This is an optimization exercise on Yosys and OpenROAD, whose aim is small area, not a production implementation. RTL that was checked went through simulation tests only; none was proved equivalent to the original. Not every run is shown, and edits may drop behaviour that the tests do not exercise. No functional check of the RTL was part of run 2. The clock cells of runs 6 to 8 come from the design's own scripts or RTL, not from TritonCTS. No driver is modelled on the clock port, so clock power and skew are understated where the tree is cut down; a real chip needs a root buffer or a tree.

File: flow/run.sh
#!/bin/bash
# synth_recipe.tcl (not shown) runs the flow's synth.tcl, then flattens the netlist and writes it again
# the make line also repeats each setting of config.mk as NAME=value (left out here)
make -C /OpenROAD-flow-scripts/flow DESIGN_CONFIG=/design/flow/config.mk WORK_HOME=/design/flow/orfs CLKGATE_MAP_FILE= SYNTH_SCRIPT=/design/flow/synth_recipe.tcl finish
File: flow/config.mk
export PLATFORM = sky130hd
export DESIGN_NAME = TOP_PWM_RAINBOW
export DESIGN_NICKNAME = TOP_PWM_RAINBOW
export VERILOG_FILES = /design/flow/design.v
export SDC_FILE = /design/flow/constraint.sdc
export NUM_CORES = 4
export LEC_CHECK = 0
export CAP_MARGIN = 20
export CORE_MARGIN = 2
export CORE_UTILIZATION = 40
export SLEW_MARGIN = 20
File: flow/constraint.sdc
create_clock -name core_clock -period 8.0 [get_ports {clk}]
set_input_delay 1.6000 -clock core_clock [delete_from_list [all_inputs] [get_ports {clk}]]
set_output_delay 1.6000 -clock core_clock [all_outputs]
set_load 0.01 [all_outputs]
File: flow/design.v
`timescale 1ns / 1ps
module PWM_ENHANCED #(parameter R = 10)
(
input wire clk, 
input wire rst,
input wire[31:0] dvsr,
input wire[R:0] duty,
output wire pwm_out
);
reg[31:0] q_reg;
wire[31:0] q_next;
reg[R-1:0] d_reg;
wire[R-1:0] d_next;
wire[R:0] d_ext;
reg pwm_reg;
wire pwm_next;
wire tick;
always@(posedge clk or posedge rst) 
begin
    if(rst)
    begin
        q_reg <= 0;
        d_reg <= 0;
        pwm_reg <= 0;
    end
    else
    begin
        q_reg <= q_next;
        d_reg <= d_next;
        pwm_reg <= pwm_next;
    end
end
assign q_next = (q_reg == dvsr) ? 0 : (q_reg + 1'b1);
assign tick = (!q_reg) ? 1 : 0;
assign d_next = (tick) ? (d_reg + 1) : d_reg;
assign d_ext = {1'b0, d_reg};
assign pwm_next = (d_ext < duty) ? 1'b1 : 1'b0;
assign pwm_out = pwm_reg;
endmodule
`timescale 1ns / 1ps
module TOP_PWM_RAINBOW
(
input wire clk,
input wire rst,
output wire[2:0] rgb,
input wire [3:0] sw
);
localparam resolution = 8;
wire[31:0] dvsr = 4;  
wire pwm_out1, pwm_out2, pwm_out3;
reg clk_50hz;
integer counter;
reg[resolution : 0] duty_reg;
reg[resolution : 0] duty_reg2, duty_reg3;
wire[resolution: 0] duty, duty2, duty3;
integer main_count;
wire tick_50hz = !rst && !(counter < 1279) && !clk_50hz;
always@(posedge clk)
begin
    if(rst)
    begin
        counter <= 0;
        clk_50hz <= 0;
    end
    else
    begin
        if(counter < 1279)
        begin
            counter <= counter + 1;                       
        end       
        else
        begin
            counter <= 0;
            clk_50hz <= ~ clk_50hz;
        end
    end
end
always@(posedge clk)
begin
    if(rst)
        main_count <= 0;
    else if(tick_50hz)
    begin
        if(main_count <= 256)
            main_count<=main_count + 1;
        else
            main_count <= 0;
    end
end
always@(posedge clk)
begin
    if(rst)
    begin
        duty_reg <= 2**resolution;
        duty_reg2 <= 0;
        duty_reg3 <= 0;
    end
    else if(tick_50hz)
    begin
        if(main_count >= 0 && main_count <= 45)
        begin
            duty_reg2 <= duty_reg2 + 1;  
        end
        else if(main_count >45 && main_count <= 90)
        begin
            duty_reg <= duty_reg - 1;    
        end
        else if(main_count > 90 && main_count <= 135)
        begin
            duty_reg3 <= duty_reg3 + 1;
        end
        else if(main_count > 135 && main_count <= 180)
        begin
            duty_reg2 <= duty_reg2 -1;
        end
        else if(main_count > 180 && main_count <= 225)
        begin
            duty_reg <= duty_reg + 1;
        end
        else if(main_count > 225 && main_count <= 255)
        begin
            duty_reg3 <= duty_reg3 - 1;
        end
        else
        begin
            duty_reg <= 2**resolution;
            duty_reg2 <= 0;
            duty_reg3 <= 0;
        end
    end
end
PWM_ENHANCED #(.R(resolution)) R1(.clk(clk), .rst(rst), .dvsr(dvsr), .duty(duty), .pwm_out(pwm_out1));
PWM_ENHANCED #(.R(resolution)) R2(.clk(clk), .rst(rst), .dvsr(dvsr), .duty(duty2), .pwm_out(pwm_out2));
PWM_ENHANCED #(.R(resolution)) R3(.clk(clk), .rst(rst), .dvsr(dvsr), .duty(duty3), .pwm_out(pwm_out3));
assign rgb[0] = pwm_out1;
assign rgb[1] = pwm_out2;
assign rgb[2] = pwm_out3;
assign duty = duty_reg;
assign duty2 = duty_reg2;
assign duty3 = duty_reg3;
endmodule
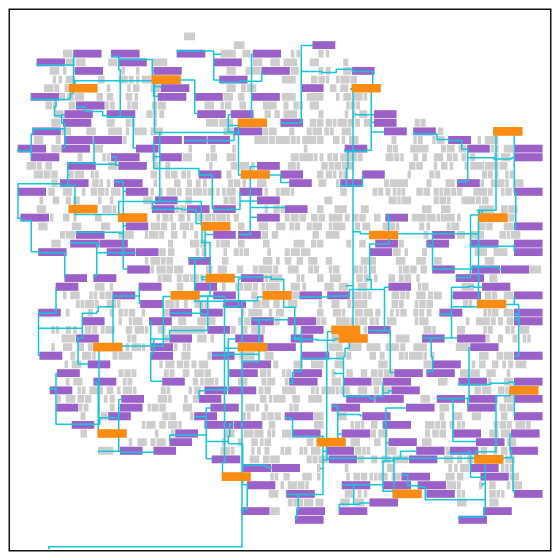
run_1/clock_map.png
[clock wires] cyan | length: 2,990 um
[flip-flops] purple | count: 215
[cells driving clock nets] orange | count: 25
flops lie	spread over the die
routed clock nets	26
Clk Latency, worst-skew pair: 0.52 ns
clk_skew: 0.0112 ns

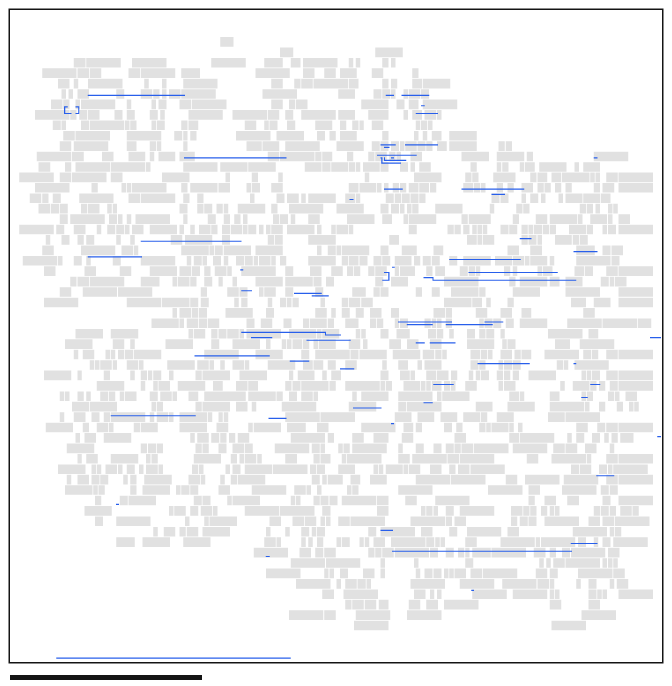
run_1/met3.png
Bar = 50 um.
main direction	horizontal
nets with wire on the layer	30
GR Layer Usage met3: 0.0216
Vias: 8,388
final wirelength: 21,200 um

==> run notes, run 1 <==
status=no timing/DRC/antenna violations; vias in the first global route=~8,200; reg2reg end=main_count[26]$_SDFFE_PP0P_; area share of and/or/nand/nor cells after synthesis=0.248; setup TNS=0 ns; Pre-antenna DRT Iters=5; Synth Area in Compound Gates=0.0952; Netlist Area Pre-Place=11,000 um^2; final worst path period share=0.460; commonest non-fill, non-tap cell in the layout=nor2_1; CP max stage delay=0.59 ns; most common cell in the netlist=nor2_1; first-pass GRT wire length=37,800 um; placed cells=~1,500; Non-CTS buffers=13; DRT iter0 DRCs=468; Leading cell kind=multi-input combinational cells; CP cell instances=clkdlybuf4s50_1 -> buf_4 -> or3_1 -> nor2_1 -> nand3_1 -> or4_1 -> o21ai_0; commonest cells in the synthesized netlist=140 x nor2_1, 123 x dfrtp_1, 96 x nand2_1, 92 x dfxtp_1, 89 x xnor2_1; DRC Markers=0; top post-synthesis cells by area=dfrtp_1 28%, dfxtp_1 17%, xnor2_1 7.1%; wire length on met3=583 um; Net Count, Synth=1,258; post_cts resized=0; Final Max Tran Viols=0; adder-cell share of the synthesized area=0.0464; clk cell area share=0.0665; share of layout cells above drive strength 1=0.0610; CTS Buffer Depth=3; hold path startpoint=R1.q_reg[31]$_DFF_PP0_; H-tree depth=1; critical path endpoint=duty_reg3[8]$_SDFFE_PP0P_; Final Wtd Congestion=approximately 0.8; routed length on met1=10,500 um; initial antenna violation count=0; die area=~29,000 um^2; Worst Hold Class=reg -> reg; Hold WS=0.468 ns; Seq area share=0.403; post-synthesis mux area share=0.00612; Initial Util=0.409; #FFs+latches synth=between 200 and 250; CTS Sinks=215; Port Buffers=4; worst setup margin=about 4.3 ns; P&R area growth vs syn=10.6%; post-DR vias/cell=5.34; Seq/Total Area, Yosys=0.445; largest net degree at the start of global routing=71; Top Layer Used=met4; total gr overflow=0; Synth area leader=dfrtp_1; DR WL met2=9630 um; Die Y=170 um; Logic inverters=49; # hold bufs at CTS=0; CTS Buf Count=25; area of the multi-input gates=about 5800 um^2; Fin. Hold Viols=0; n_diodes=0; Final setup viols=0; most frequent cells in the layout=140 x nor2_1, 123 x dfrtp_1, 96 x nand2_1, 92 x dfxtp_1, 89 x xnor2_1; worst hold path cell count=1; pre-CTS setup slack=between 3 and 4 ns; async set-reset flop share out of synthesis=0.572; Crit. End Element=flip-flop; routed len/inst=between 10 and 15 um; chip width=around 170 um; Main synth FF type=dfrtp_1; Final Net Count=1,258; Worst EP arrival=between 4 and 5 ns; Detail Route Antenna Nets=0; Max stage delay cell, worst path=or4_1; dpl hpwl=14,100 um; dpl cell area=11,400 um^2; non-clk buf share=0.00881; XOR/XNOR share of the synthesized area=0.125; RSZ-0062 raised after global routing=no; Syn Area/Cell=slightly above 9 um^2; I/O pin total=9; largest family of logic cells by synthesized area=simple AND/OR/NAND/NOR gates; Seq. cell area=roughly 4900 um^2; Worst Path Required=approximately 8.5 ns; Hold Path End=R1.q_reg[31]$_DFF_PP0_; Worst setup SP type=input port; met2 Usage GRT=0.254; Post-synth EDFFs=0; Ys Warns=2; Stages on worst setup path=7; GRT busiest layer=met2; met1 Use GR=0.204; final instance area=12,200 um^2; Least-Margin Pin Slew=1.01 ns; share of the synthesized area in the top cell type=0.279; Root Driver=clkbuf_16; Reg2Reg Launch Point=counter[0]$_SDFF_PP0_; CTS tree=yes; Max FO, Critical Path=30; row cnt=60; Clk pin slew, worst setup/hold paths=around 0.060 ns; Yosys cell types=65; Min Clock Period, post-route=3.68 ns; clock buffers=39; CP delay by family, top=simple AND/OR/NAND/NOR gates; GRT Total Usage=0.151; R2R cell count=9; Slew Limit Headroom=0.325; post-CTS setup buffer count=0; Tap Cells=341; Syn Inst Count=1,211; Max-Cap Viols=0; Setup crit start=rst; fraction of area in multi-input gates=0.472; CP Class=in -> reg; Worst R2R Setup Slack=a little over 5 ns; Multi-Input Combinational=907
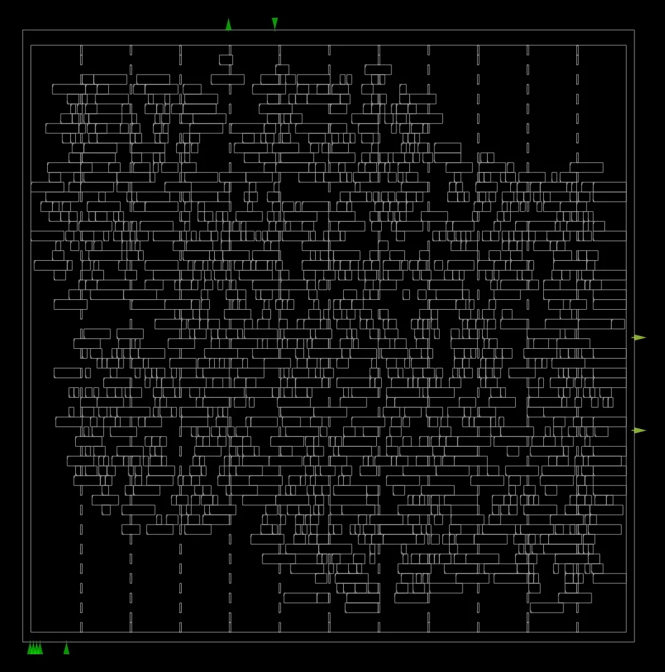
run_1/final_placement.png
Seq cells: 215
Placeable Area: 27,000 um^2
fin cells: 1,571
Fill cells: 2,590
Core Util, Final: 0.452

==> run 2, diff against run 1 <==
==> flow/design.v (replaced) <==
`timescale 1ns / 1ps
module PWM_ENHANCED #(parameter R = 10)
(
input wire clk,
input wire rst,
input wire[31:0] dvsr,
input wire[R:0] duty,
output wire pwm_out
);
reg[31:0] q_reg;
reg[R-1:0] d_reg;
reg pwm_reg;
wire tick = (q_reg == 0);
always@(posedge clk or posedge rst)
begin
    if(rst)
    begin
        q_reg <= 0;
        d_reg <= 0;
        pwm_reg <= 0;
    end
    else
    begin
        q_reg <= (q_reg == dvsr) ? 0 : (q_reg + 1'b1);
        d_reg <= tick ? (d_reg + 1) : d_reg;
        pwm_reg <= ({1'b0, d_reg} < duty);
    end
end
assign pwm_out = pwm_reg;
endmodule
`timescale 1ns / 1ps
module TOP_PWM_RAINBOW
(
input wire clk,
input wire rst,
output wire[2:0] rgb,
input wire [3:0] sw
);
reg [2:0] q;
reg [8:0] d;       
reg [2:0] seg;
reg [5:0] off;
reg       armed;
wire q_zero = !q[2] && !q[0];
wire q_four = q[2] && !q[1];
wire step   = q_four && (d[7:0] == 8'd0) && d[8];
reg       seg_end;
reg [5:0] off_start;
always @(*)
begin
    case (seg)
    3'd0:    seg_end = (off == 6'd45);
    3'd1:    seg_end = (off == 6'd44);
    3'd2:    seg_end = (off == 6'd44);
    3'd3:    seg_end = (off == 6'd61);
    3'd4:    seg_end = (off == 6'd62);
    3'd5:    seg_end = (off == 6'd48);
    default: seg_end = 1'b1;
    endcase
    case (seg)
    3'd2:    off_start = 6'd17;
    3'd3:    off_start = 6'd18;
    3'd4:    off_start = 6'd18;
    default: off_start = 6'd0;
    endcase
end
always @(posedge clk)
begin
    if (rst)
    begin
        q   <= 3'b100;
        d   <= 9'd0;
        seg <= 3'd0;
        off <= 6'd0;
    end
    else
    begin
        q <= {q[1:0], !q[2] && !q[1]};
        if (q_zero)
            d <= d + 9'd1;
        if (step)
        begin
            if (seg_end)
            begin
                seg <= (seg == 3'd6) ? 3'd0 : seg + 3'd1;
                off <= off_start;
            end
            else
                off <= off + 6'd1;
        end
    end
end
always @(posedge clk or posedge rst)
begin
    if (rst)
        armed <= 1'b0;
    else
        armed <= 1'b1;
end
wire [5:0] t    = d[5:0] ^ {6{seg[0]}};
wire       up   = (seg == 3'd0) || (seg == 3'd1) || (seg == 3'd2);
wire       lo   = (d[7:6] == 2'b00);
wire       hi   = (d[7:6] != 2'b11);
wire       cmp  = up ? (t < off) : (off < t);
wire       ramp_gb = lo && cmp;
wire       ramp_r  = hi || !cmp;
reg r, g, b;
always @(*)
begin
    case (seg)
    3'd0:    begin r = 1'b1;              g = ramp_gb;          b = 1'b0;             end
    3'd1:    begin r = ramp_r;            g = (d[7:0] < 8'd46); b = 1'b0;             end
    3'd2:    begin r = (d[7:0] < 8'd211); g = (d[7:0] < 8'd46); b = ramp_gb;          end
    3'd3:    begin r = (d[7:0] < 8'd211); g = ramp_gb;          b = (d[7:0] < 8'd45); end
    3'd4:    begin r = ramp_r;            g = (d[7:0] == 8'd0); b = (d[7:0] < 8'd45); end
    3'd5:    begin r = 1'b1;              g = (d[7:0] == 8'd0); b = ramp_gb;          end
    default: begin r = 1'b1;              g = 1'b0;             b = 1'b0;             end
    endcase
end
assign rgb = armed ? {b, g, r} : 3'b000;
endmodule
--- a/flow/config.mk
+++ b/flow/config.mk
@@ -7,2 +7,3 @@
 export LEC_CHECK = 0
+export ABC_AREA = 1
 export CAP_MARGIN = 20
==> run notes, run 2 <==
GRT Total Usage=0.164 (was 0.151); Clk pin slew, worst setup/hold paths=0.08 ns (was 0.06 ns); met2 Usage GRT=0.281 (was 0.254); routed len/inst=11.6 um (was 13.5 um); Net Count, Synth=253 (was 1,258); Logic inverters=34 (was 49); Die Y=67.2 um (was 170 um); CTS Buf Count=3 (was 25); worst hold path cell count=2 (was 1); critical path endpoint=rgb[1] (was duty_reg3[8]$_SDFFE_PP0P_); clock buffers=3 (was 39); most frequent cells in the layout=40 x nand2_1, 31 x inv_1, 27 x nor2_1, 21 x dfxtp_1 (was 140 x nor2_1, 123 x dfrtp_1, 96 x nand2_1, 92 x dfxtp_1, 89 x xnor2_1); worst setup margin=3.40 ns (was 4.32 ns); most common cell in the netlist=nand2_1 (was nor2_1); Stages on worst setup path=10 (was 7); first-pass GRT wire length=5660 um (was 37,800 um); top post-synthesis cells by area=dfxtp_1 26%, nand2_1 9.4%, ha_1 8.6% (was dfrtp_1 28%, dfxtp_1 17%, xnor2_1 7.1%); Core Util, Final=0.462 (was 0.452); total gr overflow=0 (unchanged); Detail Route Antenna Nets=0 (unchanged); Worst Path Required=6.40 ns (was 8.45 ns); Setup crit start=seg[0]$_SDFFE_PP0P_ (was rst); placed cells=281 (was 1,525); dpl hpwl=2640 um (was 14,100 um); Netlist Area Pre-Place=1600 um^2 (was 11,000 um^2); chip width=67.2 um (was 170 um); Seq cells=22 (was 215); Worst Hold Class=reg -> reg (unchanged); setup TNS=0 ns (unchanged); pre-CTS setup slack=3.65 ns (was 3.78 ns); Seq/Total Area, Yosys=0.279 (was 0.445); reg2reg end=seg[2]$_SDFFE_PP0P_ (was main_count[26]$_SDFFE_PP0P_); Worst setup SP type=flip-flop (was input port); Top Layer Used=met4 (unchanged); GR Layer Usage met3=0.0417 (was 0.0216); routed length on met1=1670 um (was 10,500 um); Final Net Count=255 (was 1,258); post_cts resized=0 (unchanged); DRC Markers=0 (unchanged); Fin. Hold Viols=0 (unchanged); DR WL met2=1520 um (was 9630 um); row cnt=22 (was 60); CP cell instances=xnor2_1 -> ha_1 -> nand2_1 -> inv_1 -> o21bai_1 -> nand3_1 -> o21ai_0 -> nand3_1 -> a21oi_1 -> clkdlybuf4s50_1 (was clkdlybuf4s50_1 -> buf_4 -> or3_1 -> nor2_1 -> nand3_1 -> or4_1 -> o21ai_0); CTS Buffer Depth=2 (was 3); R2R cell count=14 (was 9); Max stage delay cell, worst path=dfxtp_1 (was or4_1); CTS Sinks=22 (was 215); clk cell area share=0.0412 (was 0.0665); final instance area=1730 um^2 (was 12,200 um^2); Main synth FF type=dfxtp_1 (was dfrtp_1); area of the multi-input gates=986 um^2 (was 5760 um^2); initial antenna violation count=0 (unchanged); Ys Warns=1 (was 2); commonest cells in the synthesized netlist=40 x nand2_1, 31 x inv_1, 27 x nor2_1, 21 x dfxtp_1 (was 140 x nor2_1, 123 x dfrtp_1, 96 x nand2_1, 92 x dfxtp_1, 89 x xnor2_1); area share of and/or/nand/nor cells after synthesis=0.322 (was 0.248); share of the synthesized area in the top cell type=0.263 (was 0.279); H-tree depth=1 (unchanged); non-clk buf share=0.0231 (was 0.00881); wire length on met3=113 um (was 583 um); Slew Limit Headroom=0.590 (was 0.325); vias in the first global route=1,269 (was 8,199); post-DR vias/cell=4.91 (was 5.34); clk_skew=0.00115 ns (was 0.0112 ns); share of layout cells above drive strength 1=0.110 (was 0.0610); RSZ-0062 raised after global routing=no (unchanged); Clk Latency, worst-skew pair=0.26 ns (was 0.52 ns); P&R area growth vs syn=8.30% (was 10.6%); largest net degree at the start of global routing=15 (was 71); Pre-antenna DRT Iters=4 (was 5); adder-cell share of the synthesized area=0.0861 (was 0.0464); largest family of logic cells by synthesized area=simple AND/OR/NAND/NOR gates (unchanged); final worst path period share=0.575 (was 0.460); Yosys cell types=33 (was 65); I/O pin total=9 (unchanged); # hold bufs at CTS=0 (unchanged); Final Wtd Congestion=0.819 (was 0.802); Max-Cap Viols=0 (unchanged); status=no timing/DRC/antenna violations (unchanged); CP delay by family, top=flip-flops (was simple AND/OR/NAND/NOR gates); Worst R2R Setup Slack=5.81 ns (was 5.04 ns); Syn Area/Cell=6.77 um^2 (was 9.12 um^2); Initial Util=0.427 (was 0.409); fin cells=285 (was 1,571); Hold Path End=q[1]$_SDFF_PP0_ (was R1.q_reg[31]$_DFF_PP0_); fraction of area in multi-input gates=0.570 (was 0.472); CTS tree=yes (unchanged); XOR/XNOR share of the synthesized area=0.0658 (was 0.125); commonest non-fill, non-tap cell in the layout=nand2_1 (was nor2_1); Fill cells=428 (was 2,590); Non-CTS buffers=4 (was 13); Crit. End Element=output port (was flip-flop); Worst EP arrival=3.00 ns (was 4.12 ns); hold path startpoint=q[0]$_SDFF_PP0_ (was R1.q_reg[31]$_DFF_PP0_); Port Buffers=4 (unchanged); Synth area leader=dfxtp_1 (was dfrtp_1); Post-synth EDFFs=0 (unchanged); CP max stage delay=0.72 ns (was 0.59 ns); Reg2Reg Launch Point=seg[0]$_SDFFE_PP0P_ (was counter[0]$_SDFF_PP0_); CP Class=reg -> out (was in -> reg); post-CTS setup buffer count=0 (unchanged)
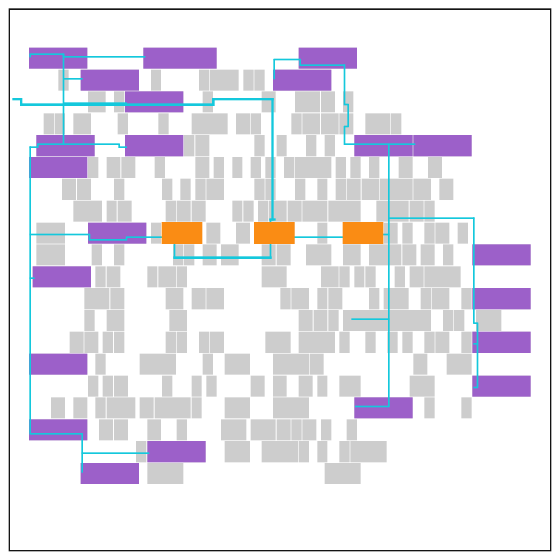
run_2/clock_map.png
[clock wires] cyan | length: 315 um
[cells driving clock nets] orange | count: 3
[flip-flops] purple | count: 22
routed clock nets	4
flops lie	spread over the die

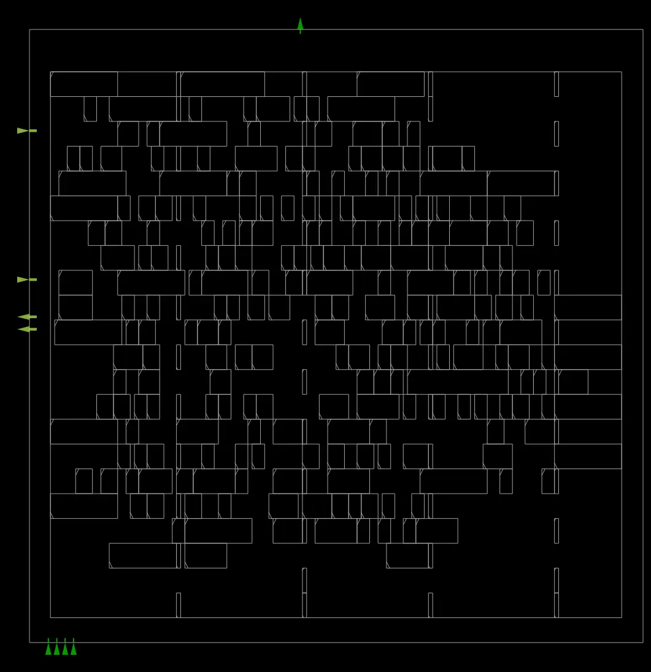
run_2/final_placement.png
Placeable Area: 3740 um^2
Seq area share: 0.257
Tap Cells: 48

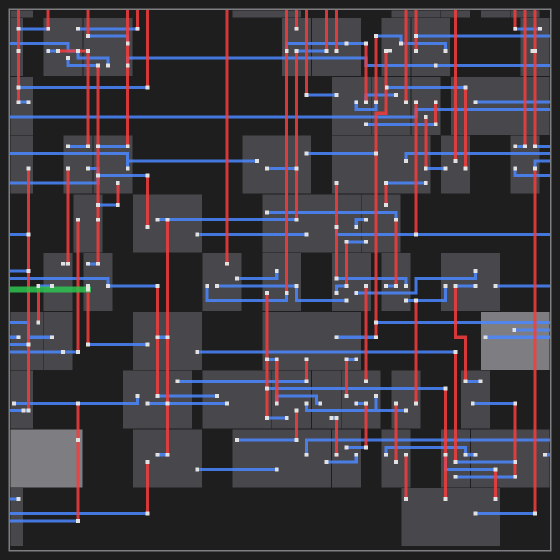
run_2/zoom.png
Window x 21 to 46, y 8 to 33 um. Cells in grey, sequential cells in the stronger grey; small squares are vias.
layer	colour
met1	blue
met2	red
met3	green
cells with their middle in the window	46
most frequent	inv_1 (7), nor2_1 (7), ha_1 (6)
sequential cells in the window	0

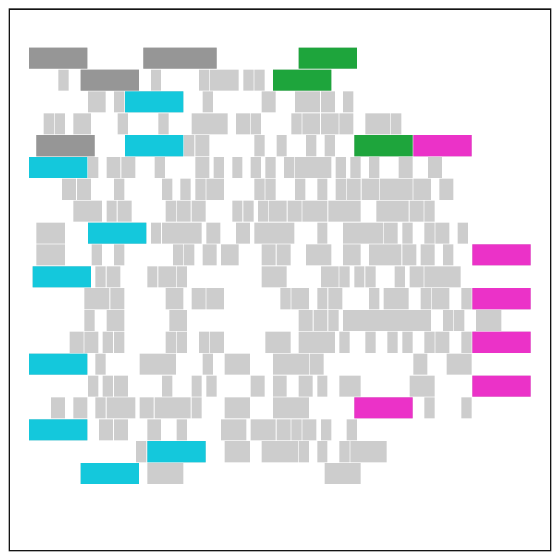
run_2/registers.png
signal	colour	sequential cells
`seg`	green	3
`d`	cyan	9
`off`	magenta	6
not coloured	4

==> run 3, diff against run 2 <==
--- a/flow/design.v
+++ b/flow/design.v
@@ -99,9 +99,7 @@
 end
-wire [5:0] t    = d[5:0] ^ {6{seg[0]}};
-wire       up   = (seg == 3'd0) || (seg == 3'd1) || (seg == 3'd2);
-wire       lo   = (d[7:6] == 2'b00);
-wire       hi   = (d[7:6] != 2'b11);
-wire       cmp  = up ? (t < off) : (off < t);
-wire       ramp_gb = lo && cmp;
-wire       ramp_r  = hi || !cmp;
+wire       dn   = (seg == 3'd3) || (seg == 3'd4) || (seg == 3'd5);
+wire       rr   = (seg == 3'd1) || (seg == 3'd4);
+wire [5:0] ramp = dn ? ~off : off;
+wire [7:0] x    = rr ? ~d[7:0] : d[7:0];
+wire       ro   = (x < {2'b00, ramp}) ^ rr;
 reg r, g, b;
@@ -110,9 +108,9 @@
     case (seg)
-    3'd0:    begin r = 1'b1;              g = ramp_gb;          b = 1'b0;             end
-    3'd1:    begin r = ramp_r;            g = (d[7:0] < 8'd46); b = 1'b0;             end
-    3'd2:    begin r = (d[7:0] < 8'd211); g = (d[7:0] < 8'd46); b = ramp_gb;          end
-    3'd3:    begin r = (d[7:0] < 8'd211); g = ramp_gb;          b = (d[7:0] < 8'd45); end
-    3'd4:    begin r = ramp_r;            g = (d[7:0] == 8'd0); b = (d[7:0] < 8'd45); end
-    3'd5:    begin r = 1'b1;              g = (d[7:0] == 8'd0); b = ramp_gb;          end
-    default: begin r = 1'b1;              g = 1'b0;             b = 1'b0;             end
+    3'd0:    begin r = 1'b1;           g = ro;              b = 1'b0;          end
+    3'd1:    begin r = ro;             g = (d[7:0] < 8'd46); b = 1'b0;          end
+    3'd2:    begin r = (d[7:0] < 8'd211); g = (d[7:0] < 8'd46); b = ro;          end
+    3'd3:    begin r = (d[7:0] < 8'd211); g = ro;              b = (d[7:0] < 8'd45); end
+    3'd4:    begin r = ro;             g = (d[7:0] == 8'd0); b = (d[7:0] < 8'd45); end
+    3'd5:    begin r = 1'b1;           g = (d[7:0] == 8'd0); b = ro;            end
+    default: begin r = 1'b1;           g = 1'b0;            b = 1'b0;          end
     endcase
--- a/flow/config.mk
+++ b/flow/config.mk
@@ -7,3 +7,2 @@
 export LEC_CHECK = 0
-export ABC_AREA = 1
 export CAP_MARGIN = 20
==> run notes, run 3 <==
routed length on met1=2050 um (was 1670 um); Max FO, Critical Path=21 (was 14); dpl hpwl=2770 um (was 2640 um); non-clk buf share=0.0215 (was 0.0231); n_diodes=0 (unchanged); CP Class=reg -> out (unchanged); initial antenna violation count=0 (unchanged); placed cells=261 (was 281); RSZ-0062 raised after global routing=no (unchanged); Least-Margin Pin Slew=0.816 ns (was 0.614 ns); Final setup viols=0 (unchanged); Max stage delay cell, worst path=dfxtp_1 (unchanged); wire length on met3=86 um (was 113 um); CTS Buffer Depth=2 (unchanged); Clk pin slew, worst setup/hold paths=0.09 ns (was 0.08 ns); worst hold path cell count=1 (was 2); Placeable Area=4320 um^2 (was 3740 um^2); adder-cell share of the synthesized area=0.0705 (was 0.0861); hold path startpoint=q[1]$_SDFF_PP0_ (was q[0]$_SDFF_PP0_); reg2reg end=off[4]$_SDFFE_PP0P_ (was seg[2]$_SDFFE_PP0P_); die area=4990 um^2 (was 4520 um^2); largest family of logic cells by synthesized area=simple AND/OR/NAND/NOR gates (unchanged); Net Count, Synth=239 (was 253); Worst R2R Setup Slack=5.20 ns (was 5.81 ns); chip width=70.6 um (was 67.2 um); P&R area growth vs syn=5.00% (was 8.30%); CP max stage delay=0.76 ns (was 0.72 ns); Synth area leader=dfxtp_1 (unchanged); Vias=1,495 (was 1,399); area share of and/or/nand/nor cells after synthesis=0.283 (was 0.322); status=no timing/DRC/antenna violations (unchanged); Hold Path End=q[2]$_SDFF_PP1_ (was q[1]$_SDFF_PP0_); Non-CTS buffers=4 (unchanged); most common cell in the netlist=nor2_1 (was nand2_1); critical path endpoint=rgb[1] (unchanged); Netlist Area Pre-Place=1780 um^2 (was 1600 um^2); top post-synthesis cells by area=dfxtp_1 24%, ha_1 7.0%, xnor2_1 6.4% (was dfxtp_1 26%, nand2_1 9.4%, ha_1 8.6%); Yosys cell types=51 (was 33); met1 Use GR=0.237 (was 0.212); Syn Inst Count=223 (was 236); Syn Area/Cell=7.96 um^2 (was 6.77 um^2); final worst path period share=0.685 (was 0.575); share of the synthesized area in the top cell type=0.237 (was 0.263); Setup crit start=seg[0]$_SDFFE_PP0P_ (unchanged); pre-CTS setup slack=2.85 ns (was 3.65 ns); Clk Latency, worst-skew pair=0.28 ns (was 0.26 ns); post-CTS setup buffer count=0 (unchanged); Ys Warns=1 (unchanged); setup TNS=0 ns (unchanged); worst setup margin=2.52 ns (was 3.40 ns); Seq/Total Area, Yosys=0.251 (was 0.279); Multi-Input Combinational=177 (was 173); # hold bufs at CTS=0 (unchanged); final instance area=1860 um^2 (was 1730 um^2); routed len/inst=14.5 um (was 11.6 um); Max-Cap Viols=0 (unchanged); commonest non-fill, non-tap cell in the layout=nor2_1 (was nand2_1); Final Wtd Congestion=0.795 (was 0.819); Slew Limit Headroom=0.455 (was 0.590); largest net degree at the start of global routing=22 (was 15); CTS Buf Count=3 (unchanged); CTS tree=yes (unchanged); Min Clock Period, post-route=5.48 ns (was 4.60 ns); async set-reset flop share out of synthesis=0.0455 (unchanged); CTS Sinks=22 (unchanged)
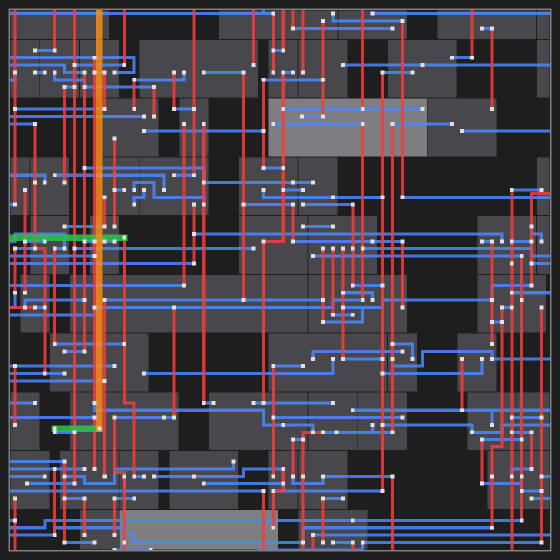
run_3/zoom.png
Window x 23 to 48, y 9 to 34 um. Cells in grey, sequential cells in the stronger grey; small squares are vias.
layer	colour
met4	orange
met3	green
met2	red
met1	blue
most frequent	xnor2_1 (4), o21ai_0 (4)
cells with their middle in the window	47
netlist names of flops here include	`off` (2)
sequential cells in the window	2

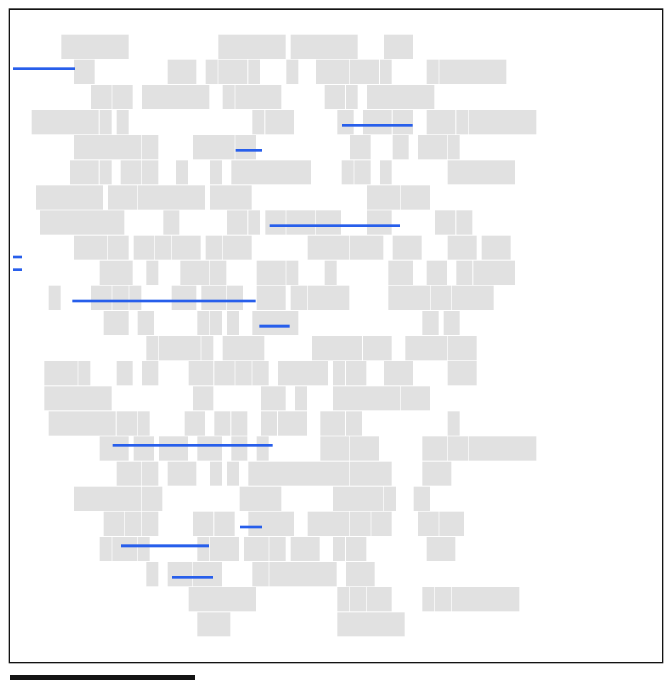
run_3/met3.png
Bar = 20 um.
nets with wire on the layer	9
main direction	horizontal
longest straight run	19.5 um
wire length on this layer	86.5 um

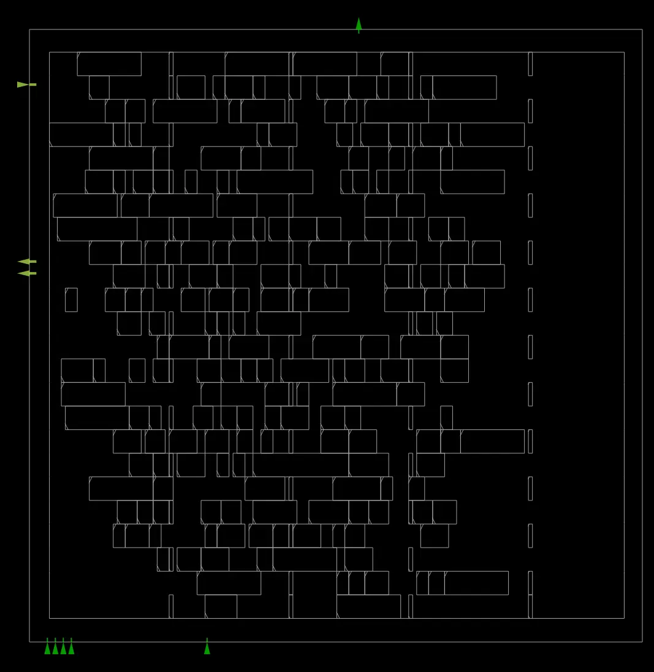
run_3/final_placement.png
row cnt: 24
Seq cells: 22
fin cells: 265
Seq area share: 0.239
Fill cells: 468

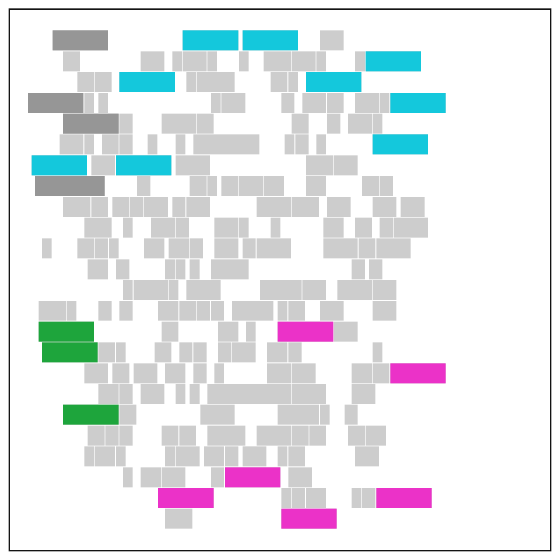
run_3/registers.png
signal	colour	sequential cells
`off`	magenta	6
`seg`	green	3
`d`	cyan	9
Seq. cell area: 445 um^2
Core Util, Final: 0.431

==> run 4: a larger rewrite; changed files in full <==
removed: flow/run.sh
==> flow/design.v <==
`timescale 1ns / 1ps
module PWM_ENHANCED #(parameter R = 10)
(
input wire clk,
input wire rst,
input wire[31:0] dvsr,
input wire[R:0] duty,
output wire pwm_out
);
reg[31:0] q_reg;
reg[R-1:0] d_reg;
reg pwm_reg;
wire tick = (q_reg == 0);
always@(posedge clk or posedge rst)
begin
    if(rst)
    begin
        q_reg <= 0;
        d_reg <= 0;
        pwm_reg <= 0;
    end
    else
    begin
        q_reg <= (q_reg == dvsr) ? 0 : (q_reg + 1'b1);
        d_reg <= tick ? (d_reg + 1) : d_reg;
        pwm_reg <= ({1'b0, d_reg} < duty);
    end
end
assign pwm_out = pwm_reg;
endmodule
`timescale 1ns / 1ps
module TOP_PWM_RAINBOW
(
input wire clk,
input wire rst,
output wire[2:0] rgb,
input wire [3:0] sw
);
reg [2:0] q;
reg [8:0] d;       
reg [2:0] seg;
reg [5:0] off;
wire q_zero = !q[2] && !q[0];
wire q_four = q[2] && !q[1];
wire step   = q_four && (d[7:0] == 8'd0) && d[8];
reg seg_end;
always @(*)
begin
    case (seg)
    3'd0:    seg_end = (off == 6'd45);
    3'd1:    seg_end = (off == 6'd44);
    3'd2:    seg_end = (off == 6'd45);
    3'd3:    seg_end = (off == 6'd62);
    3'd4:    seg_end = (off == 6'd63);
    3'd5:    seg_end = (off == 6'd49);
    default: seg_end = 1'b1;
    endcase
end
wire [5:0] off_start = (seg == 3'd2 || seg == 3'd3 || seg == 3'd4) ? 6'd19 : 6'd0;
always @(posedge clk)
begin
    if (rst)
    begin
        q   <= 3'b100;
        d   <= 9'd0;
        seg <= 3'd7;
        off <= 6'd0;
    end
    else
    begin
        q <= {q[1:0], !q[2] && !q[1]};
        if (q_zero)
            d <= d + 9'd1;
        if (step || seg == 3'd7)
        begin
            if (seg_end)
            begin
                seg <= (seg == 3'd6 || seg == 3'd7) ? 3'd0 : seg + 3'd1;
                off <= off_start;
            end
            else
                off <= off + 6'd1;
        end
    end
end
wire [6:0] sum = {1'b0, d[5:0]} + {1'b0, off};
wire lt  = (d[5:0] < off);    
wire cy  = sum[6];            
wire lo  = (d[7:6] == 2'b00);
wire hi  = (d[7:6] != 2'b11);
reg r, g, b;
always @(*)
begin
    case (seg)
    3'd0:    begin r = 1'b1;              g = lo && lt;         b = 1'b0;             end
    3'd1:    begin r = hi || !cy;         g = (d[7:0] < 8'd46); b = 1'b0;             end
    3'd2:    begin r = (d[7:0] < 8'd211); g = (d[7:0] < 8'd46); b = lo && lt;         end
    3'd3:    begin r = (d[7:0] < 8'd211); g = lo && !cy;        b = (d[7:0] < 8'd45); end
    3'd4:    begin r = hi || lt;          g = (d[7:0] == 8'd0); b = (d[7:0] < 8'd45); end
    3'd5:    begin r = 1'b1;              g = (d[7:0] == 8'd0); b = lo && !cy;        end
    3'd6:    begin r = 1'b1;              g = 1'b0;             b = 1'b0;             end
    default: begin r = 1'b0;              g = 1'b0;             b = 1'b0;             end
    endcase
end
assign rgb = {b, g, r};
endmodule
==> flow/flow/run.sh <==
#!/bin/bash
# Own layout flow: the standard flow (standard.sh) with three changes.
#  1. Synthesis runs the standard flow's synthesis script (synth_recipe.tcl, so the registers
#     and their names are the standard synthesis's) with the combinational logic
#     mapped by a stronger ABC script (flow/area.abc) and without the adder
#     extraction step.
#  2. Clock tree synthesis without dummy loads.
# Each tool's output goes to a log of its own in this folder.
set -euo pipefail
W=$(pwd)
F=$W/flow

cat > $W/own_synth.tcl <<EOT
proc abc {args} {
  set i [lsearch -exact \$args -script]
  if {\$i >= 0} { set args [lreplace \$args \$i [expr {\$i + 1}] -script $F/area.abc] }
  yosys abc {*}\$args
}
source $W/synth_recipe.tcl
EOT

bash standard.sh SYNTH_SCRIPT=$W/own_synth.tcl ADDER_MAP_FILE= synth > $W/synth.log 2>&1
bash standard.sh "CTS_ARGS=-sink_clustering_enable -sink_clustering_size 30 -sink_clustering_max_diameter 300 -repair_clock_nets -dont_use_dummy_load" "BUFFER_PORTS_ARGS=-buffer_cell sky130_fd_sc_hd__buf_1" finish > $W/layout.log 2>&1
==> flow/flow/area.abc <==
strash
ifraig
scorr
dc2
strash
&get -n
&deepsyn -T 20 -S 2
&put
dch -f
amap
topo
==> flow/standard.sh <==
#!/bin/bash
# synth_recipe.tcl (not shown) runs the flow's synth.tcl, then flattens the netlist and writes it again
# the make line also repeats each setting of config.mk as NAME=value (left out here)
make -C /OpenROAD-flow-scripts/flow DESIGN_CONFIG=/design/flow/config.mk WORK_HOME=/design/flow/orfs CLKGATE_MAP_FILE= SYNTH_SCRIPT=/design/flow/synth_recipe.tcl "${@:-finish}"
==> flow/config.mk <==
export PLATFORM = sky130hd
export DESIGN_NAME = TOP_PWM_RAINBOW
export DESIGN_NICKNAME = TOP_PWM_RAINBOW
export VERILOG_FILES = /design/flow/design.v
export SDC_FILE = /design/flow/constraint.sdc
export NUM_CORES = 4
export LEC_CHECK = 0
export ABC_AREA = 1
export CAP_MARGIN = 20
export CORE_AREA = 3 3 67 67
export DIE_AREA = 0 0 70 70
export SLEW_MARGIN = 20
==> run notes, run 4 <==
Hold WS=0.453 ns (was 0.464 ns); DR WL met2=992 um (was 1650 um); async set-reset flop share out of synthesis=0 (was 0.0455); Syn Inst Count=147 (was 223); Worst Path Required=6.40 ns (about the same); Final setup viols=0 (unchanged); first-pass GRT wire length=4060 um (was 6690 um); clock buffers=3 (unchanged); Ys Warns=1 (unchanged); most common cell in the netlist=nor2_1 (unchanged); #FFs+latches synth=21 (was 22); CTS Sinks=21 (was 22); Setup crit start=off[1]$_SDFFE_PP0P_ (was seg[0]$_SDFFE_PP0P_); Non-CTS buffers=4 (unchanged); worst setup margin=3.94 ns (was 2.52 ns); commonest cells in the synthesized netlist=23 x nor2_1, 21 x dfxtp_1, 20 x clkinv_1, 17 x o21ai_0, 15 x nand2_1 (was 22 x nor2_1, 21 x dfxtp_1, 15 x nand2_1, 13 x xnor2_1); non-clk buf share=0.0128 (was 0.0215); Root Driver=clkbuf_8 (unchanged); dpl hpwl=1880 um (was 2770 um); CTS Buf Count=3 (unchanged); Leading cell kind=multi-input combinational cells (unchanged); Worst setup SP type=flip-flop (unchanged); Port Buffers=4 (unchanged); Stages on worst setup path=9 (was 13); CP cell instances=clkinv_1 -> o22ai_1 -> o221ai_1 -> a31oi_1 -> o221ai_1 -> o31ai_1 -> o21ai_0 -> o32ai_1 -> buf_1 (was xnor2_1 -> nor2_1 -> xor2_1 -> ha_1 -> a21oi_1 -> nor2b_1 -> o21ai_0 -> o211ai_1 -> ha_1 -> o21ai_0 -> a41oi_1 -> nor2b_1 -> clkdlybuf4s50_1); Seq area share=0.359 (was 0.239); GRT Total Usage=0.0985 (was 0.163); Initial Util=0.284 (was 0.411); clk_skew=0.0131 ns (was 0.00559 ns); largest net degree at the start of global routing=13 (was 22); top post-synthesis cells by area=dfxtp_1 39%, nor2_1 8.0%, o21ai_0 7.9% (was dfxtp_1 24%, ha_1 7.0%, xnor2_1 6.4%); dpl cell area=1130 um^2 (was 1790 um^2); RSZ-0062 raised after global routing=no (unchanged); Seq cells=21 (was 22); Min Clock Period, post-route=4.06 ns (was 5.48 ns); Placeable Area=3800 um^2 (was 4320 um^2); Netlist Area Pre-Place=1080 um^2 (was 1780 um^2); Seq. cell area=420 um^2 (was 445 um^2); Worst Hold Class=reg -> reg (unchanged); n_diodes=0 (unchanged); Seq/Total Area, Yosys=0.390 (was 0.251); status=no timing/DRC/antenna violations (unchanged); hold path startpoint=q[2]$_SDFF_PP1_ (was q[1]$_SDFF_PP0_); CTS Buffer Depth=2 (unchanged); CP Class=reg -> out (unchanged); CP delay by family, top=compound AO/OA/AOI/OAI gates (was flip-flops); Clk Latency, worst-skew pair=0.26 ns (was 0.28 ns); Main synth FF type=dfxtp_1 (unchanged); post-DR vias/cell=5.24 (was 5.64); placed cells=196 (was 261); initial antenna violation count=0 (unchanged); Tap Cells=48 (was 52); Fill cells=430 (was 468); CTS tree=yes (unchanged); clk cell area share=0.0352 (was 0.0383); Die Y=70 um (was 70.6 um); wire length on met3=75 um (was 86 um); largest family of logic cells by synthesized area=compound AO/OA/AOI/OAI gates (was simple AND/OR/NAND/NOR gates); adder-cell share of the synthesized area=0 (was 0.0705); CP max stage delay=0.43 ns (was 0.76 ns); Pre-antenna DRT Iters=4 (unchanged); routed length on met1=1310 um (was 2050 um); DRC Markers=0 (unchanged); total gr overflow=0 (unchanged); max reg flops=9 (unchanged); setup TNS=0 ns (unchanged); fraction of area in multi-input gates=0.478 (was 0.654); Final Max Tran Viols=0 (unchanged); worst hold path cell count=1 (unchanged); Synth area leader=dfxtp_1 (unchanged); post_cts resized=0 (unchanged); CP bufs+invs=2 (was 1); pre-CTS setup slack=4.28 ns (was 2.85 ns); chip width=70 um (was 70.6 um); Hold Path End=q[0]$_SDFF_PP0_ (was q[2]$_SDFF_PP1_); area of the multi-input gates=561 um^2 (was 1220 um^2); Post-synth EDFFs=0 (unchanged); Slew Limit Headroom=0.603 (was 0.455); met1 Use GR=0.136 (was 0.237); met2 Usage GRT=0.148 (was 0.251); most frequent cells in the layout=23 x nor2_1, 21 x dfxtp_1, 20 x clkinv_1, 17 x o21ai_0, 15 x nand2_1 (was 22 x nor2_1, 21 x dfxtp_1, 15 x nand2_1, 13 x xnor2_1); Synth Area in Compound Gates=0.314 (was 0.185); P&R area growth vs syn=8.70% (was 5.00%); DRT iter0 DRCs=44 (was 54); Least-Margin Pin Slew=0.580 ns (was 0.816 ns); XOR/XNOR share of the synthesized area=0 (was 0.118); Logic inverters=20 (was 6); post-CTS setup buffer count=0 (unchanged); critical path endpoint=rgb[1] (unchanged); GRT busiest layer=met2 (unchanged); share of the synthesized area in the top cell type=0.390 (was 0.237); R2R cell count=11 (was 8); routed len/inst=12.1 um (was 14.5 um); Net Count, Synth=153 (was 239); Worst R2R Setup Slack=4.90 ns (was 5.20 ns); Final Net Count=159 (was 230); fin cells=199 (was 265); Multi-Input Combinational=103 (was 177); Max-Cap Viols=0 (unchanged); Detail Route Antenna Nets=0 (unchanged); Clk pin slew, worst setup/hold paths=0.08 ns (was 0.09 ns); Top Layer Used=met4 (unchanged); Max stage delay cell, worst path=dfxtp_1 (unchanged); Syn Area/Cell=7.34 um^2 (was 7.96 um^2); Fin. Hold Viols=0 (unchanged); H-tree depth=1 (unchanged); Reg2Reg Launch Point=d[4]$_SDFFE_PP0P_ (was seg[0]$_SDFFE_PP0P_); post-synthesis mux area share=0 (was 0.0282); Max FO, Critical Path=6 (was 21); share of layout cells above drive strength 1=0.0199 (was 0.0704); row cnt=22 (was 24); Crit. End Element=output port (unchanged); Final Wtd Congestion=0.810 (was 0.795); Worst EP arrival=2.46 ns (was 3.88 ns); area share of and/or/nand/nor cells after synthesis=0.205 (was 0.283); die area=4900 um^2 (was 4990 um^2); # hold bufs at CTS=0 (unchanged); vias in the first global route=918 (was 1,412); Core Util, Final=0.309 (was 0.431); Yosys cell types=26 (was 51)
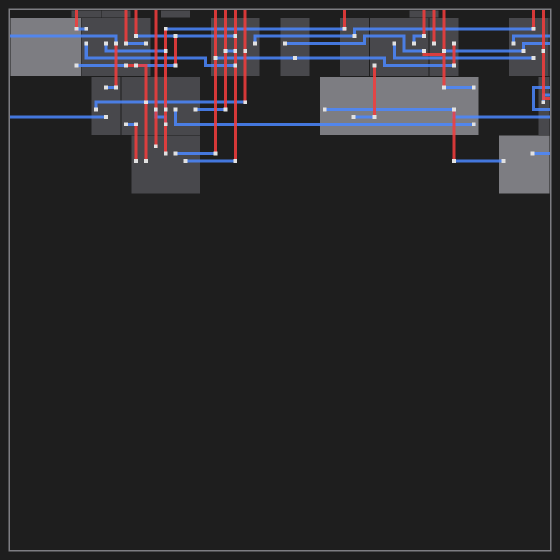
run_4/zoom.png
Window x 22 to 47, y 8 to 33 um. Cells in grey, sequential cells in the stronger grey; small squares are vias.
layer	colour
met2	red
met1	blue
netlist names of flops here include	`off` (1)
sequential cells in the window	1
cells with their middle in the window	11
most frequent	clkinv_1 (3)

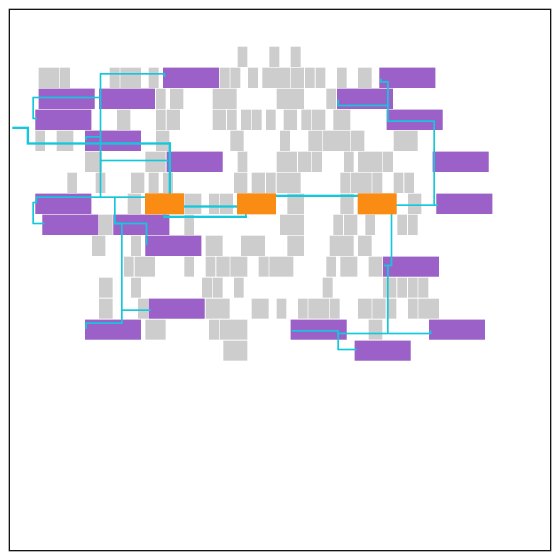
run_4/clock_map.png
[flip-flops] purple | count: 21
[clock wires] cyan | length: 259 um
[cells driving clock nets] orange | count: 3
routed clock nets	4

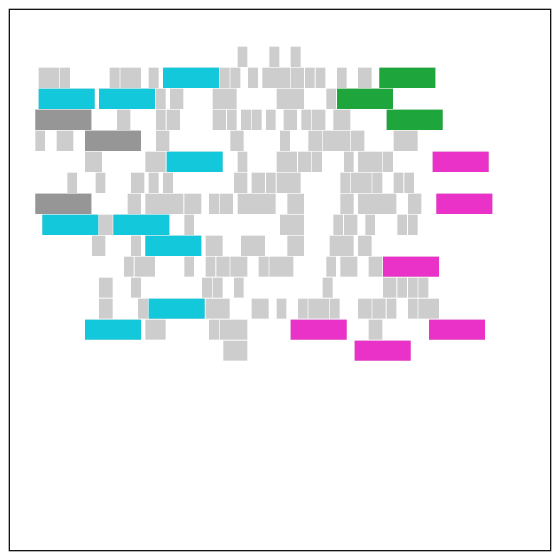
run_4/registers.png
signal	colour	sequential cells
`d`	cyan	9
`seg`	green	3
`off`	magenta	6
not coloured	3

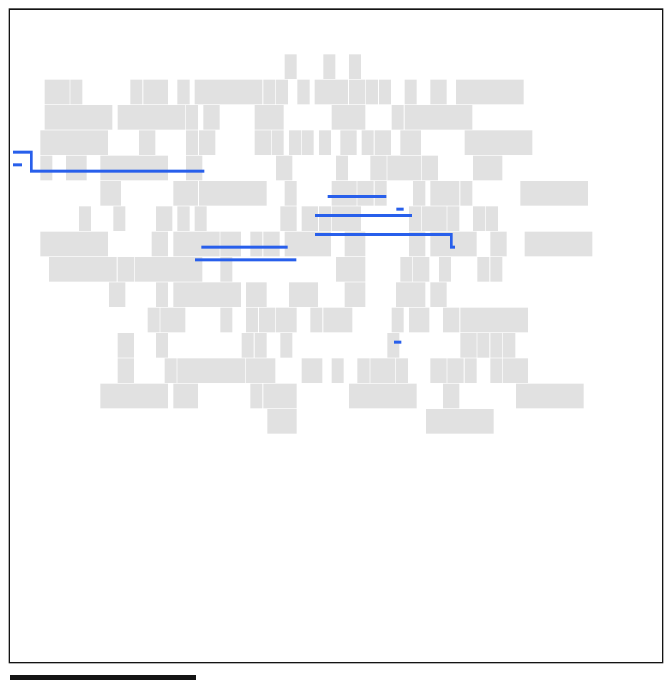
run_4/met3.png
Bar = 20 um.
share of all routed wire	3.1%
longest straight run	18.4 um
wire length on this layer	75.2 um
main direction	horizontal
nets with wire on the layer	6
Vias: 1,042
final wirelength: 2400 um
GR Layer Usage met3: 0.0360

==> run 5, diff against run 4 <==
==> flow/flow/run.sh (replaced) <==
#!/bin/bash
# Own layout flow: the standard flow (standard.sh) with these changes.
#  1. Synthesis runs the standard flow's synthesis script (synth_recipe.tcl, so the registers
#     and their names are the standard synthesis's) with the combinational logic
#     mapped by a stronger ABC script (flow/area.abc) and without the adder
#     extraction step.
#  2. Instead of a clock tree, one clock buffer drives all registers
#     (flow/cts.tcl).
#  3. The ports are buffered with the smallest buffer.
# Each tool's output goes to a log of its own in this folder.
set -euo pipefail
W=$(pwd)
F=$W/flow

cat > $W/own_synth.tcl <<EOT
proc abc {args} {
  set i [lsearch -exact \$args -script]
  if {\$i >= 0} { set args [lreplace \$args \$i [expr {\$i + 1}] -script $F/area.abc] }
  yosys abc {*}\$args
}
source $W/synth_recipe.tcl
EOT

bash standard.sh SYNTH_SCRIPT=$W/own_synth.tcl ADDER_MAP_FILE= synth > $W/synth.log 2>&1
bash standard.sh "PRE_CTS_TCL=$F/cts.tcl" "ONE_CLOCK_BUFFER=sky130_fd_sc_hd__clkbuf_8" "BUFFER_PORTS_ARGS=-buffer_cell sky130_fd_sc_hd__buf_1" finish > $W/layout.log 2>&1
==> flow/flow/area.abc (replaced) <==
strash
ifraig
scorr
dc2
strash
&get -n
&deepsyn -I 1 -J 300 -S 2
&put
dch -f
amap
topo
==> flow/flow/cts.tcl (new file) <==
# Sourced by ORFS's cts.tcl before clock tree synthesis (PRE_CTS_TCL). The
# design has few registers, so instead of TritonCTS's tree one clock buffer,
# placed at the centre of the registers, drives all of them; the clock port
# then feeds only that buffer.
proc clock_tree_synthesis {args} {
  set block [ord::get_db_block]
  set dbu [$block getDbUnitsPerMicron]
  set net [$block findNet clk]
  set xs 0
  set ys 0
  set n 0
  foreach it [$net getITerms] {
    set bb [[$it getInst] getBBox]
    incr xs [expr {([$bb xMin] + [$bb xMax]) / 2}]
    incr ys [expr {([$bb yMin] + [$bb yMax]) / 2}]
    incr n
  }
  set x [expr {double($xs) / $n / $dbu}]
  set y [expr {double($ys) / $n / $dbu}]
  puts "one clock buffer for $n clock pins at ($x, $y)"
  insert_buffer -buffer_cell $::env(ONE_CLOCK_BUFFER) -net clk -location [list $x $y] \
    -buffer_name clkbuf_0_clk -net_name clknet_0_clk
  [$block findNet clknet_0_clk] setSigType CLOCK
  set_propagated_clock [all_clocks]
}
==> run notes, run 5 <==
Main synth FF type=dfxtp_1 (unchanged); Syn Area/Cell=7.22 um^2 (was 7.34 um^2); share of the synthesized area in the top cell type=0.388 (was 0.390); Stopped at=clock tree synthesis (4_1_cts); most common cell in the netlist=nor2_1 (unchanged); I/O pin total=9 (unchanged); #FFs+latches synth=21 (unchanged); Synth Area in Compound Gates=0.304 (was 0.314); adder-cell share of the synthesized area=0 (unchanged); post-synthesis mux area share=0 (unchanged); row cnt=22 (unchanged); Err=Error: cts.tcl, 36 invalid command name "NULL"; Final Wtd Congestion=0.820 (was 0.810); Ys Warns=1 (unchanged); dpl cell area=1140 um^2 (was 1130 um^2); async set-reset flop share out of synthesis=0 (unchanged); largest family of logic cells by synthesized area=compound AO/OA/AOI/OAI gates (unchanged); Initial Util=0.285 (was 0.284); commonest cells in the synthesized netlist=30 x nor2_1, 21 x dfxtp_1, 19 x clkinv_1, 15 x o21ai_0, 11 x nand2_1 (was 23 x nor2_1, 21 x dfxtp_1, 20 x clkinv_1, 17 x o21ai_0, 15 x nand2_1); status=stopped before the end (was no timing/DRC/antenna violations); Net Count, Synth=156 (was 153); Die Y=70 um (unchanged); pre-CTS setup slack=4.50 ns (was 4.28 ns); Port Buffers=4 (unchanged); Syn Inst Count=150 (was 147); placed cells=199 (was 196); XOR/XNOR share of the synthesized area=0 (unchanged); area share of and/or/nand/nor cells after synthesis=0.222 (was 0.205); Yosys cell types=28 (was 26); Synth area leader=dfxtp_1 (unchanged); Seq/Total Area, Yosys=0.388 (was 0.390); chip width=70 um (unchanged); dpl hpwl=1830 um (was 1880 um); Netlist Area Pre-Place=1080 um^2 (about the same); top post-synthesis cells by area=dfxtp_1 39%, nor2_1 10%, o21ai_0 6.9% (was dfxtp_1 39%, nor2_1 8.0%, o21ai_0 7.9%); Post-synth EDFFs=0 (unchanged)
==> run 6, diff against run 5 <==
--- a/flow/flow/run.sh
+++ b/flow/flow/run.sh
@@ -6,3 +6,3 @@
 #     extraction step.
-#  2. Instead of a clock tree, one clock buffer drives all registers
+#  2. Instead of a clock tree, a few clock buffers drive all registers
 #     (flow/cts.tcl).
@@ -24,2 +24,2 @@
 bash standard.sh SYNTH_SCRIPT=$W/own_synth.tcl ADDER_MAP_FILE= synth > $W/synth.log 2>&1
-bash standard.sh "PRE_CTS_TCL=$F/cts.tcl" "ONE_CLOCK_BUFFER=sky130_fd_sc_hd__clkbuf_8" "BUFFER_PORTS_ARGS=-buffer_cell sky130_fd_sc_hd__buf_1" finish > $W/layout.log 2>&1
+bash standard.sh "PRE_CTS_TCL=$F/cts.tcl" "CLOCK_BUFFER=sky130_fd_sc_hd__clkbuf_4" "CLOCK_BUFFERS=3" "BUFFER_PORTS_ARGS=-buffer_cell sky130_fd_sc_hd__buf_1" finish > $W/layout.log 2>&1
==> flow/flow/cts.tcl (replaced) <==
# Sourced by ORFS's cts.tcl before clock tree synthesis (PRE_CTS_TCL). The
# design has few registers, so instead of TritonCTS's tree, CLOCK_BUFFERS
# buffers of type CLOCK_BUFFER, each at the centre of its share of the
# registers (split along the longer side of their spread), drive them all; the
# clock port feeds only these buffers.
proc clock_tree_synthesis {args} {
  set block [ord::get_db_block]
  set master [[ord::get_db] findMaster $::env(CLOCK_BUFFER)]
  set nbuf $::env(CLOCK_BUFFERS)
  set clk [$block findNet clk]
  set sinks {}
  foreach it [$clk getITerms] {
    set bb [[$it getInst] getBBox]
    lappend sinks [list [expr {([$bb xMin] + [$bb xMax]) / 2}] [expr {([$bb yMin] + [$bb yMax]) / 2}] $it]
  }
  set xs [lsort -integer [lmap s $sinks {lindex $s 0}]]
  set ys [lsort -integer [lmap s $sinks {lindex $s 1}]]
  set axis [expr {([lindex $xs end] - [lindex $xs 0]) >= ([lindex $ys end] - [lindex $ys 0]) ? 0 : 1}]
  set sinks [lsort -integer -index $axis $sinks]
  set n [llength $sinks]
  for {set k 0} {$k < $nbuf} {incr k} {
    set part [lrange $sinks [expr {$k * $n / $nbuf}] [expr {($k + 1) * $n / $nbuf - 1}]]
    set inst [odb::dbInst_create $block $master clkbuf_${k}_clk]
    set net [odb::dbNet_create $block clknet_${k}_clk]
    $net setSigType CLOCK
    set sx 0
    set sy 0
    foreach s $part {
      incr sx [lindex $s 0]
      incr sy [lindex $s 1]
      set it [lindex $s 2]
      $it disconnect
      $it connect $net
    }
    [$inst findITerm A] connect $clk
    [$inst findITerm X] connect $net
    $inst setLocation [expr {$sx / [llength $part]}] [expr {$sy / [llength $part]}]
    $inst setPlacementStatus PLACED
    puts "clock buffer $k: [llength $part] registers"
  }
  global_connect
  set_propagated_clock [all_clocks]
}
--- a/flow/config.mk
+++ b/flow/config.mk
@@ -11,2 +11,3 @@
 export DIE_AREA = 0 0 70 70
+export PLACE_DENSITY = 0.8
 export SLEW_MARGIN = 20
==> run notes, run 6 <==
status=no timing/DRC/antenna violations (was stopped before the end); I/O pin total=9 (unchanged); Stages on worst setup path=11; Crit. End Element=output port; GR Layer Usage met3=0.00863; Core Util, Final=0.305; vias in the first global route=801; Setup crit start=off[1]$_SDFFE_PP0P_; Min Clock Period, post-route=3.72 ns; area share of and/or/nand/nor cells after synthesis=0.222 (unchanged); most common cell in the netlist=nor2_1 (unchanged); GRT busiest layer=met1; chip width=70 um (unchanged); Least-Margin Pin Slew=between 0.4 and 0.5 ns; total gr overflow=0; n_diodes=0; Main synth FF type=dfxtp_1 (unchanged); largest net degree at the start of global routing=11; Worst Hold Class=reg -> reg; CP delay by family, top=compound AO/OA/AOI/OAI gates; Net Count, Synth=156 (unchanged); fraction of area in multi-input gates=0.491; P&R area growth vs syn=6.93%; post-DR vias/cell=5.06; dpl cell area=1140 um^2 (unchanged); reg2reg end=off[0]$_SDFFE_PP0P_; Pre-antenna DRT Iters=4; share of the synthesized area in the top cell type=0.388 (unchanged); first-pass GRT wire length=3620 um; Hold WS=0.464 ns; Final Wtd Congestion=0.933 (was 0.820); XOR/XNOR share of the synthesized area=0 (unchanged); pre-CTS setup slack=4.46 ns (was 4.50 ns); post-CTS setup buffer count=0; Max FO, Critical Path=5; worst setup margin=4.28 ns; hold path startpoint=q[0]$_SDFF_PP0_; Final setup viols=0; Post-synth EDFFs=0 (unchanged); routed len/inst=10.9 um; Leading cell kind=multi-input combinational cells; wire length on met3=around 120 um; adder-cell share of the synthesized area=0 (unchanged); RSZ-0062 raised after global routing=no; Fill cells=around 400; placed cells=199 (unchanged); Fin. Hold Viols=0; # hold bufs at CTS=0; Max stage delay cell, worst path=dfxtp_1; CP max stage delay=0.39 ns; Tap Cells=48; Worst Path Required=6.40 ns; Clk pin slew, worst setup/hold paths=0.08 ns; Final Max Tran Viols=0; post_cts resized=0; final worst path period share=0.465; GRT Total Usage=0.0837; Worst setup SP type=flip-flop; Reg2Reg Launch Point=d[4]$_SDFFE_PP0P_; Multi-Input Combinational=roughly 110; R2R cell count=13; Seq. cell area=420 um^2; Syn Inst Count=150 (unchanged); commonest cells in the synthesized netlist=30 x nor2_1, 21 x dfxtp_1, 19 x clkinv_1, 15 x o21ai_0, 11 x nand2_1 (unchanged); initial antenna violation count=0; CP cell instances=clkinv_1 -> o22ai_1 -> o221ai_1 -> o221ai_1 -> o221ai_1 -> a31oi_1 -> nand2_1 -> nand2_1 -> o21ai_0 -> o21ai_0 -> buf_1; Worst R2R Setup Slack=5.33 ns; Synth Area in Compound Gates=0.304 (unchanged); final instance area=1160 um^2; Port Buffers=4 (unchanged); commonest non-fill, non-tap cell in the layout=nor2_1; clk_skew=0.00793 ns; DR WL met2=878 um; met1 Use GR=0.134; Syn Area/Cell=7.22 um^2 (unchanged); Worst EP arrival=2.12 ns; area of the multi-input gates=around 570 um^2; Ys Warns=1 (unchanged); Synth area leader=dfxtp_1 (unchanged); Clk Latency, worst-skew pair=0.15 ns; Seq/Total Area, Yosys=0.388 (unchanged); max reg flops=9; most frequent cells in the layout=30 x nor2_1, 21 x dfxtp_1, 19 x clkinv_1, 15 x o21ai_0, 11 x nand2_1; CP bufs+invs=2; met2 Usage GRT=0.122; DRC Markers=0; Detail Route Antenna Nets=0; worst hold path cell count=1; async set-reset flop share out of synthesis=0 (unchanged)
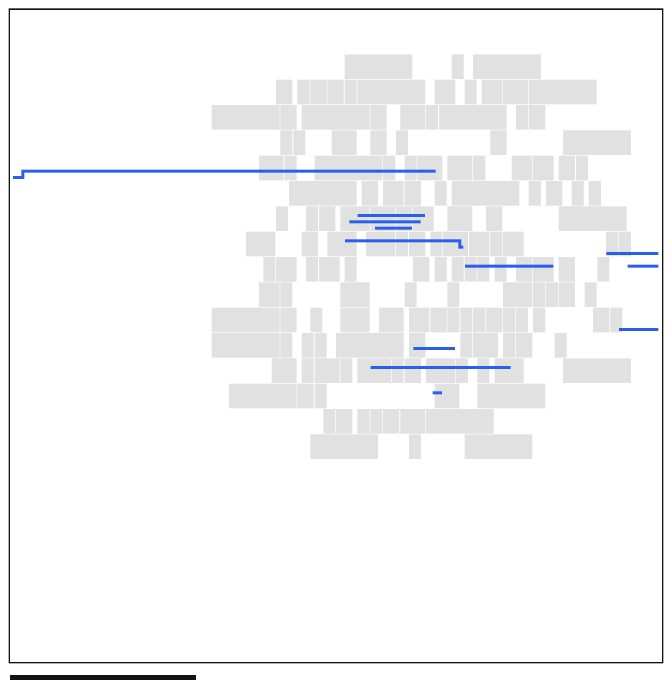
run_6/met3.png
Bar = 20 um.
share of all routed wire	5.3%
nets with wire on the layer	11
wire length on this layer	118 um
main direction	horizontal
final wirelength: 2210 um
Vias: 1,023

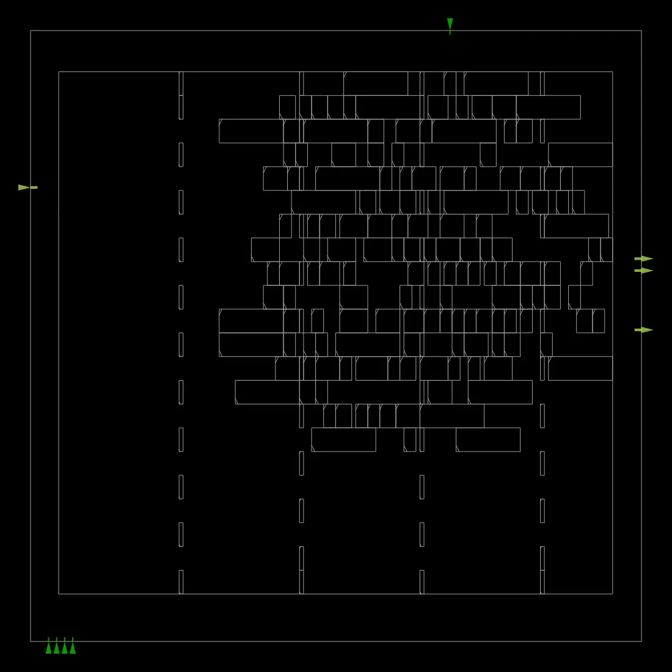
run_6/final_placement.png
fin cells: 202
Placeable Area: 3800 um^2
row cnt: 22
Seq cells: 21

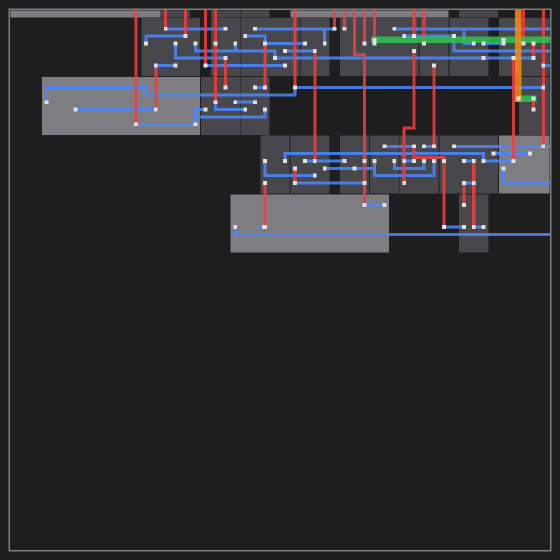
run_6/zoom.png
Window x 22 to 47, y 8 to 33 um. Cells in grey, sequential cells in the stronger grey; small squares are vias.
layer	colour
met4	orange
met1	blue
met3	green
met2	red
sequential cells in the window	2
netlist names of flops here include	`off` (2)
cells with their middle in the window	20
most frequent	nor2_1 (5)

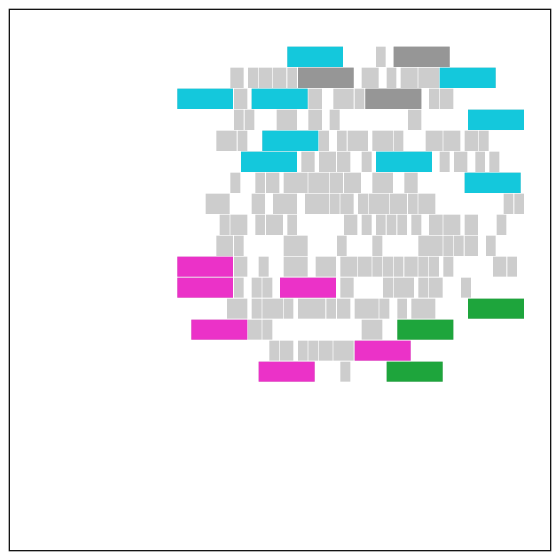
run_6/registers.png
signal	colour	sequential cells
`d`	cyan	9
`seg`	green	3
`off`	magenta	6
not coloured	3

==> run 7, diff against run 6 <==
--- a/flow/flow/run.sh
+++ b/flow/flow/run.sh
@@ -24,2 +24,2 @@
 bash standard.sh SYNTH_SCRIPT=$W/own_synth.tcl ADDER_MAP_FILE= synth > $W/synth.log 2>&1
-bash standard.sh "PRE_CTS_TCL=$F/cts.tcl" "CLOCK_BUFFER=sky130_fd_sc_hd__clkbuf_4" "CLOCK_BUFFERS=3" "BUFFER_PORTS_ARGS=-buffer_cell sky130_fd_sc_hd__buf_1" finish > $W/layout.log 2>&1
+bash standard.sh "PRE_CTS_TCL=$F/cts.tcl" "CLOCK_BUFFER=sky130_fd_sc_hd__clkbuf_4" "CLOCK_BUFFERS=2" "BUFFER_PORTS_ARGS=-buffer_cell sky130_fd_sc_hd__buf_1" finish > $W/layout.log 2>&1
==> run notes, run 7 <==
DRT iter0 DRCs=99 (was 78); # hold bufs at CTS=0 (unchanged); RSZ-0062 raised after global routing=no (unchanged); Clk Latency, worst-skew pair=0.17 ns (was 0.15 ns); Ys Warns=1 (unchanged); async set-reset flop share out of synthesis=0 (unchanged); share of the synthesized area in the top cell type=0.388 (unchanged); Worst setup SP type=flip-flop (unchanged); Final Max Tran Viols=0 (unchanged); GRT Total Usage=0.0822 (was 0.0837); CP max stage delay=0.39 ns (about the same); Final setup viols=0 (unchanged); Worst R2R Setup Slack=5.30 ns (was 5.33 ns); DRC Markers=0 (unchanged); Final Wtd Congestion=0.933 (unchanged); post-synthesis mux area share=0 (unchanged); Least-Margin Pin Slew=0.478 ns (was 0.484 ns); met1 Use GR=0.131 (was 0.134); commonest non-fill, non-tap cell in the layout=nor2_1 (unchanged); Hold Path End=q[1]$_SDFF_PP0_ (unchanged); CP bufs+invs=2 (unchanged); clk_skew=0.00119 ns (was 0.00793 ns); worst setup margin=4.25 ns (was 4.28 ns); Worst Hold Class=reg -> reg (unchanged); dpl cell area=1140 um^2 (unchanged); most frequent cells in the layout=30 x nor2_1, 21 x dfxtp_1, 19 x clkinv_1, 15 x o21ai_0, 11 x nand2_1 (unchanged); #FFs+latches synth=21 (unchanged); I/O pin total=9 (unchanged); adder-cell share of the synthesized area=0 (unchanged); Max stage delay cell, worst path=dfxtp_1 (unchanged); Tap Cells=48 (unchanged); Detail Route Antenna Nets=0 (unchanged); wire length on met3=97 um (was 117 um); die area=4900 um^2 (unchanged); status=no timing/DRC/antenna violations (unchanged); Synth Area in Compound Gates=0.304 (unchanged); Synth area leader=dfxtp_1 (unchanged); reg2reg end=off[0]$_SDFFE_PP0P_ (unchanged); CP cell instances=clkinv_1 -> o22ai_1 -> o221ai_1 -> o221ai_1 -> o221ai_1 -> a31oi_1 -> nand2_1 -> nand2_1 -> o21ai_0 -> o21ai_0 -> buf_1 (unchanged); initial antenna violation count=0 (unchanged); Initial Util=0.285 (unchanged); CP Class=reg -> out (unchanged); Fmax achieved=267 MHz (was 269 MHz); routed length on met1=1190 um (about the same); total gr overflow=0 (unchanged); setup TNS=0 ns (unchanged); Netlist Area Pre-Place=1080 um^2 (unchanged); top post-synthesis cells by area=dfxtp_1 39%, nor2_1 10%, o21ai_0 6.9% (unchanged); Logic inverters=19 (unchanged); Clk pin slew, worst setup/hold paths=0.11 ns (was 0.08 ns); Max-Cap Viols=0 (unchanged); worst hold path cell count=1 (unchanged); CP delay by family, top=compound AO/OA/AOI/OAI gates (unchanged); area of the multi-input gates=569 um^2 (unchanged); Net Count, Synth=156 (unchanged); Min Clock Period, post-route=3.75 ns (was 3.72 ns); XOR/XNOR share of the synthesized area=0 (unchanged); DR WL met2=887 um (was 878 um); hold path startpoint=q[0]$_SDFF_PP0_ (unchanged); Hold WS=0.470 ns (was 0.464 ns); most common cell in the netlist=nor2_1 (unchanged); P&R area growth vs syn=6.24% (was 6.93%); post-DR vias/cell=5.06 (about the same); Fin. Hold Viols=0 (unchanged); Placeable Area=3800 um^2 (unchanged); routed len/inst=10.9 um (about the same); max reg flops=9 (unchanged); Crit path top cell by count=o221ai_1 (unchanged); R2R cell count=13 (unchanged); Top Layer Used=met4 (unchanged); Post-synth EDFFs=0 (unchanged); n_diodes=0 (unchanged); Stages on worst setup path=11 (unchanged); pre-CTS setup slack=4.46 ns (unchanged); post_cts resized=0 (unchanged); largest net degree at the start of global routing=12 (was 11); post-CTS setup buffer count=0 (unchanged); Max FO, Critical Path=5 (unchanged); row cnt=22 (unchanged); Multi-Input Combinational=107 (unchanged); Main synth FF type=dfxtp_1 (unchanged); Setup crit start=off[1]$_SDFFE_PP0P_ (unchanged); Final Net Count=161 (was 162); vias in the first global route=786 (was 801); Slew Limit Headroom=0.673 (was 0.669); fraction of area in multi-input gates=0.495 (was 0.491); Pre-antenna DRT Iters=4 (unchanged); final worst path period share=0.469 (was 0.465); placed cells=199 (unchanged); first-pass GRT wire length=3560 um (was 3620 um); dpl hpwl=1730 um (unchanged); GRT busiest layer=met1 (unchanged); Leading cell kind=multi-input combinational cells (unchanged); largest family of logic cells by synthesized area=compound AO/OA/AOI/OAI gates (unchanged); Seq/Total Area, Yosys=0.388 (unchanged); Port Buffers=4 (unchanged); critical path endpoint=rgb[1] (unchanged); Crit. End Element=output port (unchanged); GR Layer Usage met3=0.00863 (unchanged); Worst Path Required=6.40 ns (about the same); commonest cells in the synthesized netlist=30 x nor2_1, 21 x dfxtp_1, 19 x clkinv_1, 15 x o21ai_0, 11 x nand2_1 (unchanged); chip width=70 um (unchanged); met2 Usage GRT=0.121 (was 0.122); final instance area=1150 um^2 (was 1160 um^2); Yosys cell types=28 (unchanged); Seq. cell area=420 um^2 (unchanged); Syn Inst Count=150 (unchanged); area share of and/or/nand/nor cells after synthesis=0.222 (unchanged); Seq cells=21 (unchanged); Worst EP arrival=2.15 ns (was 2.12 ns); share of layout cells above drive strength 1=0.0131 (was 0.0195); Syn Area/Cell=7.22 um^2 (unchanged); Reg2Reg Launch Point=d[4]$_SDFFE_PP0P_ (unchanged); Die Y=70 um (unchanged)
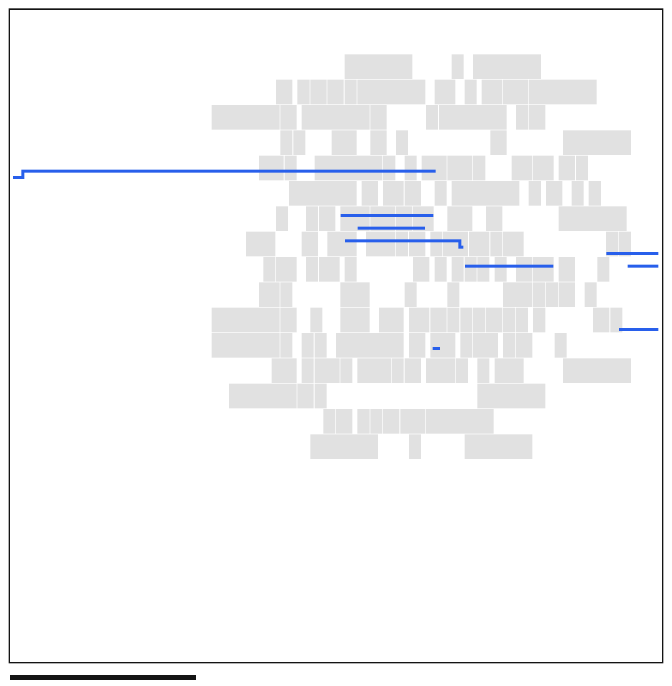
run_7/met3.png
Bar = 20 um.
wire length on this layer	97.0 um
main direction	horizontal
final wirelength: 2190 um
Vias: 1,017

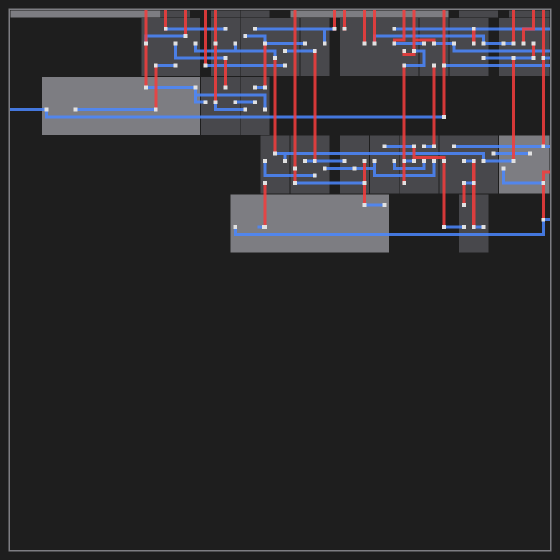
run_7/zoom.png
Window x 22 to 47, y 8 to 33 um. Cells in grey, sequential cells in the stronger grey; small squares are vias.
layer	colour
met1	blue
met2	red
netlist names of flops here include	`off` (2)
cells with their middle in the window	19
sequential cells in the window	2
most frequent	nor2_1 (5)

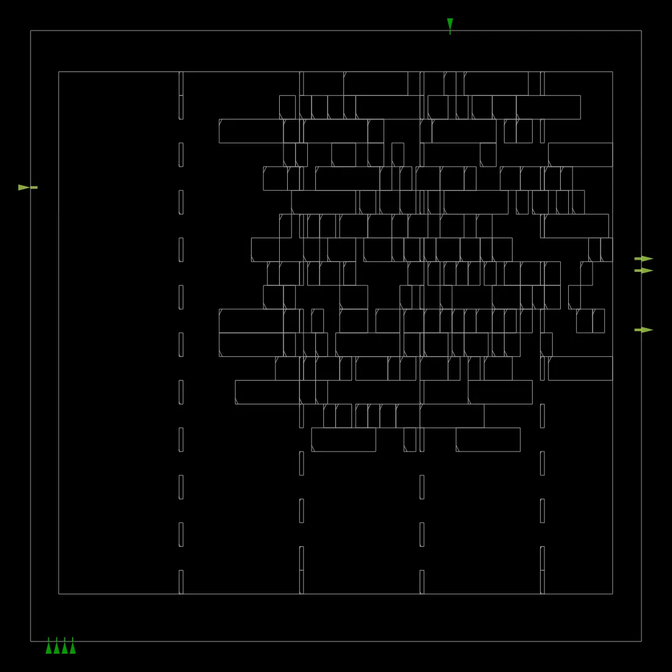
run_7/final_placement.png
Fill cells: 408
Seq area share: 0.365
fin cells: 201
Core Util, Final: 0.303

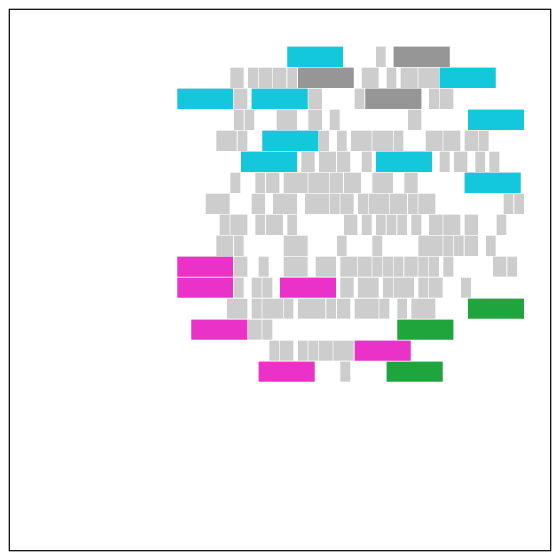
run_7/registers.png
signal	colour	sequential cells
`d`	cyan	9
`off`	magenta	6
`seg`	green	3

==> run 8, diff against run 7 <==
==> flow/design.v (replaced) <==
`timescale 1ns / 1ps
module PWM_ENHANCED #(parameter R = 10)
(
input wire clk,
input wire rst,
input wire[31:0] dvsr,
input wire[R:0] duty,
output wire pwm_out
);
reg[31:0] q_reg;
reg[R-1:0] d_reg;
reg pwm_reg;
wire tick = (q_reg == 0);
always@(posedge clk or posedge rst)
begin
    if(rst)
    begin
        q_reg <= 0;
        d_reg <= 0;
        pwm_reg <= 0;
    end
    else
    begin
        q_reg <= (q_reg == dvsr) ? 0 : (q_reg + 1'b1);
        d_reg <= tick ? (d_reg + 1) : d_reg;
        pwm_reg <= ({1'b0, d_reg} < duty);
    end
end
assign pwm_out = pwm_reg;
endmodule
`timescale 1ns / 1ps
module TOP_PWM_RAINBOW
(
input wire clk,
input wire rst,
output wire[2:0] rgb,
input wire [3:0] sw
);
localparam [2:0] G_UP = 3'd0, R_DN = 3'd5, B_UP = 3'd2, G_DN = 3'd4, R_UP = 3'd1, B_DN = 3'd6, WHITE = 3'd3, RST = 3'd7;
reg [2:0] q;
reg [8:0] d;       
reg [2:0] seg;
reg [5:0] off;
wire q_zero = !q[2] && !q[0];
wire q_four = q[2] && !q[1];
wire step   = q_four && (d[7:0] == 8'd0) && d[8];
wire adv    = step || (seg == RST);
reg       seg_end;
reg [2:0] seg_next;
reg [5:0] off_start;
always @(*)
begin
    case (seg)
    G_UP:    begin seg_end = ((off & 6'd45) == 6'd45); seg_next = R_DN; off_start = 6'd0; end
    R_DN:    begin seg_end = ((off & 6'd44) == 6'd44); seg_next = B_UP; off_start = 6'd0; end
    B_UP:    begin seg_end = ((off & 6'd45) == 6'd45); seg_next = G_DN; off_start = 6'd19; end
    G_DN:    begin seg_end = ((off & 6'd62) == 6'd62); seg_next = R_UP; off_start = 6'd19; end
    R_UP:    begin seg_end = ((off & 6'd63) == 6'd63); seg_next = B_DN; off_start = 6'd19; end
    B_DN:    begin seg_end = ((off & 6'd49) == 6'd49); seg_next = WHITE; off_start = 6'd0; end
    default: begin seg_end = 1'b1; seg_next = G_UP; off_start = 6'd0; end
    endcase
end
always @(posedge clk)
begin
    if (rst)
    begin
        q   <= 3'b100;
        d   <= 9'd0;
        seg <= RST;
        off <= 6'd0;
    end
    else
    begin
        q <= {q[1:0], !q[2] && !q[1]};
        if (q_zero)
            d <= d + 9'd1;
        if (adv)
        begin
            if (seg_end)
            begin
                seg <= seg_next;
                off <= off_start;
            end
            else
                off <= off + 6'd1;
        end
    end
end
wire [6:0] sum = {1'b0, d[5:0]} + {1'b0, off};
wire lt  = (d[5:0] < off);    
wire cy  = sum[6];            
wire lo  = (d[7:6] == 2'b00);
wire hi  = (d[7:6] != 2'b11);
wire       dn   = seg[2];
wire [1:0] ch   = seg[1:0];
wire       ramp = dn ? !cy : lt;
wire r = (ch == 2'd1) ? (hi || ramp) :
         (ch == 2'd3) ? !dn :
         ((ch == 2'd0) ^ dn) ? 1'b1 : (d[7:0] < 8'd211);
wire g = (ch == 2'd0) ? (lo && ramp) :
         (ch == 2'd3) ? 1'b0 :
         ((ch == 2'd1) ^ dn) ? (d[7:0] == 8'd0) : (d[7:0] < 8'd46);
wire b = (ch == 2'd2) ? (lo && ramp) :
         (ch == 2'd3) ? 1'b0 :
         ((ch == 2'd0) ^ dn) ? 1'b0 : (d[7:0] < 8'd45);
assign rgb = {b, g, r};
endmodule
==> flow/flow/area.abc (replaced) <==
strash
ifraig
scorr
dc2
strash
&get -n
&deepsyn -I 1 -J 300 -S 26
&put
dch -f
amap
topo
==> run notes, run 8 <==
reg2reg end=off[1]$_SDFFE_PP0P_ (was off[0]$_SDFFE_PP0P_); Max-Cap Viols=0 (unchanged); Port Buffers=4 (unchanged); I/O pin total=9 (unchanged); Hold Path End=q[0]$_SDFF_PP0_ (was q[1]$_SDFF_PP0_); Synth Area in Compound Gates=0.322 (was 0.304); Synth area leader=dfxtp_1 (unchanged); die area=4900 um^2 (unchanged); share of layout cells above drive strength 1=0.0136 (was 0.0131); CP delay by family, top=compound AO/OA/AOI/OAI gates (unchanged); Netlist Area Pre-Place=1060 um^2 (was 1080 um^2); largest family of logic cells by synthesized area=compound AO/OA/AOI/OAI gates (unchanged); Stages on worst setup path=10 (was 11); CP Class=reg -> out (unchanged); first-pass GRT wire length=3850 um (was 3560 um); Fill cells=417 (was 408); Fmax achieved=275 MHz (was 267 MHz); XOR/XNOR share of the synthesized area=0 (unchanged); worst hold path cell count=1 (unchanged); # hold bufs at CTS=0 (unchanged); Setup crit start=off[2]$_SDFFE_PP0P_ (was off[1]$_SDFFE_PP0P_); initial antenna violation count=0 (unchanged); routed length on met1=1080 um (was 1190 um); Detail Route Antenna Nets=0 (unchanged); Leading cell kind=multi-input combinational cells (unchanged); P&R area growth vs syn=6.35% (was 6.24%); Crit. End Element=output port (unchanged); Max stage delay cell, worst path=dfxtp_1 (unchanged); Post-synth EDFFs=0 (unchanged); Final Wtd Congestion=0.866 (was 0.933); commonest non-fill, non-tap cell in the layout=nor2_1 (unchanged); CP bufs+invs=2 (unchanged); chip width=70 um (unchanged); critical path endpoint=rgb[0] (was rgb[1]); worst setup margin=4.37 ns (was 4.25 ns); Least-Margin Pin Slew=0.702 ns (was 0.478 ns); Pre-antenna DRT Iters=4 (unchanged); total gr overflow=0 (unchanged); Yosys cell types=29 (was 28); max reg flops=9 (unchanged); post-synthesis mux area share=0 (unchanged); Final Net Count=155 (was 161); met1 Use GR=0.129 (was 0.131); Slew Limit Headroom=0.526 (was 0.673); Tap Cells=48 (unchanged); Ys Warns=1 (unchanged); Final setup viols=0 (unchanged); Worst EP arrival=2.03 ns (was 2.15 ns); Min Clock Period, post-route=3.63 ns (was 3.75 ns); status=no timing/DRC/antenna violations (unchanged); async set-reset flop share out of synthesis=0 (unchanged); top post-synthesis cells by area=dfxtp_1 39%, nor2_1 8.1%, clkinv_1 7.1% (was dfxtp_1 39%, nor2_1 10%, o21ai_0 6.9%); GRT Total Usage=0.0884 (was 0.0822); Worst setup SP type=flip-flop (unchanged); Syn Area/Cell=7.39 um^2 (was 7.22 um^2); Hold WS=0.475 ns (was 0.470 ns); Syn Inst Count=144 (was 150); Multi-Input Combinational=100 (was 107); dpl hpwl=1740 um (was 1730 um); n_diodes=0 (unchanged); share of the synthesized area in the top cell type=0.395 (was 0.388); dpl cell area=1120 um^2 (was 1140 um^2); #FFs+latches synth=21 (unchanged); hold path startpoint=q[2]$_SDFF_PP1_ (was q[0]$_SDFF_PP0_); adder-cell share of the synthesized area=0 (unchanged)
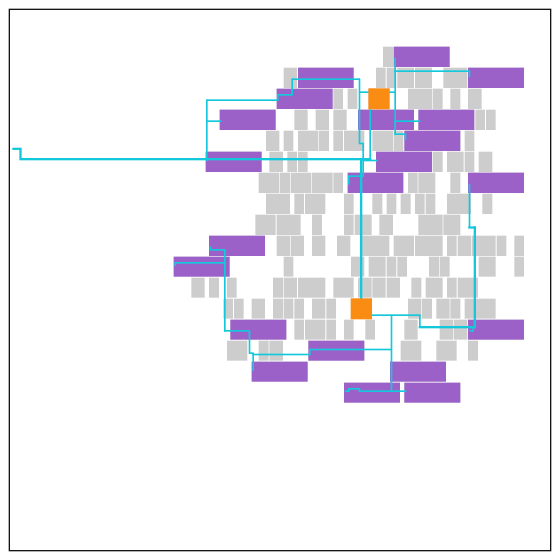
run_8/clock_map.png
[clock wires] cyan | length: 257 um
[flip-flops] purple | count: 21
[cells driving clock nets] orange | count: 2
routed clock nets	3
Clk Latency, worst-skew pair: 0.17 ns
clk_skew: 0.00265 ns

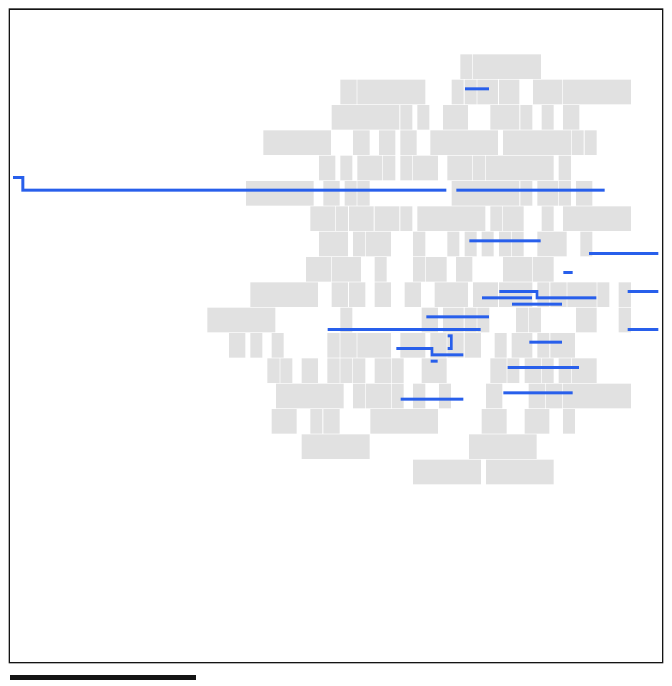
run_8/met3.png
Bar = 20 um.
main direction	horizontal
wire length on this layer	164 um
final wirelength: 2250 um
Vias: 1,028
GR Layer Usage met3: 0.00863

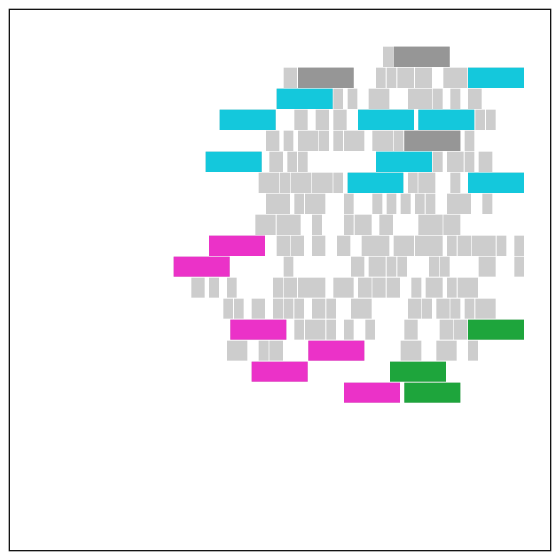
run_8/registers.png
signal	colour	sequential cells
`seg`	green	3
`off`	magenta	6
`d`	cyan	9
not coloured	3
Seq area share: 0.371
Core Util, Final: 0.298

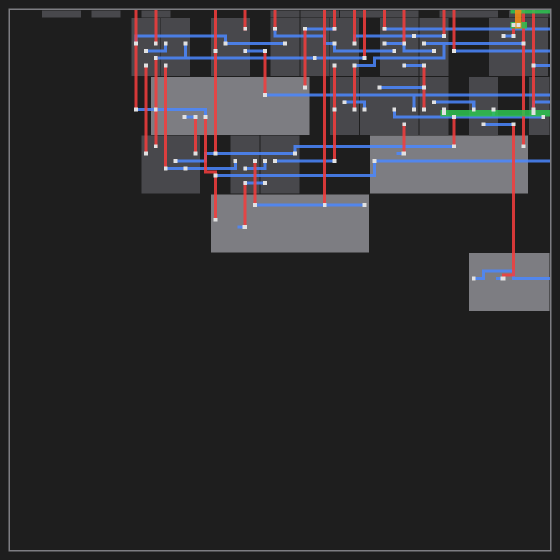
run_8/zoom.png
Window x 22 to 47, y 8 to 33 um. Cells in grey, sequential cells in the stronger grey; small squares are vias.
layer	colour
met4	orange
met1	blue
met2	red
met3	green
cells with their middle in the window	21
netlist names of flops here include	`off` (4)
most frequent	nor2_1 (6), dfxtp_1 (4), clkinv_1 (3)
sequential cells in the window	4


==> notes/layouts.md <==
Pictures saved along the way, in no particular order.

Clock network drawn from the DEF.
(a)
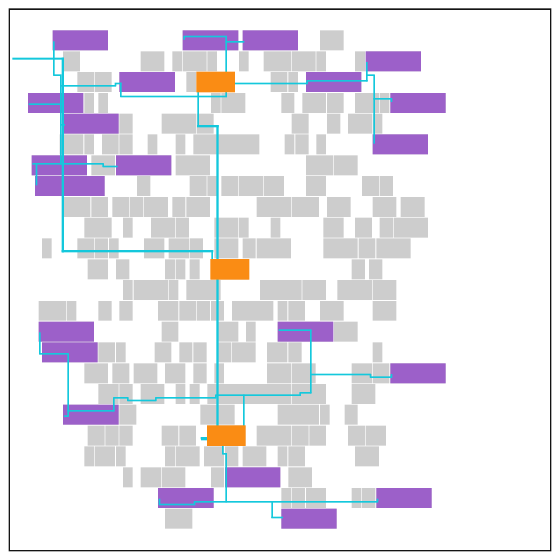
(b)
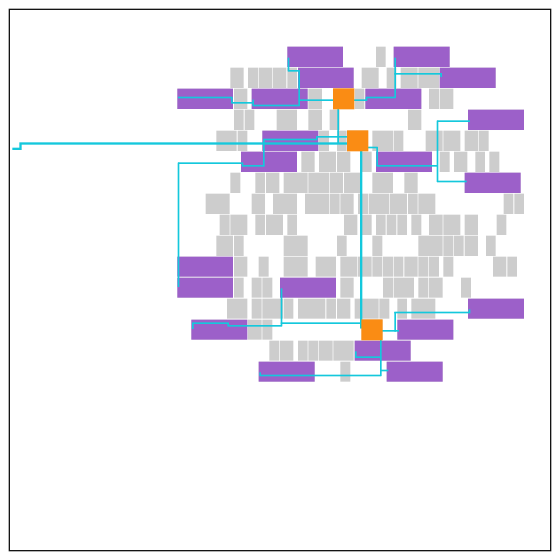
Run 6 is (b).
Run 3 is (a).

Key to (a):
[clock wires] cyan | length: 342 um
[cells driving clock nets] orange | count: 3
[flip-flops] purple | count: 22
flops lie	spread over the die
routed clock nets	4

-- what the ideal ports hide --
Ports are ideal in the flow. The routed layouts listed here were re-timed in OpenROAD. Step 1: set_driving_cell puts a clkbuf_16 on clk and a buf_2 on each other input, an assumption about the parent block. Step 2 moves the port delays by t, midway between the first and last clock arrival at a register: inputs arrive t later, outputs are due t later. That takes back most of the time a late clock gives input paths. Three values: no drivers, after step 1, after step 2; two values: the first two.
| run | t (ns) | setup slack, ns | worst setup path after step 2 | worst register clock-pin slew, ns | worst slew at a driven data input, ns |
|---|---|---|---|---|---|
| run 1 | 0.558 | 4.321 / 4.340 / 3.781 | input to register | 0.06 / 0.06 | 0.03 |
| run 2 | 0.286 | 3.397 / 3.371 / 3.658 | register to output | 0.08 / 0.08 | 0.03 |
| run 3 | 0.298 | 2.520 / 2.494 / 2.793 | register to output | 0.09 / 0.09 | 0.03 |
| run 4 | 0.278 | 3.940 / 3.916 / 4.195 | register to output | 0.08 / 0.08 | 0.03 |
| run 6 | 0.178 | 4.280 / 4.246 / 4.424 | register to output | 0.08 / 0.08 | 0.03 |
| run 7 | 0.197 | 4.251 / 4.222 / 4.419 | register to output | 0.11 / 0.11 | 0.03 |
| run 8 | 0.199 | 4.367 / 4.336 / 4.535 | register to output | 0.11 / 0.11 | 0.03 |
After both steps setup and hold are still met in every run listed. For run 1, which loses most, drivers alone change the setup slack by +0.019 ns; drivers and shift together by -0.540 ns.
